From an optimization exercise on the open Yosys and OpenROAD flow, aimed at small area, a short achievable clock period and few clock cycles per item; shortcuts taken in it are not production practice.
RTL that was checked went through simulation tests only; none was proved equivalent to the original.
The series may have gaps, and a smaller design here may also do less where the tests do not look.
For runs 2, 7 and 10, only the layout was checked, not whether the RTL still works.

==> design/flow/design.v <==
`timescale 1ns / 1ps
module Reconstructor(
    input enable,
    input CLK,
    input reset,
    input [7:0]height,
    input [7:0]width,
    input Vector_sig,
    input [7:0]mv_x,
    input [7:0]addr_x,
    input [7:0]mv_y,
    input [7:0]addr_y,
    output Nxt_block_sig,
	 input [1:0]data_type,
	 output [15:0]Tindex,
	 input [5:0]pdi,
	 output [15:0]index,
	 output we,
	 output [8:0]datax_out,
	 output [8:0]datay_out,
	 output [5:0]pdo
    );
reg [2:0] state;
reg [2:0] next_state;
assign Nxt_block_sig = (state == waiting);
parameter idle = 3'd0;
parameter waiting = 3'd1;
parameter bgen = 3'd2;
parameter ogen = 3'd3;
parameter comset = 3'd4;
reg Blo_fin;
reg OA_fin;
reg Com_fin;
reg Type_fin;
always @(posedge CLK or posedge reset)
	begin
		if (reset)
			state <= idle;
		else
			state <= next_state;
	end
always @(*)
	begin
		case (state)
			idle :
				begin 
					if (enable)
						next_state <= waiting;
					else	
						next_state <= idle;
				end
			waiting :
				if (Vector_sig)
					begin
						next_state <= bgen;
					end
				else
					begin
						next_state <= waiting;
					end
			bgen :
				begin 
					if (Blo_fin)
						next_state <= ogen;
					else	
						next_state <= bgen;
				end
			ogen :
				begin 
					if (OA_fin)
						next_state <= comset;
					else	
						next_state <= ogen;
				end
			comset :
				begin 
					if (Com_fin)
						next_state <= waiting;
					else	if (Com_fin)
						next_state <= idle;
					else
						next_state <= comset;
				end
			default :
				next_state <= idle;
		endcase
	end
reg [7:0]Raddr_x[0:3];
reg [7:0]Raddr_y[0:3];
wire [7:0]lookup;
assign lookup = Raddr_x[0];
reg c0;
always @(posedge CLK)
	begin
		if (state == idle)
			begin
				Blo_fin <= 0;
				c0 <= 1'b0;
				Raddr_x[0] <= 0; Raddr_x[1] <= 0; Raddr_x[2] <= 0; Raddr_x[3] <= 0;
				Raddr_y[0] <= 0; Raddr_y[1] <= 0; Raddr_y[2] <= 0; Raddr_y[3] <= 0;
			end
		else if (state == bgen)
			case (c0)
				1'b0 :
					begin
						c0 <= 1'b1;
						Blo_fin <= 1;
						Raddr_x[0] <= baddr1 (mv_x, addr_x);  
						Raddr_y[0] <= baddr1 (mv_y, addr_y);
						Raddr_x[1] <= baddr4 (mv_x, addr_x);  
						Raddr_y[1] <= baddr1 (mv_y, addr_y);
						Raddr_x[2] <= baddr1 (mv_x, addr_x);  
						Raddr_y[2] <= baddr4 (mv_y, addr_y);
						Raddr_x[3] <= baddr4 (mv_x, addr_x);  
						Raddr_y[3] <= baddr4 (mv_y, addr_y);
					end
				1'b1 :
					begin
						Blo_fin <= 0;
						c0 <= 1'b0;
					end
			endcase
	end
function [7:0] baddr1;
  input [7:0] mv, addr;
  begin
    baddr1 = ((mv + (addr-1)*4 ) >> 2) + 1;
  end
endfunction
function [7:0] baddr2;
  input [7:0] mv, addr;
  begin
    baddr2 = ((mv + 1 + (addr-1)*4 ) >> 2) + 1;
  end
endfunction
function [7:0] baddr3;
  input [7:0] mv, addr;
  begin
    baddr3 = ((mv + 2 + (addr-1)*4 ) >> 2) + 1;
  end
endfunction
function [7:0] baddr4;
  input [7:0] mv, addr;
  begin
    baddr4 = ((mv + addr*4 - 1) >> 2)+ 1;
  end
endfunction
reg c1;
reg [4:0]OAvalue[0:3];
always @(posedge CLK)
	begin
		if (state == idle)
			begin
				c1 <= 0;
				OA_fin <= 1'b0;
			end
		else if (state == ogen)
			case (c1)
				1'b0 :
					begin
						OA_fin <= 1'b1;
						c1 <= 1'b1;
						OAvalue[0] = inBlock(baddr1(mv_x,addr_x),baddr1(mv_y,addr_y),Raddr_x[0],Raddr_y[0])
										+	inBlock(baddr1(mv_x,addr_x),baddr2(mv_y,addr_y),Raddr_x[0],Raddr_y[0])
										+	inBlock(baddr1(mv_x,addr_x),baddr3(mv_y,addr_y),Raddr_x[0],Raddr_y[0])
										+	inBlock(baddr1(mv_x,addr_x),baddr4(mv_y,addr_y),Raddr_x[0],Raddr_y[0])
										+	inBlock(baddr2(mv_x,addr_x),baddr1(mv_y,addr_y),Raddr_x[0],Raddr_y[0])
										+	inBlock(baddr2(mv_x,addr_x),baddr2(mv_y,addr_y),Raddr_x[0],Raddr_y[0])
										+	inBlock(baddr2(mv_x,addr_x),baddr3(mv_y,addr_y),Raddr_x[0],Raddr_y[0])
										+	inBlock(baddr2(mv_x,addr_x),baddr4(mv_y,addr_y),Raddr_x[0],Raddr_y[0])
										+	inBlock(baddr3(mv_x,addr_x),baddr1(mv_y,addr_y),Raddr_x[0],Raddr_y[0])
										+	inBlock(baddr3(mv_x,addr_x),baddr2(mv_y,addr_y),Raddr_x[0],Raddr_y[0])
										+	inBlock(baddr3(mv_x,addr_x),baddr3(mv_y,addr_y),Raddr_x[0],Raddr_y[0])
										+	inBlock(baddr3(mv_x,addr_x),baddr4(mv_y,addr_y),Raddr_x[0],Raddr_y[0])
										+	inBlock(baddr4(mv_x,addr_x),baddr1(mv_y,addr_y),Raddr_x[0],Raddr_y[0])
										+	inBlock(baddr4(mv_x,addr_x),baddr2(mv_y,addr_y),Raddr_x[0],Raddr_y[0])
										+	inBlock(baddr4(mv_x,addr_x),baddr3(mv_y,addr_y),Raddr_x[0],Raddr_y[0])
										+	inBlock(baddr4(mv_x,addr_x),baddr4(mv_y,addr_y),Raddr_x[0],Raddr_y[0]);
						OAvalue[1] = inBlock(baddr1(mv_x,addr_x),baddr1(mv_y,addr_y),Raddr_x[1],Raddr_y[1])
										+	inBlock(baddr1(mv_x,addr_x),baddr2(mv_y,addr_y),Raddr_x[1],Raddr_y[1])
										+	inBlock(baddr1(mv_x,addr_x),baddr3(mv_y,addr_y),Raddr_x[1],Raddr_y[1])
										+	inBlock(baddr1(mv_x,addr_x),baddr4(mv_y,addr_y),Raddr_x[1],Raddr_y[1])
										+	inBlock(baddr2(mv_x,addr_x),baddr1(mv_y,addr_y),Raddr_x[1],Raddr_y[1])
										+	inBlock(baddr2(mv_x,addr_x),baddr2(mv_y,addr_y),Raddr_x[1],Raddr_y[1])
										+	inBlock(baddr2(mv_x,addr_x),baddr3(mv_y,addr_y),Raddr_x[1],Raddr_y[1])
										+	inBlock(baddr2(mv_x,addr_x),baddr4(mv_y,addr_y),Raddr_x[1],Raddr_y[1])
										+	inBlock(baddr3(mv_x,addr_x),baddr1(mv_y,addr_y),Raddr_x[1],Raddr_y[1])
										+	inBlock(baddr3(mv_x,addr_x),baddr2(mv_y,addr_y),Raddr_x[1],Raddr_y[1])
										+	inBlock(baddr3(mv_x,addr_x),baddr3(mv_y,addr_y),Raddr_x[1],Raddr_y[1])
										+	inBlock(baddr3(mv_x,addr_x),baddr4(mv_y,addr_y),Raddr_x[1],Raddr_y[1])
										+	inBlock(baddr4(mv_x,addr_x),baddr1(mv_y,addr_y),Raddr_x[1],Raddr_y[1])
										+	inBlock(baddr4(mv_x,addr_x),baddr2(mv_y,addr_y),Raddr_x[1],Raddr_y[1])
										+	inBlock(baddr4(mv_x,addr_x),baddr3(mv_y,addr_y),Raddr_x[1],Raddr_y[1])
										+	inBlock(baddr4(mv_x,addr_x),baddr4(mv_y,addr_y),Raddr_x[1],Raddr_y[1]);
						OAvalue[2] = inBlock(baddr1(mv_x,addr_x),baddr1(mv_y,addr_y),Raddr_x[2],Raddr_y[2])
										+	inBlock(baddr1(mv_x,addr_x),baddr2(mv_y,addr_y),Raddr_x[2],Raddr_y[2])
										+	inBlock(baddr1(mv_x,addr_x),baddr3(mv_y,addr_y),Raddr_x[2],Raddr_y[2])
										+	inBlock(baddr1(mv_x,addr_x),baddr4(mv_y,addr_y),Raddr_x[2],Raddr_y[2])
										+	inBlock(baddr2(mv_x,addr_x),baddr1(mv_y,addr_y),Raddr_x[2],Raddr_y[2])
										+	inBlock(baddr2(mv_x,addr_x),baddr2(mv_y,addr_y),Raddr_x[2],Raddr_y[2])
										+	inBlock(baddr2(mv_x,addr_x),baddr3(mv_y,addr_y),Raddr_x[2],Raddr_y[2])
										+	inBlock(baddr2(mv_x,addr_x),baddr4(mv_y,addr_y),Raddr_x[2],Raddr_y[2])
										+	inBlock(baddr3(mv_x,addr_x),baddr1(mv_y,addr_y),Raddr_x[2],Raddr_y[2])
										+	inBlock(baddr3(mv_x,addr_x),baddr2(mv_y,addr_y),Raddr_x[2],Raddr_y[2])
										+	inBlock(baddr3(mv_x,addr_x),baddr3(mv_y,addr_y),Raddr_x[2],Raddr_y[2])
										+	inBlock(baddr3(mv_x,addr_x),baddr4(mv_y,addr_y),Raddr_x[2],Raddr_y[2])
										+	inBlock(baddr4(mv_x,addr_x),baddr1(mv_y,addr_y),Raddr_x[2],Raddr_y[2])
										+	inBlock(baddr4(mv_x,addr_x),baddr2(mv_y,addr_y),Raddr_x[2],Raddr_y[2])
										+	inBlock(baddr4(mv_x,addr_x),baddr3(mv_y,addr_y),Raddr_x[2],Raddr_y[2])
										+	inBlock(baddr4(mv_x,addr_x),baddr4(mv_y,addr_y),Raddr_x[2],Raddr_y[2]);
						OAvalue[3] = inBlock(baddr1(mv_x,addr_x),baddr1(mv_y,addr_y),Raddr_x[3],Raddr_y[3])
										+	inBlock(baddr1(mv_x,addr_x),baddr2(mv_y,addr_y),Raddr_x[3],Raddr_y[3])
										+	inBlock(baddr1(mv_x,addr_x),baddr3(mv_y,addr_y),Raddr_x[3],Raddr_y[3])
										+	inBlock(baddr1(mv_x,addr_x),baddr4(mv_y,addr_y),Raddr_x[3],Raddr_y[3])
										+	inBlock(baddr2(mv_x,addr_x),baddr1(mv_y,addr_y),Raddr_x[3],Raddr_y[3])
										+	inBlock(baddr2(mv_x,addr_x),baddr2(mv_y,addr_y),Raddr_x[3],Raddr_y[3])
										+	inBlock(baddr2(mv_x,addr_x),baddr3(mv_y,addr_y),Raddr_x[3],Raddr_y[3])
										+	inBlock(baddr2(mv_x,addr_x),baddr4(mv_y,addr_y),Raddr_x[3],Raddr_y[3])
										+	inBlock(baddr3(mv_x,addr_x),baddr1(mv_y,addr_y),Raddr_x[3],Raddr_y[3])
										+	inBlock(baddr3(mv_x,addr_x),baddr2(mv_y,addr_y),Raddr_x[3],Raddr_y[3])
										+	inBlock(baddr3(mv_x,addr_x),baddr3(mv_y,addr_y),Raddr_x[3],Raddr_y[3])
										+	inBlock(baddr3(mv_x,addr_x),baddr4(mv_y,addr_y),Raddr_x[3],Raddr_y[3])
										+	inBlock(baddr4(mv_x,addr_x),baddr1(mv_y,addr_y),Raddr_x[3],Raddr_y[3])
										+	inBlock(baddr4(mv_x,addr_x),baddr2(mv_y,addr_y),Raddr_x[3],Raddr_y[3])
										+	inBlock(baddr4(mv_x,addr_x),baddr3(mv_y,addr_y),Raddr_x[3],Raddr_y[3])
										+	inBlock(baddr4(mv_x,addr_x),baddr4(mv_y,addr_y),Raddr_x[3],Raddr_y[3]);
					end
				1'b1 :
					begin
						OA_fin <= 1'b0;
						c1 <= 1'b0;
					end
			endcase
	end
function  inBlock;
  input [7:0] addrx, addry, blockx, blocky;
  begin
    inBlock = (addrx == blockx) && (addry == blocky);
  end
endfunction
reg [1:0]ct;
reg [1:0]btype;
assign Tindex = (addr_y-1)*width + addr_x-1;
always @(posedge CLK)
	btype <= data_type;
reg [4:0]c2;
reg [5:0]p_out;
reg wlf;
reg [2:0]reg_index;
assign we = wlf;
assign index = Raddr_x[reg_index]-1 + (Raddr_y[reg_index]-1)*width ;
assign pdo = p_out;
assign datax_out = {1'b0,mv_x};
assign datay_out = {1'b0,mv_y};
always @(posedge CLK)
	begin
		if (state != comset)
			begin
				c2 <= 0;
				Com_fin <= 0;
				reg_index <= 0;
				wlf <= 0;
			end
		else if (state == comset)
			case (c2)
				4'd0	:
					begin
						c2 <= c2+1;
						wlf <= 0; 
						p_out <= OAvalue[reg_index] + btype*4;
						reg_index <= 0;
					end
				4'd1	:
					begin
						if ( p_out > pdi ) begin wlf <= 1; c2 <= c2+1; end
						else begin c2 <= c2+2; reg_index <= 1; end
					end
				4'd2	:
					begin
						c2 <= c2+1;
						wlf <= 0;
						reg_index <= 1;
					end
				4'd3	:
					begin
						c2 <= c2+1;
						wlf <= 0; 
						p_out <= OAvalue[reg_index] + btype*4;
					end
				4'd4	:
					begin
						if ( p_out > pdi ) begin wlf <= 1; c2 <= c2+1; end
						else begin c2 <= c2+2; reg_index <= 2; end
					end
				4'd5	:
					begin
						c2 <= c2+1;
						wlf <= 0;
						reg_index <= 2;
					end
				4'd6	:
					begin
						c2 <= c2+1;
						wlf <= 0; 
						p_out <= OAvalue[reg_index] + btype*4;
					end
				4'd7	:
					begin
						if ( p_out > pdi ) begin wlf <= 1; c2 <= c2+1; end
						else begin c2 <= c2+2; reg_index <= 3; end
					end
				4'd8	:
					begin
						c2 <= c2+1;
						wlf <= 0;
						reg_index <= 3;
					end
				4'd9	:
					begin
						c2 <= c2+1;
						wlf <= 0; 
						p_out <= OAvalue[reg_index] + btype*4;
					end
				4'd10	:
					begin
						if ( p_out > pdi ) begin wlf <= 1; c2 <= c2+1; end
						else begin c2 <= c2+2; reg_index <= 0; end
					end
				4'd11	:
					begin
						c2 <= c2+1;
						wlf <= 0;
						reg_index <= 0;
					end
				4'd12 :
					begin
						c2 <= c2+1;
						Com_fin <= 1;
					end
				4'd13 :
					begin
						c2 <= 0;
						Com_fin <= 0;
					end
			endcase
	end
endmodule
==> design/flow/run.sh <==
#!/bin/bash
# synth_recipe.tcl (not shown) runs the flow's synth.tcl, then flattens the netlist and writes it again
# the make line also repeats each setting of config.mk as NAME=value (left out here)
make -C /OpenROAD-flow-scripts/flow DESIGN_CONFIG=/design/flow/config.mk WORK_HOME=/design/flow/orfs CLKGATE_MAP_FILE= SYNTH_SCRIPT=/design/flow/synth_recipe.tcl finish
==> design/flow/config.mk <==
export PLATFORM = sky130hd
export DESIGN_NAME = Reconstructor
export DESIGN_NICKNAME = Reconstructor
export VERILOG_FILES = /design/flow/design.v
export SDC_FILE = /design/flow/constraint.sdc
export NUM_CORES = 4
export LEC_CHECK = 0
export CAP_MARGIN = 20
export CORE_MARGIN = 2
export CORE_UTILIZATION = 40
export PLACE_DENSITY = 0.6
export SLEW_MARGIN = 20
==> design/flow/constraint.sdc <==
create_clock -name core_clock -period 11.0 [get_ports {CLK}]
set_input_delay 2.2000 -clock core_clock [delete_from_list [all_inputs] [get_ports {CLK}]]
set_output_delay 2.2000 -clock core_clock [all_outputs]
set_load 0.01 [all_outputs]
==> run_1/io_fan.png <==
(2 px per um)
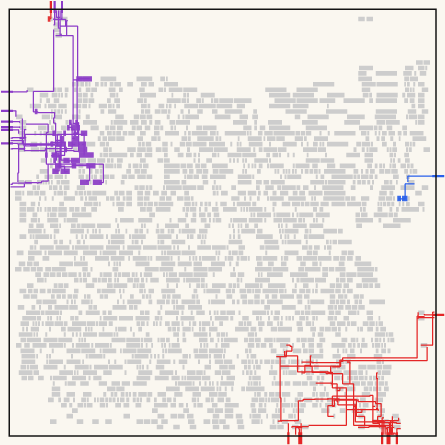
[red] `datax_out` | bits: 9 | direction: output | edge: 7 bottom, 1 right, 1 top | end cells: 1 | buffers: 16 | wire: 851 um
[blue] `Vector_sig` | bits: 1 | direction: input | edge: right | end cells: 2 | buffers: 1 | wire: 31.3 um
[purple] `mv_y` | bits: 8 | direction: input | edge: 6 left, 2 top | end cells: 35 | buffers: 16 | wire: 778 um

==> run_1/placement_by_type.png <==
(2 px per um)
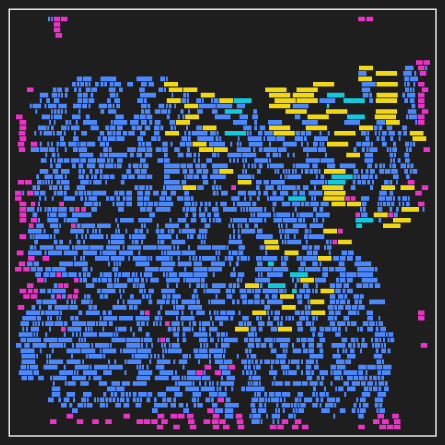
[cyan] clock drivers and dummy loads | cells: 16 | share of their area: 1.8%
[yellow] flops | cells: 74 | share of their area: 9.4%
[blue] combinational and other logic | cells: 1,846 | share of their area: 82%
[magenta] other buffers and delay cells | cells: 134 | share of their area: 6.8%

==> results.py, run 1 <==
metrics = {
    "outcome": {
        "status": "timing/DRC/antenna clean",
    },
    "yosys": {
        "synth.most_common_cell": "inv_1",
        "yosysSeqAreaShare": 0.101,
        "synth_seq_cells": 74,
        "syn_area_um2": 17400,
        "async_flop_share": 0.0405,
        "synth_ff_type": "dfxtp_1",
        "synthCells": 2009,
        "synth_area_leaders": "fa_1, ha_1, xnor2_1",
        "synth_top_cell_area_share": 0.208,
        "synth.distinct_cells": 89,
        "ys_warn_count": 4,
        "synth_largest_area_cell": "fa_1",
        "synth_enable_flop_cells": 26,
        "avgSynthCellArea_um2": 8.66,
        "synth_common_cells": "inv_1, nand2_1, ha_1",
    },
    "setup_path": {
        "cp_slowest_cell": "or4_4",
        "reg2reg_to": "OAvalue[2][2]",
        "endpoint_kind": "primary output",
        "timing.rr.start": "Raddr_y[2][0]",
        "crit_family": "adder cells",
        "cp-endpoint": "Tindex[15]",
        "cpMostUsedCell": "fa_1",
        "cp_max_fo": 5,
        "cp.arrival_ps": 8520,
        "worst_setup_path_start_kind": "input port",
        "path_cells": "clkdlybuf4s50_1 > or4_4 > nor2_4 > nand3_2 > xnor2_2 > and2_1 > fa_1 > fa_1 > fa_1 > inv_1 > fa_1 > inv_1 > fa_1 > ha_1 > a21o_1 > a31oi_1 > o211ai_1 > a31o_2 > a21oi_1 > xnor2_1 > clkdlybuf4s50_1",
        "path_class": "in -> out",
        "cp_num_cells": 21,
        "reg2reg_slack_ps": 5810,
        "crit_required_ps": 8800,
        "path_buf_inv": 4,
        "crit_path_start": "addr_y[0]",
        "r2r_cells": 16,
        "critPathMaxStageDelay_ps": 560,
    },
    "routing": {
        "routed_wl_um": 41500,
        "dr.pass1.iters": 5,
        "wl_met1_um": 19500,
        "drtIter0Drc": 713,
        "wl_met2_um": 19900,
        "viasPerCell": 5.13,
        "met3_length_um": 1330,
        "vias": 13622,
        "drc": 0,
        "ant_nets": 0,
        "highest_layer": "met4",
        "wl_per_cell_um": 15.6,
    },
    "clock_tree": {
        "ctsHoldBuffers": 0,
        "cts_buffers": 9,
        "cts_max_path_buffers": 2,
        "clock_latency_ps": 350,
        "clock-sinks": 74,
        "path_clk_slew_ps": 60,
        "h-tree-depth": 3,
        "clockRootBuffer": "clkbuf_16",
        "cts_tree": "built",
    },
    "min_path": {
        "hp-class": "reg -> reg",
        "holdPathStages": 2,
        "min_from": "wlf",
        "hold-path-endpoint": "wlf",
    },
    "cells_and_area": {
        "layout-drive-gt1-share": 0.0459,
        "final_cells": 2655,
        "layout_common_cells": "inv_1, nand2_1, ha_1, fa_1, xnor2_1",
        "fin_nets": 2488,
        "final_common_cell": "inv_1",
        "n_antenna_cell": 0,
    },
    "timing": {
        "clock_skew_ps": 11.7,
        "fin_crit_sh": 0.974,
        "fin_tns_setup_ps": 0,
        "drv_slew": 0,
        "fin_crit_ps": 10720,
        "fmax_ghz": 0.0933,
        "tightestPinTransition_ps": 981,
        "hold_violations": 0,
        "rsz0062_at_grt": "false",
        "maxSlewHeadroom": 0.346,
        "setup_viol": 0,
    },
    "floorplan": {
        "die_h_um": 213,
        "top_level_ports": 118,
        "die_area_um2": 45200,
        "start_util": 0.405,
        "fp.dieW_um": 213,
    },
    "placement": {
        "pre_cts_ws_ps": 123,
        "placed_area_um2": 19000,
        "port_buffers": 107,
        "gp_congestion": 0.860,
        "dp_hpwl_um": 35000,
        "dp.cells": 2639,
    },
    "global_route": {
        "use_met2": 0.326,
        "busiest_layer": "met2",
        "grt_pass1_wl_um": 68300,
        "grt_pass1_vias": 13537,
        "gr-usage-met3": 0.0174,
        "gr-total-overflow": 0,
        "antenna_found_initial": 0,
        "grtUsageTotal": 0.189,
        "use_met1": 0.256,
        "grt_max_degree": 44,
    },
    "run": {
        "max_cap_viol_count": 0,
    },
}
Testbench counts for the RTL of run 1, summed over its fixed seeds: cycles 90,520, vectors 5,350.
==> run_1/sizes.png <==
(2 px per um)
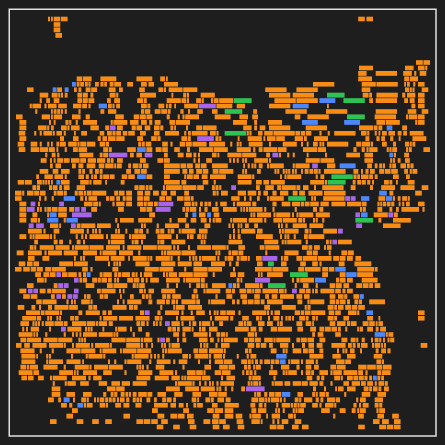
[orange] _0 and _1 cells | cells: 1,975 | most used: inv_1
[green] _6 and larger | cells: 13 | most used: clkbuf_16
[blue] _2 cells | cells: 38 | most used: or2_2
[purple] _3 and _4 cells | cells: 44 | most used: buf_4
post-route cell area: 19,400 um^2
final worst setup slack: 284 ps
Non-clock buffers: 134
Synth-to-Final Area Change: 11.3%

==> run_1/placement.png <==
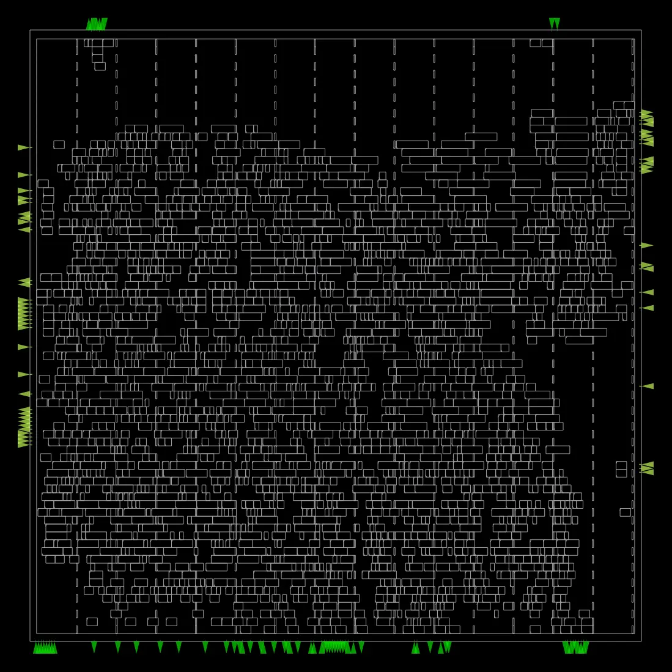
fill cell count: 4,290
Core Area: 43,000 um^2
Tap Count: 585
fraction of area in registers: 0.0907
cell row count: 76

==> run 1: per-stage QoR <==
step | utilization | hold slack [ps]
2_1_floorplan | - | 445
3_3_place_gp | 0.442 | 461
3_5_place_dp | 0.442 | 474
4_1_cts | 0.450 | 485
5_1_grt | 0.451 | 510
6_report | 0.451 | 473
==> run 1: repair_timing <==
| item | 4_1_cts | 5_1_grt |
|---|---|---|
| hold endpoints to repair | 0 | 0 |
| gates resized for setup | 0 | 3 |
| setup buffers | 0 | 0 |
| endpoints found under the setup margin | 0 | 2 |
==> run 1: cell type report <==
| type | count | area [um^2] |
|---|---|---|
| Clock buffer | 10 | 229 |
| Clock inverter | 6 | 115 |
| Fill cell | 4290 | 23600 |
| Inverter | 291 | 1090 |
| Multi-Input combinational cell | 1555 | 14200 |
| Sequential cell | 74 | 1760 |
| Tap cell | 585 | 732 |
| Timing Repair Buffer | 134 | 1270 |
==> run 1: logic make-up (layout without fill, tap and decap cells) <==
| logic type | after synthesis | in the layout | synth area share |
|---|---|---|---|
| AND/OR/NAND/NOR | 621 | 621 | 0.190 |
| buffers and inverters | 381 | 441 | 0.0869 |
| adder cells (fa/ha/maj) | 363 | 363 | 0.339 |
| XOR/XNOR | 295 | 295 | 0.171 |
| AO/OA/AOI/OAI | 248 | 248 | 0.0935 |
| flip-flops | 74 | 74 | 0.101 |
| multiplexers | 26 | 26 | 0.0186 |
| other | 1 | 2 | 0.000215 |
==> run 1: sequential cells by signal, indices dropped and copies added (netlist names) <==
| register | flops |
|---|---|
| p_out | 6 |
| OAvalue | 20 |
| reg_index | 2 |
| Raddr_y | 16 |
| btype | 2 |
| OA_fin | 1 |
| state | 3 |
| Blo_fin | 1 |
| Raddr_x | 16 |
| c2 | 5 |
| wlf | 1 |
| Com_fin | 1 |
==> run 1: tightest hold or removal path, delay by kind of cell (launching register included) <==
kind | cells | cell delay (ps)
flip-flops | 1 | 310
AO/OA/AOI/OAI | 2 | 120
==> run_1/metal_density.png <==
(2 px per um) 21 x 21 tiles, from dark blue (low) to red (high), scaled to the fullest tile. Values are wire area over tile area, all layers added.
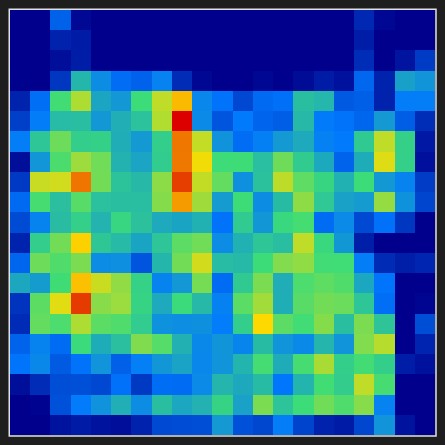

==> run 2: changes to the inputs <==
==> design/flow/design.v (replaced) <==
module Reconstructor(
    input enable,
    input CLK,
    input reset,
    input [7:0]height,
    input [7:0]width,
    input Vector_sig,
    input [7:0]mv_x,
    input [7:0]addr_x,
    input [7:0]mv_y,
    input [7:0]addr_y,
    output Nxt_block_sig,
    input [1:0]data_type,
    output [15:0]Tindex,
    input [5:0]pdi,
    output [15:0]index,
    output we,
    output [8:0]datax_out,
    output [8:0]datay_out,
    output [5:0]pdo
    );
localparam IDLE = 3'd0, WAIT = 3'd1, S1 = 3'd2, RD0 = 3'd3, CMP = 3'd4, RD = 3'd5;
reg [2:0] state;
reg [15:0] I, N;          
reg jxN, jyN, nval;       
reg [4:0] preg;           
reg [1:0] btype;
wire [1:0] rx = mv_x[1:0], ry = mv_y[1:0];
wire hasx = |rx, hasy = |ry;
function [4:0] oa;
  input jx, jy;
  input [1:0] rx, ry;
  reg [2:0] cx, cy;
  begin
    cx = jx ? {1'b0, rx} : (rx == 2'd0 ? 3'd4 : {1'b0, 2'd0 - rx});
    cy = jy ? {1'b0, ry} : (ry == 2'd0 ? 3'd4 : {1'b0, 2'd0 - ry});
    oa = cx * cy;
  end
endfunction
wire s_cmp = (state == CMP);
wire wr = s_cmp & ({1'b0, preg} > pdi);
wire last = ~nval;
wire bx = (state == RD0) ? 1'b0 : jxN;
wire by = (state == RD0) ? 1'b0 : jyN;
wire nx_v  = (~bx & hasx) | (~by & hasy);
wire nx_x  = ~bx & hasx;
wire nx_y  = (~bx & hasx) ? by : 1'b1;
wire tgt_x = (state == S1) ? 1'b0 : nx_x;
wire tgt_y = (state == S1) ? 1'b0 : nx_y;
wire tmode = (state == IDLE) | (state == WAIT) | (s_cmp & last);
wire [7:0] op = tmode ? addr_y : addr_y + mv_y[7:2] + {7'd0, tgt_y};
wire [7:0] ax = tmode ? addr_x : addr_x + mv_x[7:2] + {7'd0, tgt_x};
wire [15:0] M = op * width + {8'd0, ax} + {8'hFF, ~width};
assign Nxt_block_sig = (state == WAIT) | (s_cmp & last & ~wr);
assign Tindex = I;
assign index = (s_cmp & ~wr) ? N : I;
assign we = wr;
assign pdo = {1'b0, preg};
assign datax_out = {1'b0, mv_x};
assign datay_out = {1'b0, mv_y};
always @(posedge CLK or posedge reset)
  if (reset)
    state <= IDLE;
  else
    case (state)
      IDLE: if (enable) state <= WAIT;
      WAIT: if (Vector_sig) state <= S1;
      S1:   state <= RD0;
      RD0:  state <= CMP;
      CMP:  if (last) state <= (~wr & Vector_sig) ? S1 : WAIT;
            else if (wr) state <= RD;
      RD:   state <= CMP;
      default: state <= IDLE;
    endcase
always @(posedge CLK) begin
  case (state)
    IDLE, WAIT, S1: I <= M;
    RD0: begin
      N <= M; nval <= nx_v; jxN <= nx_x; jyN <= nx_y;
      btype <= data_type;
      preg <= oa(1'b0, 1'b0, rx, ry) + {data_type, 2'b00};
    end
    CMP: if (last) I <= M;
         else begin
           I <= N;
           preg <= oa(jxN, jyN, rx, ry) + {btype, 2'b00};
           N <= M; nval <= nx_v; jxN <= nx_x; jyN <= nx_y;
         end
    default: ;
  endcase
end
endmodule
==> run_2/metal_density.png <==
(3 px per um) 26 x 26 tiles, from dark blue (low) to red (high), scaled to the fullest tile. Values are wire area over tile area, all layers added.
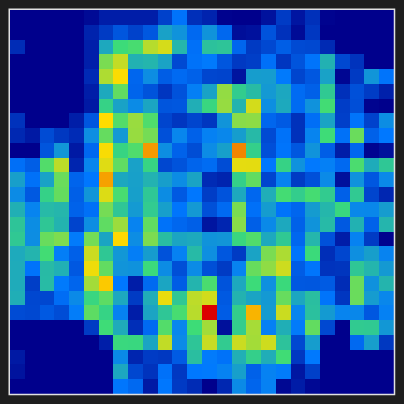
mean over tiles: 0.12
tiles over half the peak: 14%
fullest tile: 0.46
nearly empty tiles: 17%
total track usage: 0.163
vias: 4,579
overall routed net length: 12,900 um
Avg WL per Cell: 13.9 um

==> run_2/placement.png <==
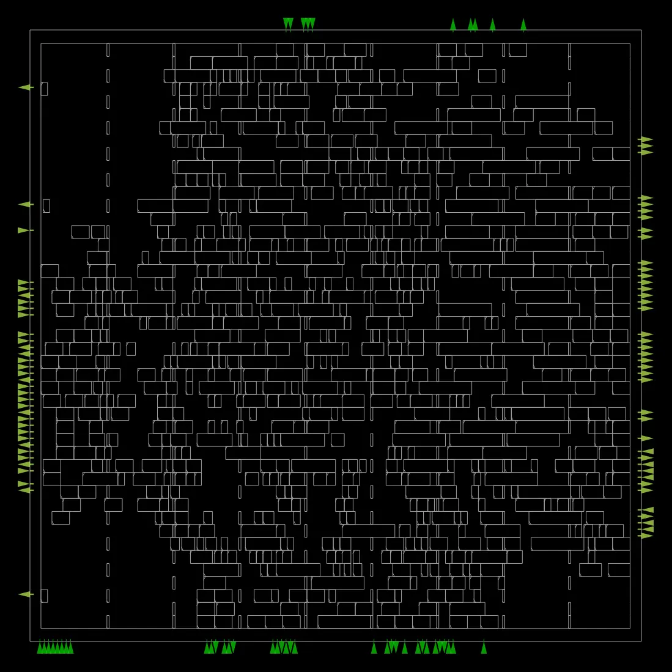
cell row count: 45
fraction of area in registers: 0.179
Layout Utilization: 0.494
FFs & Latches: 45

==> run_2/sizes.png <==
(3 px per um)
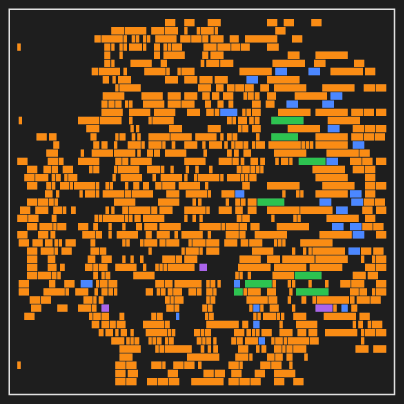
[purple] _3 and _4 cells | cells: 3 | most used: buf_4
[green] _6 and larger | cells: 8 | most used: clkbuf_16
[orange] _0 and _1 cells | cells: 701 | most used: clkdlybuf4s50_1
[blue] _2 cells | cells: 26 | most used: mux2_2

==> run 2 against run 1 <==
Compared with the run above: still clean on timing, DRC and antenna; sequential share of layout area increased by 8.9 points; routed wire length down 69%; non-clock buffer count fell by 26; clock-buffer cell count is 5 lower; core utilization increased by 4.3 points; setup slack improved by 880 ps; cell count fell by 65%; register-to-register slack worse by 2500 ps; fmax is 9.0% higher; die area is 64% lower; sequential cell count shrank 29.
==> results.py, run 2 <==
metrics = {
    "yosys": {
        "synth_enable_flop_cells": 42,
        "yosysSeqAreaShare": 0.217,
        "synth_area_leaders": "edfxtp_1, fa_1, ha_1",
        "synth_largest_area_cell": "edfxtp_1",
        "synth_top_cell_area_share": 0.205,
        "async_flop_share": 0.0667,
        "synth.most_common_cell": "inv_1",
        "synth_seq_cells": 45,
        "synth_ff_type": "edfxtp_1",
        "avgSynthCellArea_um2": 9.43,
    },
    "timing": {
        "setup_viol": 0,
        "rsz0062_at_grt": "false",
        "clock_skew_ps": 7.66,
        "hold_slack_ps": 553,
        "fin_tns_setup_ps": 0,
    },
    "global_route": {
        "grt_max_degree": 24,
        "antenna_found_initial": 0,
        "grt_pass1_wl_um": 22000,
    },
    "clock_tree": {
        "cts_buffers": 5,
        "cts_tree": "built",
        "ctsHoldBuffers": 0,
        "clock_latency_ps": 290,
        "path_clk_slew_ps": 60,
        "clock-sinks": 45,
    },
    "floorplan": {
        "top_level_ports": 118,
        "die_h_um": 128,
        "start_util": 0.407,
        "die_area_um2": 16400,
    },
    "cells_and_area": {
        "fillers": 1420,
        "layout_common_cells": "clkdlybuf4s50_1, inv_1, nand2_1, ha_1, fa_1",
        "final_common_cell": "clkdlybuf4s50_1",
        "layout-drive-gt1-share": 0.0501,
        "final_cells": 926,
    },
    "placement": {
        "port_buffers": 106,
        "dp_hpwl_um": 10900,
        "gp_congestion": 0.830,
        "dp.cells": 918,
    },
    "setup_path": {
        "cp_max_fo": 9,
        "path_buf_inv": 5,
        "endpoint_kind": "register",
        "cp.arrival_ps": 9860,
        "crit_family": "adder cells",
        "path_class": "in -> reg",
        "crit_required_ps": 11030,
        "critPathMaxStageDelay_ps": 620,
    },
    "routing": {
        "ant_nets": 0,
        "viasPerCell": 4.94,
        "drc": 0,
        "dr.pass1.iters": 4,
        "drtIter0Drc": 144,
    },
    "outcome": {
        "status": "timing/DRC/antenna clean",
    },
}
run 2: per-stage QoR:
stage	worst slack, ps	util	cell area, um^2
final	1170	0.494	7450
after global routing	619	0.494	7450
after CTS	1150	0.494	7450
after detailed placement	861	0.481	7260
after global placement	940	0.481	7260
after floorplan	2060	-	6150
run 2: cell families (layout without fill, tap and decap cells):
kind of cell               after synthesis  in the layout  share of synthesized area
and+or+nand+nor                        191            191                      0.150
adders and majority gates              134            134                      0.344
buffers and inverters                  127            211                     0.0920
AOI/OAI and AO/OA                       97             97                      0.103
DFF                                     45             45                      0.217
muxes                                   30             30                     0.0544
xor gates and xnor gates                27             27                     0.0385
other                                    1              3                   0.000610
run 2: layout make-up:
cell class,count,area [um^2],area share
clock buffer,5,125,0.0168
clock inverter,3,68.8,0.00924
inverter,95,357,0.0479
multi-input combinational,482,4250,0.571
sequential,45,1340,0.179
tap,188,235,0.0316
timing repair buffer,108,1080,0.144
run 2: worst register-to-register path: cells and delay by family, from the launching register on:
kind | cells | cell delay [ps]
AOI/OAI and AO/OA | 7 | 1140
xor gates and xnor gates | 2 | 760
adders and majority gates | 8 | 3820
buffers and inverters | 3 | 140
DFF | 1 | 530
muxes | 1 | 280
and+or+nand+nor | 5 | 750
run 2: metal layers:
layer / GRT usage / vias to the layer above / part of all wire
met5: 0 / - / 0
met2: 0.285 / 93 / 0.47
li1: - / 2327 / -
met3: 0.0179 / 5 / 0.037
met4: 0.0297 / 0 / 0.0051
met1: 0.220 / 2154 / 0.49
run 2: final timing paths:
kind,start,end,slack (ps),cells after the start
worst max-delay path,mv_x[0],I[15],1170,29
min in group asynchronous,reset,state[2],2090,2
max in group asynchronous,reset,state[1],8770,2
worst max register to register,state[1],I[15],3310,26
worst min register to register,N[2],I[2],550,2
worst min-delay path,N[2],I[2],550,2
==> run_2/placement_by_type.png <==
(3 px per um)
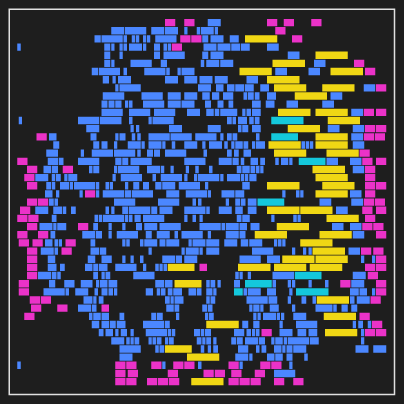

==> run 3: changes to the inputs <==
--- a/design/flow/design.v
+++ b/design/flow/design.v
@@ -26,7 +26,11 @@
 reg [4:0] preg;           
 reg [1:0] btype;
 wire [1:0] rx = mv_x[1:0], ry = mv_y[1:0];
-wire hasx = |rx, hasy = |ry;
+reg hasx, hasy;
+always @(posedge CLK) begin
+  hasx <= |rx;
+  hasy <= |ry;
+end
 function [4:0] oa;
   input jx, jy;
   input [1:0] rx, ry;
@@ -48,8 +52,13 @@
 wire tgt_x = (state == S1) ? 1'b0 : nx_x;
 wire tgt_y = (state == S1) ? 1'b0 : nx_y;
 wire tmode = (state == IDLE) | (state == WAIT) | (s_cmp & last);
-wire [7:0] op = tmode ? addr_y : addr_y + mv_y[7:2] + {7'd0, tgt_y};
-wire [7:0] ax = tmode ? addr_x : addr_x + mv_x[7:2] + {7'd0, tgt_x};
+reg [7:0] ry0, rx0;
+always @(posedge CLK) begin
+  ry0 <= addr_y + mv_y[7:2];
+  rx0 <= addr_x + mv_x[7:2];
+end
+wire [7:0] op = tmode ? addr_y : ry0 + {7'd0, tgt_y};
+wire [7:0] ax = tmode ? addr_x : rx0 + {7'd0, tgt_x};
 wire [15:0] M = op * width + {8'd0, ax} + {8'hFF, ~width};
 assign Nxt_block_sig = (state == WAIT) | (s_cmp & last & ~wr);
 assign Tindex = I;
--- a/design/flow/config.mk
+++ b/design/flow/config.mk
@@ -5,8 +5,10 @@
 export SDC_FILE = /design/flow/constraint.sdc
 export NUM_CORES = 4
 export LEC_CHECK = 0
+export ABC_CLOCK_PERIOD_IN_PS = 6000
 export CAP_MARGIN = 20
 export CORE_MARGIN = 2
 export CORE_UTILIZATION = 40
 export PLACE_DENSITY = 0.6
+export SETUP_SLACK_MARGIN = 4.5
 export SLEW_MARGIN = 20
==> run_3/placement_by_type.png <==
(3 px per um)
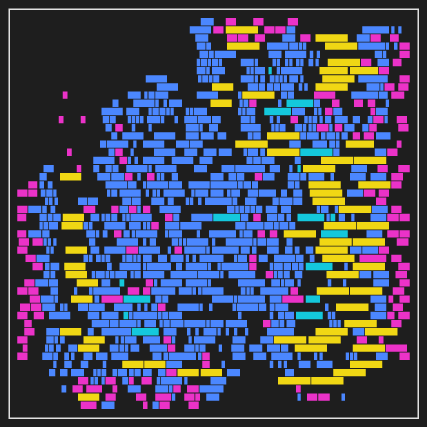
[blue] combinational and other logic | cells: 644 | share of their area: 62%
[cyan] clock drivers and dummy loads | cells: 16 | share of their area: 3.2%
[yellow] flops | cells: 63 | share of their area: 19%
[magenta] other buffers and delay cells | cells: 153 | share of their area: 16%

==> run_3/metal_density.png <==
(3 px per um) 27 x 27 tiles, from dark blue (low) to red (high), scaled to the fullest tile. Values are wire area over tile area, all layers added.
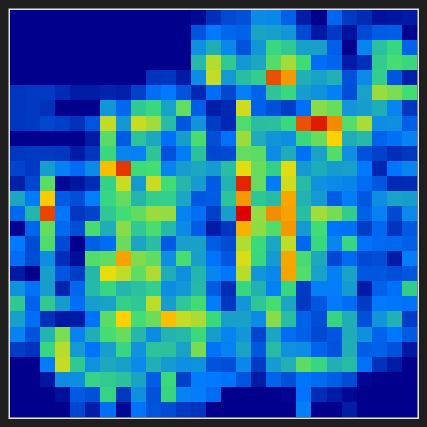
fullest tile: 0.50
tiles over half the peak: 15%
nearly empty tiles: 15%
Avg WL per Cell: 14.9 um
total track usage: 0.181
vias: 5,459

==> run_3/placement.png <==
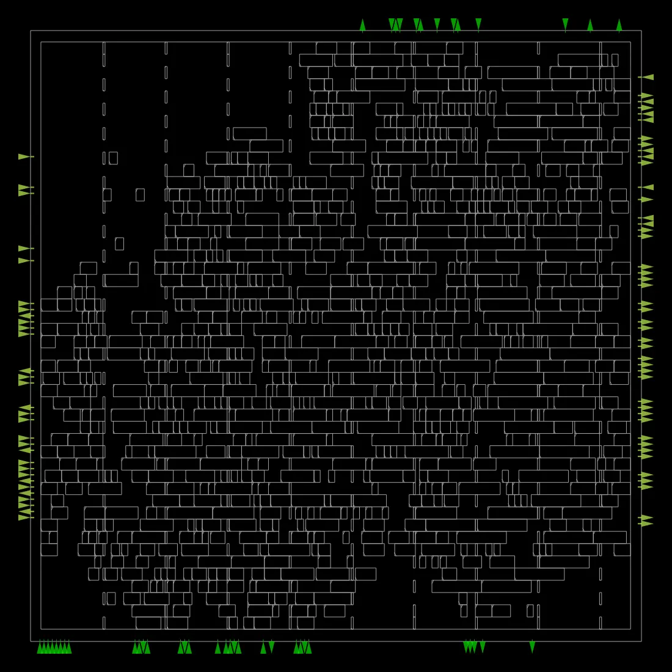
Layout Utilization: 0.547
FFs & Latches: 63

==> run 3 against run 2 <==
Compared with the run above: largest cell class unchanged; cell count is 19% higher; register-to-register slack better by 1200 ps; critical path type unchanged.
==> results.py, run 3 <==
metrics = {
    "clock_tree": {
        "cts_tree": "built",
        "ctsHoldBuffers": 0,
        "path_clk_slew_ps": 60,
        "clock_latency_ps": 340,
        "clock-sinks": 63,
        "cts_buffers": 9,
        "cts_setup_buffers": 29,
    },
    "global_route": {
        "grt_max_degree": 29,
        "grt_pass1_wl_um": 26700,
        "gr-total-overflow": 0,
        "antenna_found_initial": 0,
    },
    "yosys": {
        "yosysSeqAreaShare": 0.244,
        "synth_ff_type": "edfxtp_1",
        "synth_largest_area_cell": "edfxtp_1",
        "synth_seq_cells": 63,
        "avgSynthCellArea_um2": 9.43,
        "synth_area_leaders": "edfxtp_1, fa_1, ha_1",
        "synth_enable_flop_cells": 42,
        "synth_top_cell_area_share": 0.181,
        "async_flop_share": 0.0476,
    },
    "routing": {
        "ant_nets": 0,
        "routed_wl_um": 16400,
        "viasPerCell": 4.96,
        "dr.pass1.iters": 4,
        "drtIter0Drc": 292,
        "drc": 0,
    },
    "timing": {
        "clock_skew_ps": 11.4,
        "fin_tns_setup_ps": 0,
        "hold_slack_ps": 541,
        "setup_viol": 0,
        "fin_crit_sh": 0.598,
        "rsz0062_at_grt": "true",
    },
    "cells_and_area": {
        "layout_common_cells": "inv_1, nand2_1, ha_1, clkdlybuf4s50_1, fa_1",
        "fillers": 1498,
        "postLayoutCellArea_um2": 9370,
        "layout-drive-gt1-share": 0.253,
        "final_cells": 1101,
        "final_common_cell": "inv_1",
    },
    "min_path": {
        "holdPathStages": 2,
        "min_from": "N[2]",
        "hold-path-endpoint": "I[2]",
    },
    "placement": {
        "dp_hpwl_um": 12400,
        "gp_congestion": 0.805,
        "dp.cells": 1038,
        "placed_area_um2": 8240,
        "port_buffers": 106,
    },
    "setup_path": {
        "path_class": "in -> reg",
        "cp_max_fo": 5,
        "cp.arrival_ps": 6650,
        "r2r_cells": 28,
        "crit_required_ps": 11080,
        "reg2reg_slack_ps": 4540,
        "endpoint_kind": "register",
        "reg2reg_to": "I[13]",
    },
    "floorplan": {
        "die_area_um2": 18400,
        "top_level_ports": 118,
        "die_h_um": 136,
        "row_count": 48,
    },
    "outcome": {
        "status": "timing/DRC/antenna clean",
    },
}
Testbench counts for the RTL of run 3, summed over its fixed seeds: cycles 37,029, vectors 5,350.
## run 3: changes by cell type in the layout (fill, tap and decap cells not counted), sizes merged, moves of 6 or more
cell | before | now
nand3 | 4 | 14
buf | 2 | 64
clkdlybuf4s50 | 106 | 64
dfxtp | 0 | 18
a21oi | 32 | 26
clkbuf | 5 | 15
dlygate4sd2 | 0 | 7
nor2 | 30 | 36
clkdlybuf4s15 | 0 | 14
xnor2 | 17 | 26
and3 | 1 | 8
nand2 | 81 | 101
ha | 76 | 82
## run 3: logic make-up after synthesis
| family | count (synthesis) | share of synthesized area |
|---|---|---|
| simple gates | 248 | 0.176 |
| fa+ha+maj | 138 | 0.309 |
| buf+inv | 129 | 0.0832 |
| compound gates | 92 | 0.0886 |
| flops | 63 | 0.244 |
| xor+xnor | 35 | 0.0441 |
| mux | 31 | 0.0542 |
| other cells | 1 | 0.000540 |
## run 3: area by class of cell
type,count,area [um^2],share of cell area
inverters,97,364,0.0389
well taps,225,282,0.0301
clock buffers,12,246,0.0263
clock inverters,4,45.0,0.00481
repair buffers,153,1440,0.154
flip-flops and latches,63,1700,0.182
multi-input cells,547,5290,0.564
## run 3: how the worst max path moves through the flow
stage	from	endpoint	slack [ps]	depth (start not counted)
after floorplan	addr_y[1]	N[15]	4350	17
after global placement	addr_y[5]	N[15]	3550	20
after detailed placement	addr_y[5]	N[15]	3530	20
after CTS	addr_y[4]	I[13]	4370	19
after global routing	addr_y[4]	N[15]	4250	20
final	addr_y[4]	N[15]	4430	20
## run 3: layer usage
metal / vias up / share of wire / wire length [um] / track usage
met4: 0 / 0.014 / 227 / 0.0428
met1: 2610 / 0.47 / 7680 / 0.240
met3: 11 / 0.048 / 792 / 0.0343
met2: 116 / 0.47 / 7650 / 0.308
met5: - / 0 / 0 / 0
li1: 2722 / - / - / -
## run 3: through the flow
stage	util	setup WS, ps
after floorplan	-	4350
after global placement	0.481	3550
after CTS	0.527	4370
after global routing	0.547	4250
final	0.547	4430
after detailed placement	0.481	3530
## run 3: critical path, stage by stage
cell and delay [ps]:
buf_8 80, nand2_4 40, o21ai_4 80, buf_6 140, buf_4 100, nand2_1 80, fa_1 540, inv_1 60
fa_1 450, ha_1 310, fa_1 540, inv_1 50, fa_1 490, inv_1 70, ha_4 260, and3_4 180
a221oi_4 330, o21ai_4 120, a2111oi_4 290, and4b_1 240
==> run_3/sizes.png <==
(3 px per um)
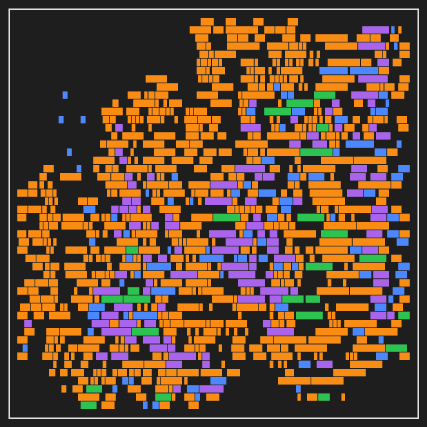

==> run 4: changes to the inputs <==
==> design/flow/config.mk (replaced) <==
export PLATFORM = sky130hd
export DESIGN_NAME = Reconstructor
export DESIGN_NICKNAME = Reconstructor
export VERILOG_FILES = /design/flow/design.v
export SDC_FILE = /design/flow/constraint.sdc
export NUM_CORES = 4
export LEC_CHECK = 0
export CAP_MARGIN = 20
export CORE_MARGIN = 2
export CORE_UTILIZATION = 40
export PLACE_DENSITY = 0.6
export SLEW_MARGIN = 20
==> run_4/sizes.png <==
(3 px per um)
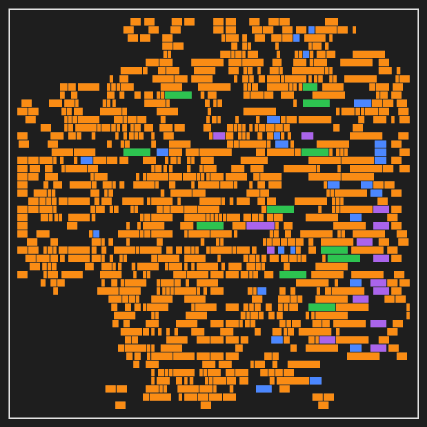
[green] _6 and larger | cells: 11 | most used: clkbuf_16
[orange] _0 and _1 cells | cells: 779 | most used: clkdlybuf4s50_1
[purple] _3 and _4 cells | cells: 14 | most used: mux2_4
[blue] _2 cells | cells: 25 | most used: mux2_2

==> run_4/io_fan.png <==
(3 px per um)
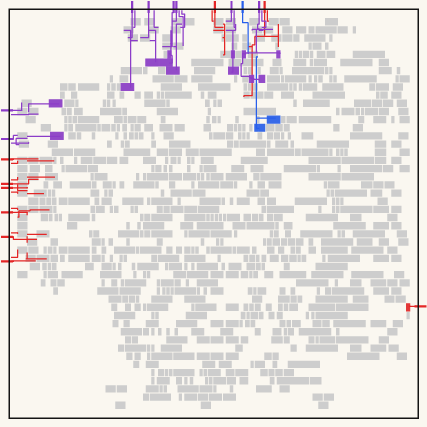
[red] `datax_out` | bits: 9 | direction: output | edge: 6 left, 2 top, 1 right | end cells: 1 | buffers: 16 | wire: 209 um
[purple] `mv_y` | bits: 8 | direction: input | edge: 6 top, 2 left | end cells: 13 | buffers: 16 | wire: 294 um
[blue] `Vector_sig` | bits: 1 | direction: input | edge: top | end cells: 3 | buffers: 1 | wire: 47.9 um
port buffer count: 106
I/O pin total: 118

==> run 4 against run 3 <==
Compared with the run above: sequential share of layout area rose by 2.1 points; first-iteration DRC count fell by 21%; critical path type unchanged; global-route usage fell by 1.9 points; clock-buffer cell count rose by 1; clock skew fell by 0.56 ps.
==> results.py, run 4 <==
metrics = {
    "routing": {
        "routed_wl_um": 14100,
        "drtIter0Drc": 232,
        "drc": 0,
        "wl_per_cell_um": 13.4,
        "dr.pass1.iters": 4,
        "vias": 5168,
        "ant_nets": 0,
        "viasPerCell": 4.90,
    },
    "global_route": {
        "grt_max_degree": 29,
        "grtUsageTotal": 0.163,
        "antenna_found_initial": 0,
        "grt_pass1_wl_um": 24200,
        "gr-total-overflow": 0,
    },
    "min_path": {
        "hold-path-endpoint": "I[2]",
        "holdPathStages": 2,
        "min_from": "N[2]",
    },
    "timing": {
        "fin_crit_sh": 0.694,
        "setup_viol": 0,
        "drv_slew": 0,
        "hold_violations": 0,
        "fin_tns_setup_ps": 0,
        "rsz0062_at_grt": "false",
        "tightestPinTransition_ps": 1050,
        "clock_skew_ps": 10.9,
    },
    "setup_path": {
        "timing.rr.start": "state[1]",
        "critPathMaxStageDelay_ps": 550,
        "path_cells": "clkdlybuf4s50_1 > nand2_1 > o21ai_1 > nand2_1 > fa_1 > inv_1 > fa_1 > inv_1 > fa_1 > inv_1 > fa_1 > inv_1 > fa_1 > inv_1 > ha_1 > and3_1 > a221oi_4 > o21ai_2 > a2111oi_2 > and4b_1",
        "crit_path_start": "addr_y[5]",
        "cp_slowest_cell": "fa_1",
        "r2r_cells": 27,
        "reg2reg_to": "N[15]",
        "endpoint_kind": "register",
        "path_class": "in -> reg",
        "crit_required_ps": 11080,
        "reg2reg_slack_ps": 3460,
        "cp_max_fo": 8,
        "cp.arrival_ps": 7720,
    },
    "cells_and_area": {
        "layout-drive-gt1-share": 0.0603,
        "layout_common_cells": "clkdlybuf4s50_1, nand2_1, inv_1, ha_1, fa_1",
        "seq_area_um2": 1700,
        "final_common_cell": "clkdlybuf4s50_1",
        "multiInputGateArea_um2": 4680,
        "final_cells": 1054,
    },
    "yosys": {
        "yosysSeqAreaShare": 0.244,
        "synth_ff_type": "edfxtp_1",
        "synth_area_leaders": "edfxtp_1, fa_1, ha_1",
        "async_flop_share": 0.0476,
        "avgSynthCellArea_um2": 9.43,
        "synth_seq_cells": 63,
        "synth_top_cell_area_share": 0.181,
        "synth_enable_flop_cells": 42,
        "synth_largest_area_cell": "edfxtp_1",
        "synth.most_common_cell": "nand2_1",
        "synth_common_cells": "nand2_1, inv_1, ha_1",
    },
    "clock_tree": {
        "path_clk_slew_ps": 50,
        "cts_tree": "built",
        "clock-sinks": 63,
        "clock_latency_ps": 330,
        "h-tree-depth": 3,
        "ctsHoldBuffers": 0,
        "clockRootBuffer": "clkbuf_16",
        "cts_setup_buffers": 0,
        "cts_buffers": 9,
    },
    "outcome": {
        "status": "timing/DRC/antenna clean",
    },
    "placement": {
        "dp_hpwl_um": 11800,
        "gp_congestion": 0.831,
        "dp.cells": 1038,
    },
    "floorplan": {
        "die_area_um2": 18400,
        "die_h_um": 136,
    },
}
==> run_4/placement.png <==
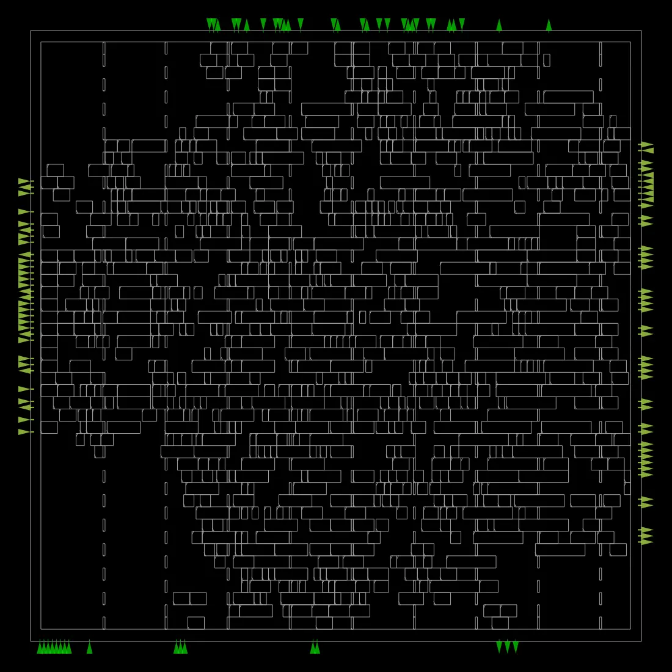
fraction of area in registers: 0.202
fill cell count: 1,558
Layout Utilization: 0.490
cell row count: 48

## run 4: cell counts after synthesis
Identical to the previous run, type by type.
## run 4: how the worst max path moves through the flow
stage,depth (start not counted),slack [ps],to
floorplan,17,3900,N[15]
finish,20,3370,N[15]
global placement,20,3000,N[15]
CTS,20,3300,N[15]
global route,20,2890,N[15]
detailed placement,20,2960,N[15]
## run 4: kinds of logic after synthesis
group	count (synthesis)	share of synthesized area
AOI/OAI and AO/OA	92	0.0886
xor gates and xnor gates	35	0.0441
adders and majority gates	138	0.309
buffers and inverters	129	0.0832
DFF	63	0.244
muxes	31	0.0542
other	1	0.000540
and+or+nand+nor	248	0.176
## run 4: area by class of cell
class / count / share of cell area
Inverter: 97 / 0.0435
Clock buffer: 13 / 0.0299
Sequential cell: 63 / 0.202
Timing Repair Buffer: 106 / 0.127
Multi-Input combinational cell: 547 / 0.559
Tap cell: 225 / 0.0336
Clock inverter: 3 / 0.00508
## run 4: through the flow
stage	cell area (um^2)	setup WS [ps]	hold WS [ps]
CTS	8380	3300	551
global placement	8090	3000	532
floorplan	6960	3900	503
global route	8380	2890	588
finish	8380	3370	553
detailed placement	8090	2960	537
## run 4: per-layer routing
layer	track usage	wire length, um
met5	0	0
met4	0.0440	169
met3	0.0268	713
met2	0.270	6460
met1	0.220	6740
## run 4: critical path: cells and delay by family
kind / cells / cell delay, ps
adder cells (fa/ha/maj): 6 / 2930
AO/OA/AOI/OAI: 4 / 1160
buffers and inverters: 6 / 730
AND/OR/NAND/NOR: 4 / 670
==> run_4/placement_by_type.png <==
(3 px per um)
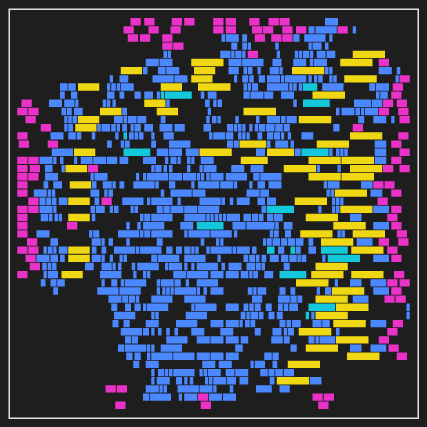

==> run 5: changes to the inputs <==
--- a/design/flow/config.mk
+++ b/design/flow/config.mk
@@ -5,8 +5,10 @@
 export SDC_FILE = /design/flow/constraint.sdc
 export NUM_CORES = 4
 export LEC_CHECK = 0
+export ABC_CLOCK_PERIOD_IN_PS = 6000
 export CAP_MARGIN = 20
 export CORE_MARGIN = 2
 export CORE_UTILIZATION = 40
 export PLACE_DENSITY = 0.6
+export SETUP_SLACK_MARGIN = 3.5
 export SLEW_MARGIN = 20
==> run_5/placement_by_type.png <==
(3 px per um)
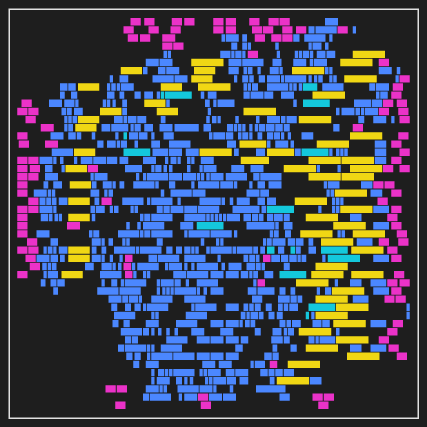
[blue] combinational and other logic | cells: 644 | share of their area: 62%
[magenta] other buffers and delay cells | cells: 112 | share of their area: 13%
[cyan] clock drivers and dummy loads | cells: 16 | share of their area: 3.5%
[yellow] flops | cells: 63 | share of their area: 21%

==> run_5/io_fan.png <==
(3 px per um)
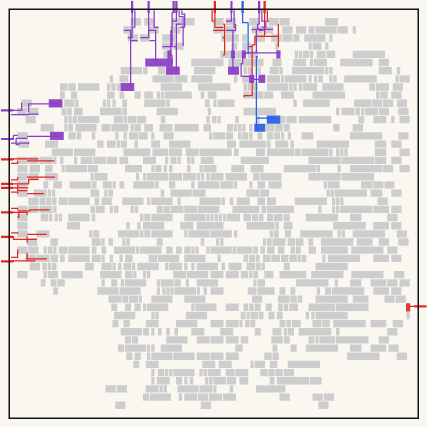
[red] `datax_out` | bits: 9 | direction: output | edge: 6 left, 2 top, 1 right | end cells: 1 | buffers: 16 | wire: 209 um
[purple] `mv_y` | bits: 8 | direction: input | edge: 6 top, 2 left | end cells: 13 | buffers: 16 | wire: 294 um
[blue] `Vector_sig` | bits: 1 | direction: input | edge: top | end cells: 3 | buffers: 1 | wire: 47.9 um

==> run 5 against run 4 <==
Compared with the run above: via count rose by 0.62%; synthesized area did not move; die area did not move; first-iteration DRC count rose by 8.2%; fmax rose by 5.5%; critical path depth fell by 1; cell area rose by 2.2%; clock skew rose by 2.1 ps; cell count rose by 0.57%; largest cell class unchanged.
==> results.py, run 5 <==
metrics = {
    "timing": {
        "fin_crit_ps": 7230,
        "fin_tns_setup_ps": 0,
        "drv_slew": 0,
        "hold_violations": 0,
        "tightestPinTransition_ps": 1040,
        "fin_crit_sh": 0.657,
        "clock_skew_ps": 13.0,
        "setup_viol": 0,
        "rsz0062_at_grt": "true",
        "maxSlewHeadroom": 0.303,
    },
    "setup_path": {
        "critPathMaxStageDelay_ps": 550,
        "cp_max_fo": 8,
        "endpoint_kind": "register",
        "path_class": "in -> reg",
        "cp_slowest_cell": "fa_1",
        "path_buf_inv": 5,
        "cp.arrival_ps": 7320,
        "crit_family": "adder cells",
        "path_cells": "clkdlybuf4s50_1 > nand2_1 > o21ai_2 > and2_1 > fa_1 > fa_1 > inv_1 > fa_1 > inv_1 > fa_1 > inv_1 > fa_1 > inv_1 > ha_4 > and3_1 > a221oi_4 > o21ai_4 > a2111oi_4 > and4b_1",
        "crit_required_ps": 11080,
    },
    "placement": {
        "dp.cells": 1038,
        "port_buffers": 106,
        "gp_congestion": 0.831,
        "dp_hpwl_um": 11800,
    },
    "floorplan": {
        "core_um2": 17100,
        "row_count": 48,
        "die_h_um": 136,
        "start_util": 0.406,
        "top_level_ports": 118,
        "die_area_um2": 18400,
    },
    "routing": {
        "wl_met2_um": 6610,
        "routed_wl_um": 14300,
        "wl_per_cell_um": 13.5,
        "drc": 0,
        "ant_nets": 0,
        "viasPerCell": 4.91,
        "met3_length_um": 638,
        "vias": 5200,
        "drtIter0Drc": 251,
        "dr.pass1.iters": 4,
        "highest_layer": "met4",
        "wl_met1_um": 6840,
    },
    "yosys": {
        "avgSynthCellArea_um2": 9.43,
        "synth_area_leaders": "edfxtp_1, fa_1, ha_1",
        "synth_enable_flop_cells": 42,
        "synth_seq_cells": 63,
        "yosysSeqAreaShare": 0.244,
        "synth.distinct_cells": 61,
        "synth_largest_area_cell": "edfxtp_1",
        "synth_top_cell_area_share": 0.181,
        "syn_area_um2": 6950,
        "async_flop_share": 0.0476,
        "synth_ff_type": "edfxtp_1",
        "synth_common_cells": "nand2_1, inv_1, ha_1",
        "synth.most_common_cell": "nand2_1",
    },
    "clock_tree": {
        "cts_buffers": 9,
        "cts_tree": "built",
        "clockRootBuffer": "clkbuf_16",
        "clock-sinks": 63,
        "path_clk_slew_ps": 50,
        "h-tree-depth": 3,
        "clock_latency_ps": 340,
    },
    "cells_and_area": {
        "layout-drive-gt1-share": 0.0898,
        "layout_common_cells": "clkdlybuf4s50_1, nand2_1, inv_1, ha_1, fa_1",
        "final_common_cell": "clkdlybuf4s50_1",
        "fillers": 1552,
        "final_cells": 1060,
        "n_antenna_cell": 0,
    },
    "run": {
        "max_cap_viol_count": 0,
    },
    "global_route": {
        "antenna_found_initial": 0,
        "gr-total-overflow": 0,
        "grt_pass1_wl_um": 24200,
        "grtUsageTotal": 0.163,
        "grt_max_degree": 29,
    },
    "outcome": {
        "status": "timing/DRC/antenna clean",
    },
}
==> run_5/sizes.png <==
(3 px per um)
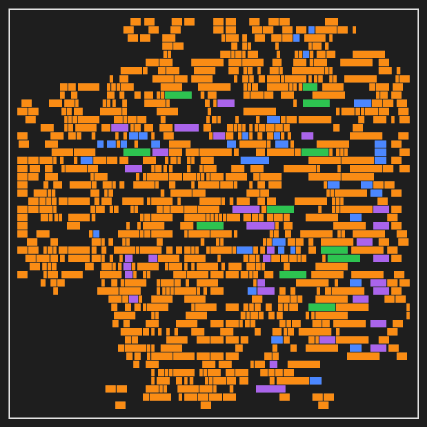
[purple] _3 and _4 cells | cells: 30 | most used: mux2_4
[orange] _0 and _1 cells | cells: 760 | most used: clkdlybuf4s50_1
[green] _6 and larger | cells: 11 | most used: clkbuf_16
[blue] _2 cells | cells: 34 | most used: mux2_2
Non-clock buffers: 112
post-route cell area: 8560 um^2
Synth-to-Final Area Change: 23.2%
final worst setup slack: 3770 ps

## run 5: per-layer routing
metal | vias to the layer above | global-route usage
met1 | 2429 | 0.221
met3 | 11 | 0.0268
met4 | 0 | 0.0440
li1 | 2642 | -
met5 | - | 0
met2 | 118 | 0.271
## run 5: what timing repair did
item	in CTS	in global routing
setup buffers	2	4
endpoints found under the setup margin	3	15
pin swaps	1	4
hold buffers	0	0
gates resized for setup	3	30
## run 5: layout make-up
class	instances	area [um^2]	share of cell area
multi-input combinational	547	4810	0.562
sequential	63	1700	0.198
timing repair buffer	112	1120	0.130
inverter	97	364	0.0425
tap	225	282	0.0329
clock buffer	13	250	0.0292
clock inverter	3	42.5	0.00497
## run 5: final timing paths
path	start	cells past startpoint	slack (ps)	to
worst max-delay path	addr_y[3]	19	3770	N[15]
worst min-delay path	N[2]	2	550	I[2]
worst max register to register	state[1]	27	4020	N[15]
worst min register to register	N[2]	2	550	I[2]
max in group asynchronous	reset	2	8760	state[1]
min in group asynchronous	reset	2	2090	state[2]
## run 5: worst min-delay path: cells and delay by family, from the launching register on
kind,cells,cell delay (ps)
flip-flops,1,350
AND/OR/NAND/NOR,2,100
## run 5: cells by family after synthesis
group | count (synthesis) | synth area share
AO/OA/AOI/OAI | 92 | 0.0886
adder cells (fa/ha/maj) | 138 | 0.309
multiplexers | 31 | 0.0542
other | 1 | 0.000540
AND/OR/NAND/NOR | 248 | 0.176
XOR/XNOR | 35 | 0.0441
flip-flops | 63 | 0.244
buffers and inverters | 129 | 0.0832
## run 5: through the flow
step                cell area, um^2   util  hold WS, ps  worst slack (ps)
global route                   8560  0.500          588              3470
floorplan                      6960      -          503              3900
finish                         8560  0.500          552              3770
CTS                            8400  0.491          551              3520
global placement               8090  0.472          532              3000
detailed placement             8090  0.472          537              2960
==> run_5/placement.png <==
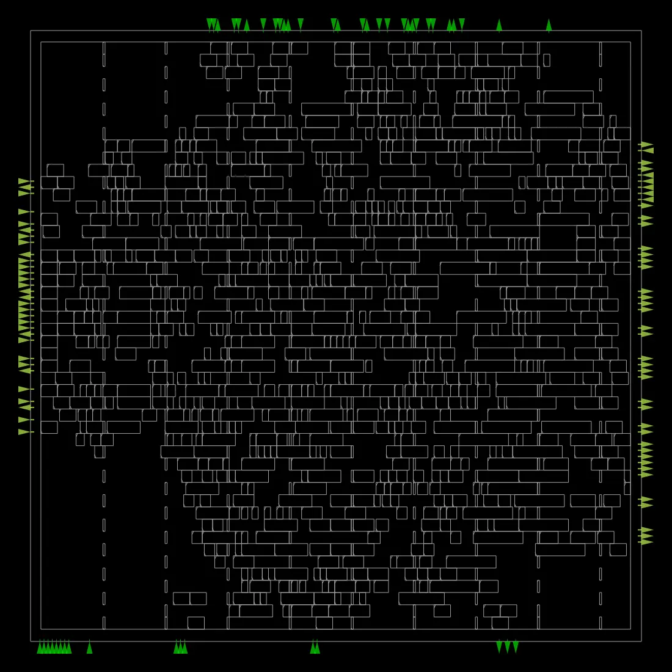

==> run 6: changes to the inputs <==
--- a/design/flow/config.mk
+++ b/design/flow/config.mk
@@ -9,6 +9,8 @@
 export CAP_MARGIN = 20
 export CORE_MARGIN = 2
 export CORE_UTILIZATION = 40
+export CTS_BUF_LIST = sky130_fd_sc_hd__clkbuf_8
+export CTS_CLUSTER_SIZE = 30
 export PLACE_DENSITY = 0.6
-export SETUP_SLACK_MARGIN = 3.5
+export SETUP_SLACK_MARGIN = 4.5
 export SLEW_MARGIN = 20
==> run_6/placement.png <==
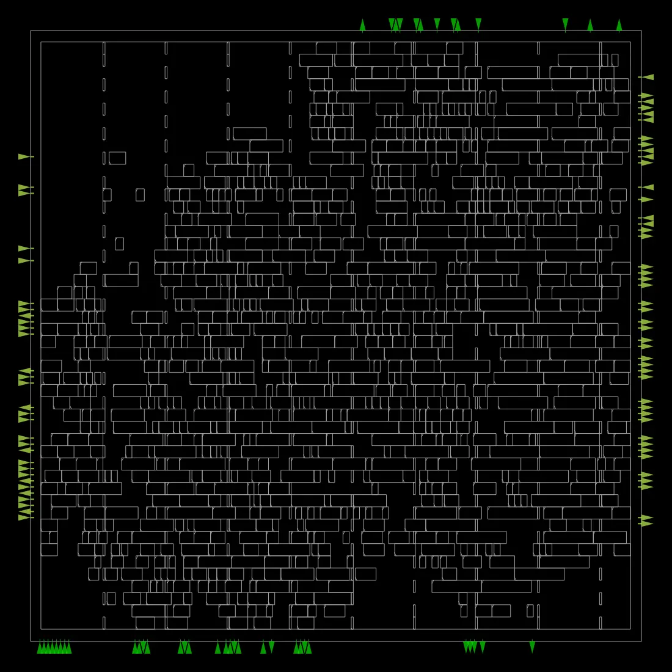
fraction of area in registers: 0.183
Layout Utilization: 0.544
Core Area: 17,100 um^2
Layout Cells excl Fill: 1,103

==> run_6/placement_by_type.png <==
(3 px per um)
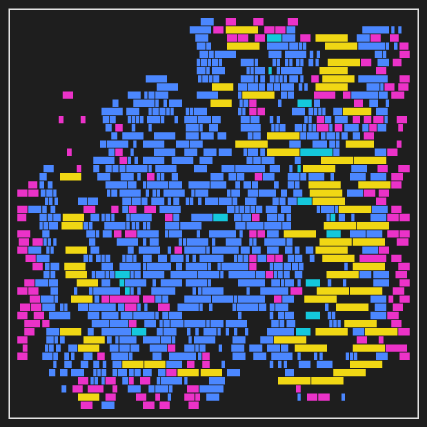
[cyan] clock drivers and dummy loads | cells: 16 | share of their area: 2.1%
[yellow] flops | cells: 63 | share of their area: 19%
[magenta] other buffers and delay cells | cells: 155 | share of their area: 16%
[blue] combinational and other logic | cells: 644 | share of their area: 63%

==> run_6/metal_density.png <==
(3 px per um) 27 x 27 tiles, from dark blue (low) to red (high), scaled to the fullest tile. Values are wire area over tile area, all layers added.
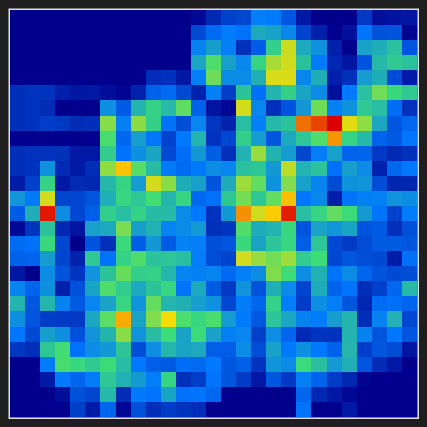
fullest tile: 0.56
nearly empty tiles: 16%
tiles over half the peak: 8.9%
emptiest ninth of the die: top left

==> run 6 against run 5 <==
Compared with the run above: still clean; setup slack improved by 720 ps; critical path depth did not move; sequential cell count did not move; synthesized cell count did not move; clock-buffer cell count fell by 3; routed wire length rose by 15%; fmax rose by 11%; largest cell class unchanged.
==> results.py, run 6 <==
metrics = {
    "outcome": {
        "status": "timing/DRC/antenna clean",
    },
    "min_path": {
        "holdPathStages": 2,
    },
    "yosys": {
        "syn_area_um2": 6950,
        "synth_largest_area_cell": "edfxtp_1",
        "synth_common_cells": "nand2_1, inv_1, ha_1",
        "synth_seq_cells": 63,
        "avgSynthCellArea_um2": 9.43,
        "synth_ff_type": "edfxtp_1",
        "synth.most_common_cell": "nand2_1",
        "async_flop_share": 0.0476,
    },
    "routing": {
        "routed_wl_um": 16400,
        "vias": 5518,
        "drc": 0,
        "wl_met1_um": 7680,
        "wl_per_cell_um": 14.9,
        "viasPerCell": 5.00,
        "wl_met2_um": 7800,
        "ant_nets": 0,
    },
    "setup_path": {
        "path_buf_inv": 5,
        "reg2reg_to": "N[15]",
        "critPathMaxStageDelay_ps": 540,
        "crit_family": "adder cells",
        "path_cells": "buf_8 > nand2_4 > o21ai_4 > and2_4 > fa_1 > inv_2 > fa_1 > inv_2 > fa_1 > fa_1 > inv_1 > fa_2 > inv_2 > ha_4 > a211o_1 > a21oi_2 > o21ai_4 > a2111oi_4 > and4b_1",
    },
    "timing": {
        "fin_tns_setup_ps": 0,
        "fin_crit_ps": 6510,
        "hold_violations": 0,
        "drv_slew": 0,
        "fin_crit_sh": 0.592,
        "setup_viol": 0,
    },
    "run": {
        "max_cap_viol_count": 0,
    },
    "cells_and_area": {
        "fillers": 1510,
        "n_antenna_cell": 0,
        "area_delta_synth_final_pct": 33.9,
        "layout-drive-gt1-share": 0.264,
    },
    "global_route": {
        "grt_max_degree": 29,
        "gr-total-overflow": 0,
    },
    "placement": {
        "gp_congestion": 0.805,
        "port_buffers": 106,
        "pre_cts_ws_ps": 3530,
    },
    "floorplan": {
        "start_util": 0.406,
        "die_h_um": 136,
        "die_area_um2": 18400,
    },
    "clock_tree": {
        "cts_tree": "built",
        "clock_latency_ps": 370,
        "h-tree-depth": 3,
        "ctsHoldBuffers": 0,
        "path_clk_slew_ps": 70,
    },
}
-- run 6: what timing repair did --
item / in CTS / in global routing
pin swaps: 42 / 27
setup buffers: 33 / 14
resized for setup: 208 / 50
setup endpoints to repair: 38 / 34
gates cloned: 1 / 0
-- run 6: final cells by class --
class | count | area share
sequential | 63 | 0.183
timing repair buffer | 155 | 0.159
clock inverter | 6 | 0.00565
multi-input combinational | 547 | 0.569
clock buffer | 10 | 0.0148
tap | 225 | 0.0302
inverter | 97 | 0.0391
-- run 6: worst min path at each step --
stage,slack [ps],endpoint,startpoint
floorplan,500,I[0],N[0]
global placement,510,I[0],N[0]
detailed placement,530,I[0],N[0]
CTS,550,I[4],N[4]
global route,580,I[4],N[4]
finish,540,I[2],N[2]
-- run 6: metrics by stage --
step | area [um^2] | hold WS (ps)
global route | 9310 | 580
finish | 9310 | 545
floorplan | 7110 | 503
detailed placement | 8240 | 528
CTS | 8970 | 546
global placement | 8240 | 514
-- run 6: kinds of logic after synthesis --
kind of cell               Yosys count  share of synthesized area
and+or+nand+nor                    248                      0.176
adders and majority gates          138                      0.309
buffers and inverters              129                     0.0832
AOI/OAI and AO/OA                   92                     0.0886
DFF                                 63                      0.244
xor gates and xnor gates            35                     0.0441
muxes                               31                     0.0542
other                                1                   0.000540
-- run 6: worst reg2reg max path, stage by stage (launching register included) --
cell	delay, ps
dfrtp_2	420
nor2b_4	140
buf_6	120
o21ai_2	40
o31a_1	240
ha_2	250
ha_4	140
and3_4	200
nand3_4	90
xor2_4	170
o21ai_4	200
buf_6	120
nand2_1	60
fa_1	540
inv_1	50
fa_1	480
fa_1	520
fa_1	540
inv_1	50
fa_2	530
inv_2	40
ha_4	150
a211o_1	290
a21oi_2	190
o21ai_4	110
a2111oi_4	290
and4b_1	230
-- run 6: routing by layer --
metal | global-route usage | up-vias
met1 | 0.242 | 2655
met4 | 0.0475 | 0
met5 | 0 | -
met3 | 0.0339 | 15
li1 | - | 2721
met2 | 0.308 | 127
==> run_6/sizes.png <==
(3 px per um)
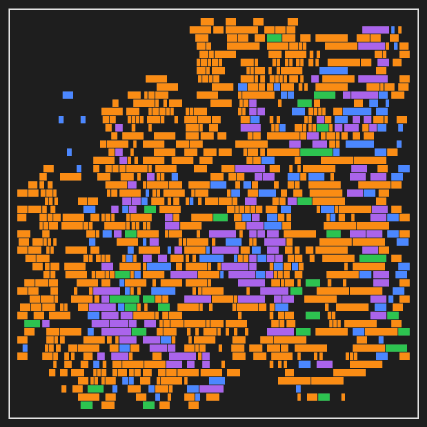

==> run 7: changes to the inputs <==
--- a/design/flow/design.v
+++ b/design/flow/design.v
@@ -59,7 +59,9 @@
 end
 wire [7:0] op = tmode ? addr_y : ry0 + {7'd0, tgt_y};
 wire [7:0] ax = tmode ? addr_x : rx0 + {7'd0, tgt_x};
-wire [15:0] M = op * width + {8'd0, ax} + {8'hFF, ~width};
+wire [15:0] r0 = {8'hFF, ~(width & {8{~op[0]}})};
+wire [14:0] pr = op[7:1] * width;
+wire [15:0] M = r0 + {pr, 1'b0} + {8'd0, ax};
 assign Nxt_block_sig = (state == WAIT) | (s_cmp & last & ~wr);
 assign Tindex = I;
 assign index = (s_cmp & ~wr) ? N : I;
==> run_7/sizes.png <==
(3 px per um)
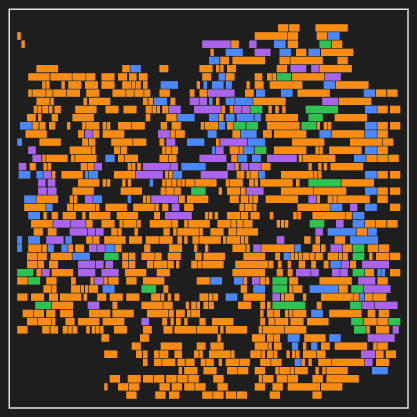
[purple] _3 and _4 cells | cells: 82 | most used: buf_4
[blue] _2 cells | cells: 92 | most used: mux2_2
[orange] _0 and _1 cells | cells: 637 | most used: clkdlybuf4s50_1
[green] _6 and larger | cells: 28 | most used: buf_6

==> run_7/metal_density.png <==
(3 px per um) 26 x 26 tiles, from dark blue (low) to red (high), scaled to the fullest tile. Values are wire area over tile area, all layers added.
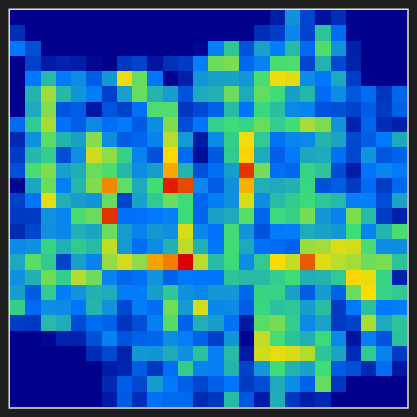
nearly empty tiles: 15%
mean over tiles: 0.13
fullest tile: 0.45
tiles over half the peak: 16%
densest ninth of the die: middle
overall routed net length: 14,700 um
total track usage: 0.167

==> run 7 against run 6 <==
Compared with the run above: non-clock buffer count decreased by 3; routed wire length decreased by 11%; critical path type unchanged; largest cell class unchanged; highest routed layer unchanged.
==> results.py, run 7 <==
metrics = {
    "timing": {
        "hold_slack_ps": 556,
        "fin_crit_sh": 0.675,
        "drv_slew": 0,
        "fin_crit_ps": 7420,
        "hold_violations": 0,
    },
    "routing": {
        "ant_nets": 0,
        "wl_per_cell_um": 13.9,
        "wl_met1_um": 6680,
        "viasPerCell": 4.84,
        "wl_met2_um": 7190,
        "drc": 0,
    },
    "yosys": {
        "synth.most_common_cell": "inv_1",
        "synth_largest_area_cell": "edfxtp_1",
        "syn_area_um2": 6600,
        "synth_ff_type": "edfxtp_1",
        "synth_seq_cells": 63,
        "avgSynthCellArea_um2": 9.45,
        "async_flop_share": 0.0476,
        "synth_common_cells": "inv_1, ha_1, nand2_1",
    },
    "outcome": {
        "status": "timing/DRC/antenna clean",
    },
    "clock_tree": {
        "clock_latency_ps": 350,
        "h-tree-depth": 3,
        "cts_tree": "built",
        "path_clk_slew_ps": 80,
    },
    "cells_and_area": {
        "area_delta_synth_final_pct": 35.3,
        "n_antenna_cell": 0,
    },
    "global_route": {
        "gr-total-overflow": 0,
        "grt_max_degree": 29,
        "busiest_layer": "met2",
    },
    "setup_path": {
        "path_buf_inv": 5,
        "reg2reg_to": "I[15]",
        "crit_family": "adder cells",
    },
    "floorplan": {
        "die_h_um": 132,
        "die_area_um2": 17500,
    },
    "min_path": {
        "holdPathStages": 2,
        "hold-path-endpoint": "I[4]",
    },
    "placement": {
        "port_buffers": 106,
        "gp_congestion": 0.794,
    },
    "run": {
        "max_cap_viol_count": 0,
    },
}
==> run_7/placement_by_type.png <==
(3 px per um)
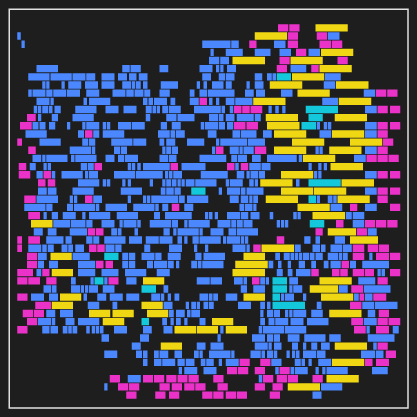
[magenta] other buffers and delay cells | cells: 152 | share of their area: 17%
[blue] combinational and other logic | cells: 608 | share of their area: 61%
[cyan] clock drivers and dummy loads | cells: 16 | share of their area: 2.8%
[yellow] flops | cells: 63 | share of their area: 20%
cell row count: 46
Core Area: 16,000 um^2
Layout Utilization: 0.558
post-route cell area: 8930 um^2
fraction of area in registers: 0.190

==> run 7: cell types whose count changed after synthesis, sizes merged, moves of 6 or more <==
cell    delta
nand2     -35
nor2b     +27
xnor2     +12
fa        -11
inv       -10
a21oi      +9
buf        -9
xor2       +8
o21a       +7
clkbuf     +6
ha         -6
mux2       +6
==> run 7: through the flow <==
stage                     std cells  worst slack, ps  area (um^2)
after CTS                      1041             3700         8640
after floorplan                 700             3540         6760
after detailed placement        996             2620         7940
after global routing           1055             3410         8930
after global placement          996             2700         7940
final                          1055             3580         8930
==> run 7: how the worst max path moves through the flow <==
| stage | from | end | slack [ps] | cells after the start |
|---|---|---|---|---|
| 6_report | addr_y[3] | I[15] | 3580 | 25 |
| 2_1_floorplan | addr_y[2] | I[15] | 3540 | 24 |
| 3_5_place_dp | addr_y[2] | I[15] | 2620 | 25 |
| 3_3_place_gp | addr_y[2] | I[15] | 2700 | 25 |
| 4_1_cts | addr_y[4] | I[15] | 3700 | 25 |
| 5_1_grt | addr_y[3] | I[15] | 3410 | 25 |
==> run 7: cell type report <==
| cell class | instances | area (um^2) |
|---|---|---|
| timing repair buffer | 152 | 1450 |
| sequential | 63 | 1700 |
| tap | 216 | 270 |
| clock buffer | 9 | 124 |
| multi-input combinational | 521 | 4930 |
| clock inverter | 7 | 121 |
| fill | 1426 | 7070 |
| inverter | 87 | 329 |
==> run 7: logic make-up (layout without fill, tap and decap cells) <==
family,after synthesis,after routing,share of synthesized area
AO/OA/AOI/OAI,101,101,0.0990
flip-flops,63,63,0.257
multiplexers,32,32,0.0540
buffers and inverters,116,255,0.0770
AND/OR/NAND/NOR,208,208,0.157
other,1,3,0.000568
adder cells (fa/ha/maj),122,122,0.282
XOR/XNOR,55,55,0.0730
==> run 7: timing repair <==
item	in CTS	in global routing
hold buffers	0	0
endpoints found under the hold margin	0	0
pin swaps	41	35
resized for setup	118	46
setup endpoints to repair	38	37
setup buffers	29	14
==> run_7/placement.png <==
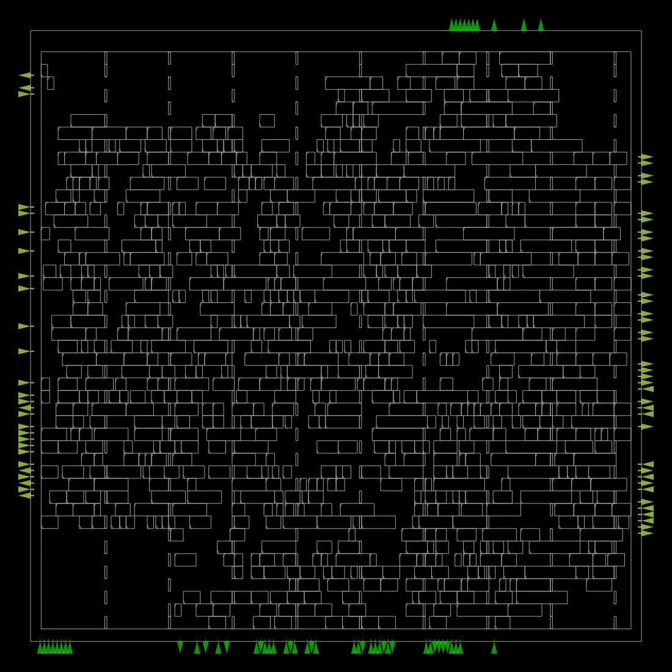

==> run 8: changes to the inputs <==
--- a/design/flow/design.v
+++ b/design/flow/design.v
@@ -59,9 +59,7 @@
 end
 wire [7:0] op = tmode ? addr_y : ry0 + {7'd0, tgt_y};
 wire [7:0] ax = tmode ? addr_x : rx0 + {7'd0, tgt_x};
-wire [15:0] r0 = {8'hFF, ~(width & {8{~op[0]}})};
-wire [14:0] pr = op[7:1] * width;
-wire [15:0] M = r0 + {pr, 1'b0} + {8'd0, ax};
+wire [15:0] M = op * width + {8'd0, ax} + {8'hFF, ~width};
 assign Nxt_block_sig = (state == WAIT) | (s_cmp & last & ~wr);
 assign Tindex = I;
 assign index = (s_cmp & ~wr) ? N : I;
==> design/flow/flow/run.sh (new file) <==
#!/bin/bash
# Standard layout, with every port buffered by sky130_fd_sc_hd__buf_2.
set -euo pipefail
export BUFFER_PORTS_ARGS="-buffer_cell sky130_fd_sc_hd__buf_2"
bash standard.sh > standard.log 2>&1
==> design/flow/standard.sh (new file) <==
#!/bin/bash
# synth_recipe.tcl (not shown) runs the flow's synth.tcl, then flattens the netlist and writes it again
# the make line also repeats each setting of config.mk as NAME=value (left out here)
make -C /OpenROAD-flow-scripts/flow DESIGN_CONFIG=/design/flow/config.mk WORK_HOME=/design/flow/orfs CLKGATE_MAP_FILE= SYNTH_SCRIPT=/design/flow/synth_recipe.tcl "${@:-finish}"
removed: design/flow/run.sh
==> run_8/placement.png <==
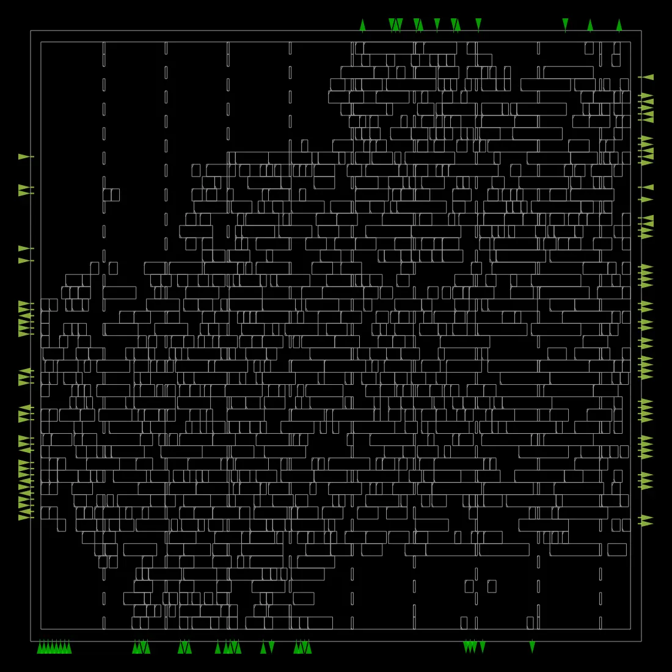
Layout Utilization: 0.497
fill cell count: 1,610
Layout Cells excl Fill: 1,084
cell row count: 48
fraction of area in registers: 0.200

==> run_8/metal_density.png <==
(3 px per um) 27 x 27 tiles, from dark blue (low) to red (high), scaled to the fullest tile. Values are wire area over tile area, all layers added.
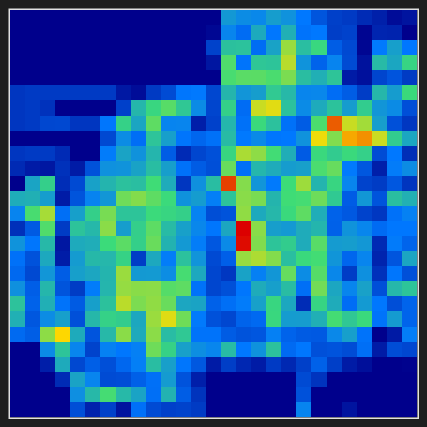
nearly empty tiles: 19%
densest ninth of the die: middle
mean over tiles: 0.13
tiles over half the peak: 11%
emptiest ninth of the die: top left
total track usage: 0.165
vias: 5,340
overall routed net length: 14,800 um
Avg WL per Cell: 13.7 um

==> run 8 against run 7 <==
Compared with the run above: sequential share of layout area rose by 0.93 points; hold slack got worse by 15 ps; fmax is 15% higher; routed wire length grew 1.3%; die area grew 5.2%; sequential cell count stayed put; clock-buffer cell count unchanged; setup slack better by 940 ps; critical path depth fell by 8; synthesized area grew 5.3%; critical endpoint is now N[15].
==> results.py, run 8 <==
metrics = {
    "outcome": {
        "status": "timing/DRC/antenna clean",
    },
    "yosys": {
        "synth.distinct_cells": 61,
        "synth_top_cell_area_share": 0.181,
        "synthCells": 737,
        "async_flop_share": 0.0476,
        "synth_largest_area_cell": "edfxtp_1",
        "synth_common_cells": "nand2_1, inv_1, ha_1",
        "syn_area_um2": 6950,
        "synth_area_leaders": "edfxtp_1, fa_1, ha_1",
        "avgSynthCellArea_um2": 9.43,
        "yosysSeqAreaShare": 0.244,
        "ys_warn_count": 1,
        "synth_ff_type": "edfxtp_1",
        "synth.most_common_cell": "nand2_1",
        "synth_enable_flop_cells": 42,
        "synth_seq_cells": 63,
    },
    "setup_path": {
        "path_cells": "buf_8 > mux2i_4 > nand2b_4 > fa_1 > fa_1 > inv_1 > fa_1 > fa_1 > inv_2 > fa_2 > inv_2 > ha_4 > a211o_1 > a21oi_2 > o21ai_4 > a2111oi_4 > and4b_1",
        "crit_required_ps": 11120,
        "r2r_cells": 27,
        "crit_family": "adder cells",
        "reg2reg_slack_ps": 4650,
        "cp-endpoint": "N[15]",
        "endpoint_kind": "register",
        "cp_max_fo": 6,
        "reg2reg_to": "N[15]",
        "cp_num_cells": 17,
        "cp_slowest_cell": "fa_1",
        "crit_path_start": "addr_y[0]",
        "critPathMaxStageDelay_ps": 550,
        "path_class": "in -> reg",
        "path_buf_inv": 4,
        "cpMostUsedCell": "fa_1",
        "cp.arrival_ps": 6600,
        "timing.rr.start": "state[1]",
        "worst_setup_path_start_kind": "input port",
    },
    "timing": {
        "fin_tns_setup_ps": 0,
        "setup_viol": 0,
        "fin_crit_ps": 6480,
        "tightestPinTransition_ps": 1030,
        "fmax_ghz": 0.154,
        "fin_crit_sh": 0.589,
        "drv_slew": 0,
        "rsz0062_at_grt": "true",
        "clock_skew_ps": 9.14,
        "hold_violations": 0,
        "hold_slack_ps": 540,
        "setup_ws_ps": 4520,
        "maxSlewHeadroom": 0.314,
    },
    "floorplan": {
        "top_level_ports": 118,
        "fp.dieW_um": 136,
        "die_area_um2": 18400,
        "die_h_um": 136,
        "start_util": 0.406,
    },
    "placement": {
        "gp_congestion": 0.778,
        "pre_cts_ws_ps": 3580,
        "placed_area_um2": 7700,
        "dp_hpwl_um": 11500,
        "port_buffers": 106,
    },
    "global_route": {
        "busiest_layer": "met2",
        "grt_pass1_vias": 5035,
        "gr-usage-met3": 0.0302,
        "grt_max_degree": 29,
        "gr-total-overflow": 0,
        "grt_pass1_wl_um": 24200,
        "antenna_found_initial": 1,
        "use_met1": 0.231,
        "use_met2": 0.260,
    },
    "clock_tree": {
        "cts_buffers": 9,
        "path_clk_slew_ps": 80,
        "cts_tree": "built",
        "clock-sinks": 63,
        "ctsHoldBuffers": 0,
        "clock_latency_ps": 360,
        "h-tree-depth": 3,
        "cts_max_path_buffers": 2,
        "clockRootBuffer": "clkbuf_8",
    },
    "routing": {
        "highest_layer": "met4",
        "met3_length_um": 742,
        "wl_met2_um": 6630,
        "wl_met1_um": 7300,
        "drtIter0Drc": 289,
        "dr.pass1.iters": 4,
        "drc": 0,
        "ant_nets": 0,
        "viasPerCell": 4.93,
    },
    "cells_and_area": {
        "layout_common_cells": "buf_2, inv_1, nand2_1, ha_1, fa_1",
        "seq_area_um2": 1700,
        "fin_nets": 1052,
        "n_antenna_cell": 0,
        "layout-drive-gt1-share": 0.306,
        "final_common_cell": "buf_2",
        "multiInputGateArea_um2": 5200,
        "area_delta_synth_final_pct": 22.5,
    },
    "min_path": {
        "hp-class": "reg -> reg",
    },
    "run": {
        "max_cap_viol_count": 0,
    },
}
Testbench counts for the RTL of run 8, summed over its fixed seeds: cycles 37,029, vectors 5,350.
==> run_8/placement_by_type.png <==
(3 px per um)
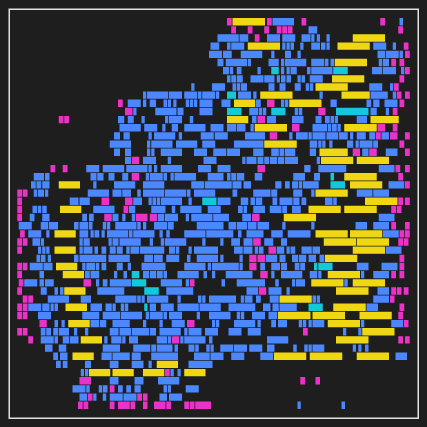
[magenta] other buffers and delay cells | cells: 135 | share of their area: 9.5%
[blue] combinational and other logic | cells: 645 | share of their area: 68%
[cyan] clock drivers and dummy loads | cells: 16 | share of their area: 2.3%
[yellow] flops | cells: 63 | share of their area: 21%
Core Area: 17,100 um^2
post-route cell area: 8510 um^2

run 8: cell count changes after synthesis, moves of 11 or more:
cell,previous run,this run
xnor2_1,38,26
fa_1,45,56
inv_1,86,97
mux2_2,29,13
nor2b_1,38,11
nand2_1,66,101
run 8: how the worst min path moves through the flow:
stage               from  endpoint  slack (ps)  cells after the start
floorplan           N[0]      I[0]         500                      2
global placement    N[1]      I[1]         520                      2
detailed placement  N[1]      I[1]         530                      2
CTS                 N[1]      I[1]         550                      2
global route        N[0]      I[0]         560                      2
finish              N[1]      I[1]         540                      2
run 8: layout make-up:
class / instances / area share
clock buffers: 9 / 0.0145
clock inverters: 7 / 0.00764
inverters: 97 / 0.0428
multi-input cells: 548 / 0.610
flip-flops and latches: 63 / 0.200
well taps: 225 / 0.0331
repair buffers: 135 / 0.0920
run 8: cells by family after synthesis:
family | after synthesis | synth area share
mux | 31 | 0.0542
simple gates | 248 | 0.176
xor+xnor | 35 | 0.0441
fa+ha+maj | 138 | 0.309
other cells | 1 | 0.000540
compound gates | 92 | 0.0886
flops | 63 | 0.244
buf+inv | 129 | 0.0832
run 8: what timing repair did:
action,CTS,global route
gates resized for setup,38,50
buffers inserted,17,12
endpoints found under the setup margin,20,17
gates cloned,0,1
pin swaps,16,28
endpoints found under the hold margin,0,0
run 8: worst reg2reg max path: stages, from the launching register on:
cell and delay, ps:
dfrtp_2 420, nor2b_4 140, buf_4 130, o21ai_0 60, o31a_1 260, ha_2 240
ha_4 140, and3_4 190, nand3_2 90, xor2_2 170, o21ai_4 170, nand2_2 80
fa_1 530, inv_1 50, fa_1 470, inv_1 50, fa_1 470, inv_1 50
fa_1 470, inv_1 50, fa_1 490, inv_2 50, ha_4 220, and3_4 150
a221oi_4 340, o21ai_4 120, a2111oi_4 290, and4b_1 220
run 8: through the flow:
| step | std cells |
|---|---|
| detailed placement | 1038 |
| global placement | 1038 |
| finish | 1084 |
| global route | 1084 |
| CTS | 1071 |
| floorplan | 739 |
==> run_8/io_fan.png <==
(3 px per um)
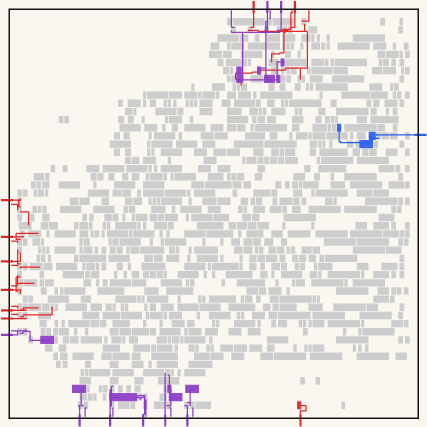

==> run 9: changes to the inputs <==
==> design/flow/flow/run.sh (replaced) <==
#!/bin/bash
# Standard layout, with every port buffered by sky130_fd_sc_hd__buf_1.
set -euo pipefail
export BUFFER_PORTS_ARGS="-buffer_cell sky130_fd_sc_hd__buf_1"
bash standard.sh > standard.log 2>&1
==> run_9/io_fan.png <==
(3 px per um)
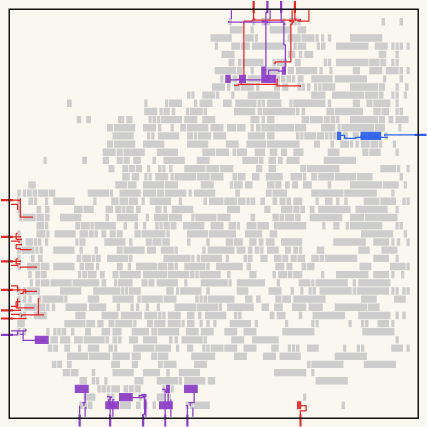
[red] `datax_out` | bits: 9 | direction: output | edge: 6 left, 2 top, 1 bottom | end cells: 1 | buffers: 16 | wire: 221 um
[purple] `mv_y` | bits: 8 | direction: input | edge: 5 bottom, 2 top, 1 left | end cells: 13 | buffers: 16 | wire: 210 um
[blue] `Vector_sig` | bits: 1 | direction: input | edge: right | end cells: 3 | buffers: 1 | wire: 29.1 um

==> run_9/sizes.png <==
(3 px per um)
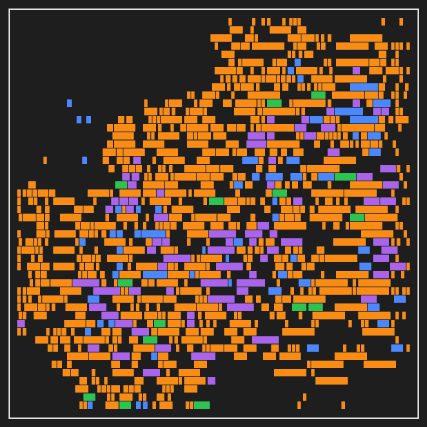
[blue] _2 cells | cells: 60 | most used: nand2_2
[green] _6 and larger | cells: 15 | most used: clkbuf_8
[orange] _0 and _1 cells | cells: 706 | most used: inv_1
[purple] _3 and _4 cells | cells: 79 | most used: buf_4

==> run_9/placement.png <==
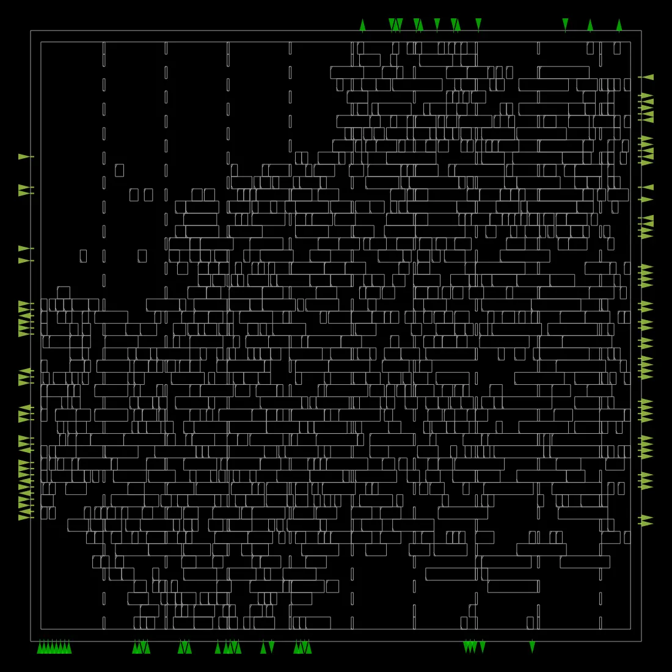
Layout Cells excl Fill: 1,086
fill cell count: 1,658
fraction of area in registers: 0.206
Layout Utilization: 0.483

==> run 9 against run 8 <==
Compared with the run above: non-clock buffer count grew 1; cell area shrank 2.9%; routed wire length grew 0.11%; still clean; die area is the same; synthesized area is the same; clock skew grew 5.5 ps.
==> results.py, run 9 <==
metrics = {
    "timing": {
        "fin_crit_ps": 6570,
        "setup_ws_ps": 4430,
        "fin_crit_sh": 0.597,
        "drv_slew": 0,
        "fin_tns_setup_ps": 0,
        "hold_slack_ps": 546,
        "fmax_ghz": 0.152,
        "hold_violations": 0,
        "maxSlewHeadroom": 0.313,
    },
    "clock_tree": {
        "path_clk_slew_ps": 70,
        "clock-sinks": 63,
        "h-tree-depth": 3,
        "cts_tree": "built",
        "clockRootBuffer": "clkbuf_8",
        "clock_latency_ps": 360,
    },
    "min_path": {
        "hold-path-endpoint": "I[4]",
        "min_from": "N[4]",
    },
    "yosys": {
        "synth_area_leaders": "edfxtp_1, fa_1, ha_1",
        "synth.distinct_cells": 61,
        "synth_largest_area_cell": "edfxtp_1",
        "synth_ff_type": "edfxtp_1",
        "synth.most_common_cell": "nand2_1",
        "synth_common_cells": "nand2_1, inv_1, ha_1",
        "synth_enable_flop_cells": 42,
        "async_flop_share": 0.0476,
        "synthCells": 737,
    },
    "setup_path": {
        "reg2reg_to": "I[11]",
        "worst_setup_path_start_kind": "input port",
        "path_cells": "buf_8 > mux2i_4 > nand2b_4 > fa_1 > fa_1 > inv_1 > fa_1 > fa_1 > inv_1 > fa_1 > inv_2 > ha_4 > a211o_1 > a21oi_2 > o21ai_4 > buf_4 > xor2_2 > mux2_4",
        "path_class": "in -> reg",
        "reg2reg_slack_ps": 4620,
        "crit_family": "adder cells",
        "timing.rr.start": "state[0]",
        "r2r_cells": 20,
        "cp_slowest_cell": "fa_1",
    },
    "floorplan": {
        "row_count": 48,
        "die_h_um": 136,
        "die_area_um2": 18400,
        "core_um2": 17100,
        "fp.dieW_um": 136,
    },
    "cells_and_area": {
        "postLayoutCellArea_um2": 8270,
        "fin_nets": 1053,
        "layout-drive-gt1-share": 0.179,
        "layout_common_cells": "inv_1, buf_1, nand2_1, ha_1, fa_1",
        "area_delta_synth_final_pct": 19.0,
    },
    "global_route": {
        "grt_max_degree": 29,
        "grt_pass1_wl_um": 24000,
    },
    "placement": {
        "gp_congestion": 0.775,
        "port_buffers": 106,
        "dp_hpwl_um": 11700,
        "dp.cells": 1038,
    },
    "routing": {
        "drtIter0Drc": 247,
        "vias": 5269,
        "ant_nets": 0,
        "viasPerCell": 4.85,
        "wl_per_cell_um": 13.7,
    },
    "outcome": {
        "status": "timing/DRC/antenna clean",
    },
}
## run 9: cell counts after synthesis
No cell type changed its count.
## run 9: layer usage
metal / vias to the layer above / wire length [um] / global-route usage
li1: 2688 / - / -
met3: 12 / 831 / 0.0336
met2: 127 / 6510 / 0.262
met4: 0 / 190 / 0.0382
met5: - / 0 / 0
met1: 2442 / 7340 / 0.230
## run 9: timing repair
item / CTS / global route
gates resized for setup: 38 / 46
gates cloned: 0 / 1
setup endpoints to repair: 20 / 24
buffers inserted: 16 / 14
pin swaps: 8 / 23
## run 9: cell type report
type	instances	area, um^2	share of cell area
timing repair buffer	136	684	0.0827
clock inverter	7	27.5	0.00333
clock buffer	9	124	0.0150
multi-input combinational	548	5090	0.615
antenna	1	2.50	0.000303
tap	225	282	0.0340
inverter	97	364	0.0440
sequential	63	1700	0.206
## run 9: worst max path at each step
stage | start | to | slack, ps | cells past startpoint
2_1_floorplan | addr_y[1] | N[15] | 4350 | 17
3_3_place_gp | state[1] | N[15] | 3600 | 27
3_5_place_dp | state[1] | N[15] | 3570 | 27
4_1_cts | addr_y[3] | N[15] | 4450 | 18
5_1_grt | addr_y[0] | N[15] | 4280 | 17
6_report | addr_y[0] | I[11] | 4430 | 18
## run 9: cell families after synthesis
kind of cell,share of synthesized area
adder cells (fa/ha/maj),0.309
AO/OA/AOI/OAI,0.0886
multiplexers,0.0542
other,0.000540
buffers and inverters,0.0832
XOR/XNOR,0.0441
AND/OR/NAND/NOR,0.176
flip-flops,0.244
## run 9: worst register-to-register path, delay by kind of cell (launching register included)
family,cells,cell delay [ps]
compound gates,4,900
xor+xnor,1,150
fa+ha+maj,6,2620
buf+inv,5,450
flops,1,420
mux,2,750
simple gates,2,860
==> run_9/placement_by_type.png <==
(3 px per um)
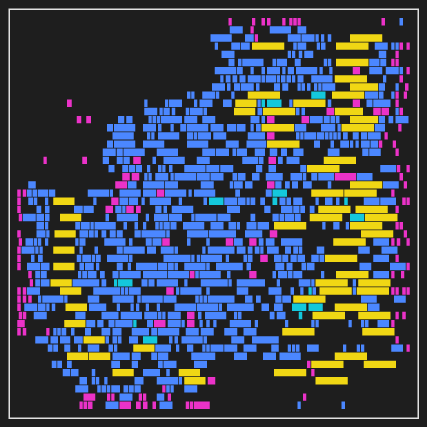

==> run 10: changes to the inputs <==
==> design/flow/design.v (replaced) <==
module Reconstructor(
    input enable,
    input CLK,
    input reset,
    input [7:0]height,
    input [7:0]width,
    input Vector_sig,
    input [7:0]mv_x,
    input [7:0]addr_x,
    input [7:0]mv_y,
    input [7:0]addr_y,
    output Nxt_block_sig,
    input [1:0]data_type,
    output [15:0]Tindex,
    input [5:0]pdi,
    output [15:0]index,
    output we,
    output [8:0]datax_out,
    output [8:0]datay_out,
    output [5:0]pdo
    );
localparam IDLE = 3'd0, WAIT = 3'd1, S1 = 3'd2, RD0 = 3'd3, CMP = 3'd4, RD = 3'd5;
reg [2:0] state;
reg [15:0] I, N;          
reg jxN, jyN, nval;       
reg [4:0] preg;           
reg [1:0] btype;
reg [7:0] ry0, rx0;
reg hasx, hasy;
always @(posedge CLK) begin
  ry0 <= addr_y + mv_y[7:2];
  rx0 <= addr_x + mv_x[7:2];
  hasx <= |mv_x[1:0];
  hasy <= |mv_y[1:0];
end
function [4:0] oa;
  input jx, jy;
  input [1:0] rx, ry;
  reg [2:0] cx, cy;
  begin
    cx = jx ? {1'b0, rx} : (rx == 2'd0 ? 3'd4 : {1'b0, 2'd0 - rx});
    cy = jy ? {1'b0, ry} : (ry == 2'd0 ? 3'd4 : {1'b0, 2'd0 - ry});
    oa = cx * cy;
  end
endfunction
wire s_cmp = (state == CMP);
wire s_rd0 = (state == RD0);
wire wr = s_cmp & ({1'b0, preg} > pdi);
wire last = ~nval;
wire adv = s_rd0 | (s_cmp & ~last);    
wire nx_v = (~jxN & hasx) | (~jyN & hasy);
wire nx_x = ~jxN & hasx;
wire nx_y = (~jxN & hasx) ? jyN : 1'b1;
wire tmode = (state == IDLE) | (state == WAIT) | (s_cmp & last);
wire tgt_x = (state == S1) ? 1'b0 : (state == RD) ? jxN : nx_x;
wire tgt_y = (state == S1) ? 1'b0 : (state == RD) ? jyN : nx_y;
wire [7:0] op = tmode ? addr_y : ry0 + {7'd0, tgt_y};
wire [7:0] ax = tmode ? addr_x : rx0 + {7'd0, tgt_x};
wire [15:0] M = op[7:1] * {width, 1'b0} + {8'hFF, ~(width & {8{~op[0]}})} + {8'd0, ax};
assign Nxt_block_sig = (state == WAIT) | (s_cmp & last & ~wr);
assign Tindex = N;
assign index = (s_rd0 | (s_cmp & ~wr)) ? N : I;
assign we = wr;
assign pdo = {1'b0, preg};
assign datax_out = {1'b0, mv_x};
assign datay_out = {1'b0, mv_y};
always @(posedge CLK or posedge reset)
  if (reset)
    state <= IDLE;
  else
    case (state)
      IDLE: if (enable) state <= WAIT;
      WAIT: if (Vector_sig) state <= S1;
      S1:   state <= RD0;
      RD0:  state <= CMP;
      CMP:  if (last) state <= (~wr & Vector_sig) ? S1 : WAIT;
            else if (wr) state <= RD;
      RD:   state <= CMP;
      default: state <= IDLE;
    endcase
always @(posedge CLK) begin
  N <= M;
  if (state == S1) begin
    jxN <= 1'b0; jyN <= 1'b0; nval <= 1'b1;
  end
  if (s_rd0)
    btype <= data_type;
  if (adv) begin
    I <= N;
    preg <= oa(jxN, jyN, mv_x[1:0], mv_y[1:0]) + {(s_rd0 ? data_type : btype), 2'b00};
    nval <= nx_v; jxN <= nx_x; jyN <= nx_y;
  end
end
endmodule
==> run_10/placement_by_type.png <==
(3 px per um)
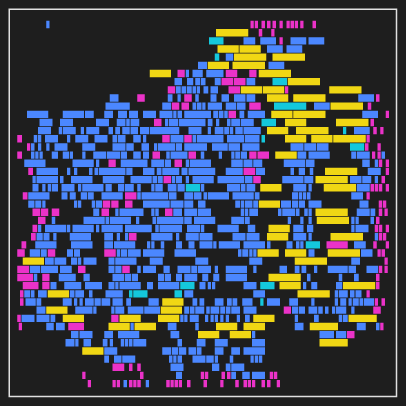
[magenta] other buffers and delay cells | cells: 153 | share of their area: 11%
[yellow] flops | cells: 63 | share of their area: 20%
[cyan] clock drivers and dummy loads | cells: 16 | share of their area: 2.4%
[blue] combinational and other logic | cells: 570 | share of their area: 66%
post-route cell area: 7780 um^2
Core Area: 15,200 um^2
cell row count: 45
Layout Utilization: 0.512

==> run_10/io_fan.png <==
(4 px per um)
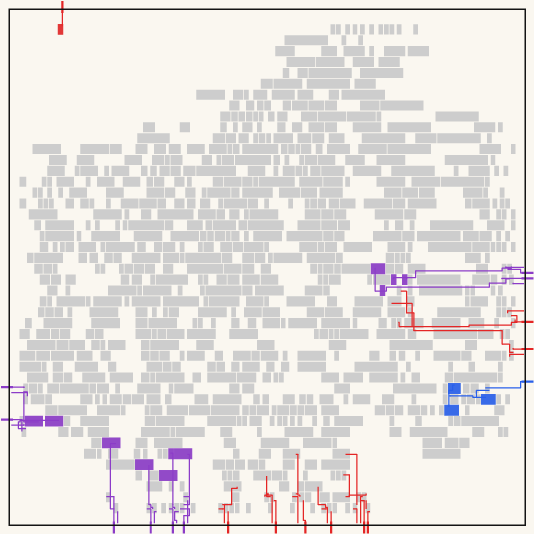
[blue] `Vector_sig` | bits: 1 | direction: input | edge: right | end cells: 3 | buffers: 1 | wire: 32.2 um
[red] `datax_out` | bits: 9 | direction: output | edge: 6 bottom, 2 right, 1 top | end cells: 1 | buffers: 16 | wire: 238 um
[purple] `mv_y` | bits: 8 | direction: input | edge: 4 bottom, 2 right, 2 left | end cells: 11 | buffers: 16 | wire: 238 um

==> run 10 against run 9 <==
Compared with the run above: setup slack worse by 530 ps; global-route usage is 0.30 points higher; still clean on timing, DRC and antenna; non-clock buffer count is 17 higher; cell area is 5.9% lower; synthesized area is 11% lower; sequential share of layout area is 1.0 points lower; via count is 6.3% lower.
==> results.py, run 10 <==
metrics = {
    "setup_path": {
        "timing.rr.start": "state[1]",
        "path_class": "in -> reg",
        "cp_max_fo": 4,
        "reg2reg_to": "N[15]",
        "reg2reg_slack_ps": 4060,
        "crit_path_start": "addr_y[2]",
        "worst_setup_path_start_kind": "input port",
        "r2r_cells": 30,
    },
    "timing": {
        "setup_ws_ps": 3900,
        "fin_crit_sh": 0.646,
        "tightestPinTransition_ps": 904,
        "drv_slew": 0,
        "hold_violations": 0,
        "hold_slack_ps": 465,
        "maxSlewHeadroom": 0.396,
        "fmax_ghz": 0.141,
        "fin_crit_ps": 7100,
        "fin_tns_setup_ps": 0,
    },
    "clock_tree": {
        "cts_max_path_buffers": 2,
        "path_clk_slew_ps": 60,
        "clock-sinks": 63,
        "h-tree-depth": 3,
        "clockRootBuffer": "clkbuf_8",
        "cts_tree": "built",
        "clock_latency_ps": 360,
    },
    "routing": {
        "dr.pass1.iters": 4,
        "ant_nets": 0,
        "wl_per_cell_um": 13.3,
        "drtIter0Drc": 217,
    },
    "global_route": {
        "grt_max_degree": 29,
        "grt_pass1_wl_um": 22400,
    },
    "cells_and_area": {
        "n_antenna_cell": 0,
        "layout_common_cells": "buf_1, inv_1, ha_1, nand2_1, fa_1",
        "final_common_cell": "buf_1",
        "area_delta_synth_final_pct": 25.3,
        "final_cells": 990,
        "layout-drive-gt1-share": 0.223,
        "fin_nets": 973,
    },
    "floorplan": {
        "die_area_um2": 16500,
        "fp.dieW_um": 129,
        "die_h_um": 129,
    },
    "placement": {
        "dp_hpwl_um": 10200,
        "gp_congestion": 0.861,
        "dp.cells": 928,
        "port_buffers": 106,
    },
    "yosys": {
        "synth_area_leaders": "ha_1, fa_1, dfxtp_1",
        "synth_ff_type": "dfxtp_1",
        "yosys.area_share.adder": 0.284,
        "synth_top_family_by_area": "adder cells",
        "synth.distinct_cells": 64,
        "synth_mux_area_frac": 0.0520,
        "async_flop_share": 0.0476,
        "synth_largest_area_cell": "ha_1",
        "synth_compound_area_frac": 0.119,
        "synth-xor-area-share": 0.0657,
        "synth_enable_flop_cells": 24,
        "synth_simple_gate_area_frac": 0.147,
        "synthCells": 659,
        "syn_area_um2": 6210,
        "synth.most_common_cell": "inv_1",
        "avgSynthCellArea_um2": 9.42,
        "synth_common_cells": "inv_1, ha_1, nand2_1",
    },
    "outcome": {
        "status": "timing/DRC/antenna clean",
    },
}
==> run_10/metal_density.png <==
(3 px per um) 26 x 26 tiles, from dark blue (low) to red (high), scaled to the fullest tile. Values are wire area over tile area, all layers added.
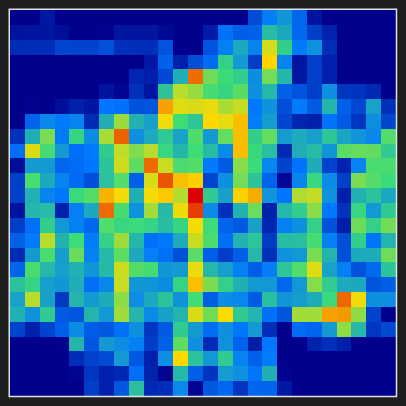
mean over tiles: 0.12
emptiest ninth of the die: top left
fullest tile: 0.44
densest ninth of the die: middle
overall routed net length: 13,200 um
vias: 4,937

==> run 10: cell count changes in the layout (fill, tap and decap cells not counted), sizes merged, moves of 8 or more <==
cell,delta
dfxtp,+18
a21oi,+8
fa,-14
ha,-8
edfxtp,-18
nand2,-48
buf,+17
o21bai,+10
and2,-11
nor2b,+16
inv,-14
==> run 10: how the worst min path moves through the flow <==
| stage | startpoint | end | slack [ps] | cells after the start |
|---|---|---|---|---|
| after floorplan | btype[0] | btype[0] | 470 | 1 |
| after detailed placement | N[13] | I[13] | 460 | 0 |
| after global routing | N[10] | I[10] | 470 | 0 |
| final | N[13] | I[13] | 470 | 0 |
| after CTS | N[13] | I[13] | 470 | 0 |
| after global placement | N[13] | I[13] | 450 | 0 |
==> run 10: what timing repair did <==
action                     CTS  global route
gates resized for setup     62            56
setup buffers               32            14
cloned                       0             0
hold endpoints to repair     0             0
pin swaps                   35            23
setup endpoints to repair   24            10
==> run 10: final cells by class <==
class	instances	area, um^2
Clock buffer	9	124
Clock inverter	7	57.6
Fill cell	1406	7420
Inverter	86	323
Multi-Input combinational cell	484	4670
Sequential cell	63	1520
Tap cell	188	235
Timing Repair Buffer	153	858
==> run 10: worst max-delay path, stage by stage <==
cell	delay, ps
buf_6	80
a21oi_4	60
buf_4	150
buf_6	100
buf_4	120
nor2b_1	130
fa_1	460
fa_1	500
fa_1	510
ha_1	370
ha_4	200
or4_4	510
o22ai_2	130
o21bai_1	80
a21o_1	200
xnor2_1	130
ha_1	310
buf_4	160
a211oi_2	180
o22a_1	220
o31ai_4	100
xnor2_1	160
xnor3_1	240
==> run 10: routing by layer <==
layer  track usage  wire length [um]  up-vias
met2         0.300              6560      101
met5             0                 0        -
met1         0.203              5960     2352
met4        0.0492               212        0
li1              -                 -     2468
met3        0.0341               477       16
==> run 10: logic make-up (layout without fill, tap and decap cells) <==
kind of cell,after synthesis,after routing
XOR/XNOR,45,45
other,1,3
AND/OR/NAND/NOR,182,182
adder cells (fa/ha/maj),116,116
AO/OA/AOI/OAI,112,112
buffers and inverters,114,255
flip-flops,63,63
multiplexers,26,26

==> layout pictures side by side <==
Nets reached from selected ports.
shot_01.png
(3 px per um)
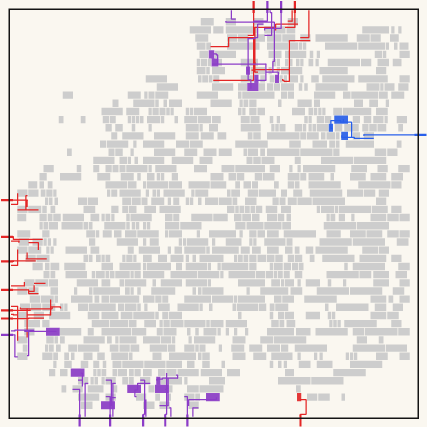
shot_02.png
(4 px per um)
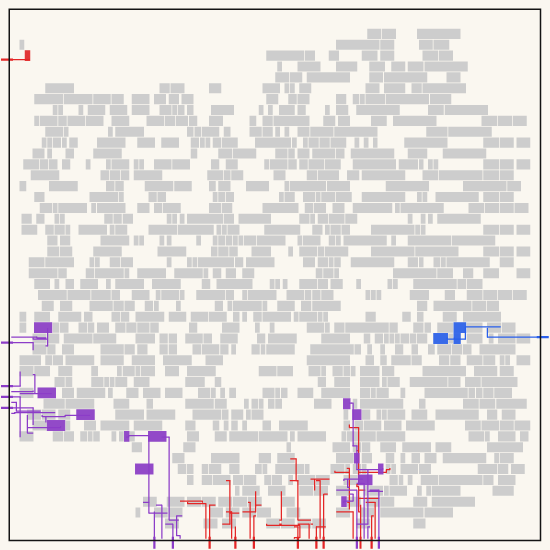
shot_03.png
(4 px per um)
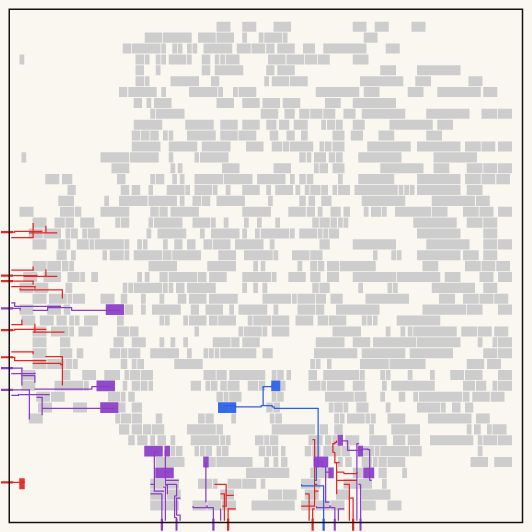
shot_01.png comes from run 6.
shot_02.png comes from run 7.
shot_03.png comes from run 2.

## what the ideal ports hide
Ports are ideal in the flow. The routed layouts listed here were re-timed in OpenROAD.
Step 1, drivers: a clkbuf_16 drives CLK and a buf_2 each remaining input, both assumed.
Step 2 adds t to the input delays and takes it off the output delays; t is the mean of the earliest and latest rising clock arrival at the registers after step 1. Input paths then give back, and output paths get back, about the clock's delay inside the block.
a / b / c = no drivers / after step 1 / after step 2; a / b = the first two.
run | t, ns | setup slack, ns | worst register clock-pin slew, ns
run 1 | 0.380 | 0.284 / 0.262 / 0.262 | 0.07 / 0.07
run 2 | 0.318 | 1.168 / 1.179 / 0.862 | 0.07 / 0.07
run 3 | 0.373 | 4.427 / 4.421 / 4.048 | 0.06 / 0.06
run 4 | 0.367 | 3.367 / 3.377 / 3.010 | 0.06 / 0.06
run 5 | 0.368 | 3.768 / 3.785 / 3.417 | 0.06 / 0.06
run 6 | 0.404 | 4.487 / 4.477 / 4.073 | 0.09 / 0.09
run 7 | 0.387 | 3.577 / 3.576 / 3.190 | 0.08 / 0.08
run 8 | 0.393 | 4.520 / 4.518 / 4.125 | 0.08 / 0.08
run 9 | 0.388 | 4.432 / 4.432 / 4.045 | 0.07 / 0.07
run 10 | 0.387 | 3.897 / 3.891 / 3.504 | 0.08 / 0.08
After both steps setup and hold are still met in every run listed. The setup slack of run 6, which loses most, moves by -0.010 ns with the drivers and by -0.414 ns with both steps.
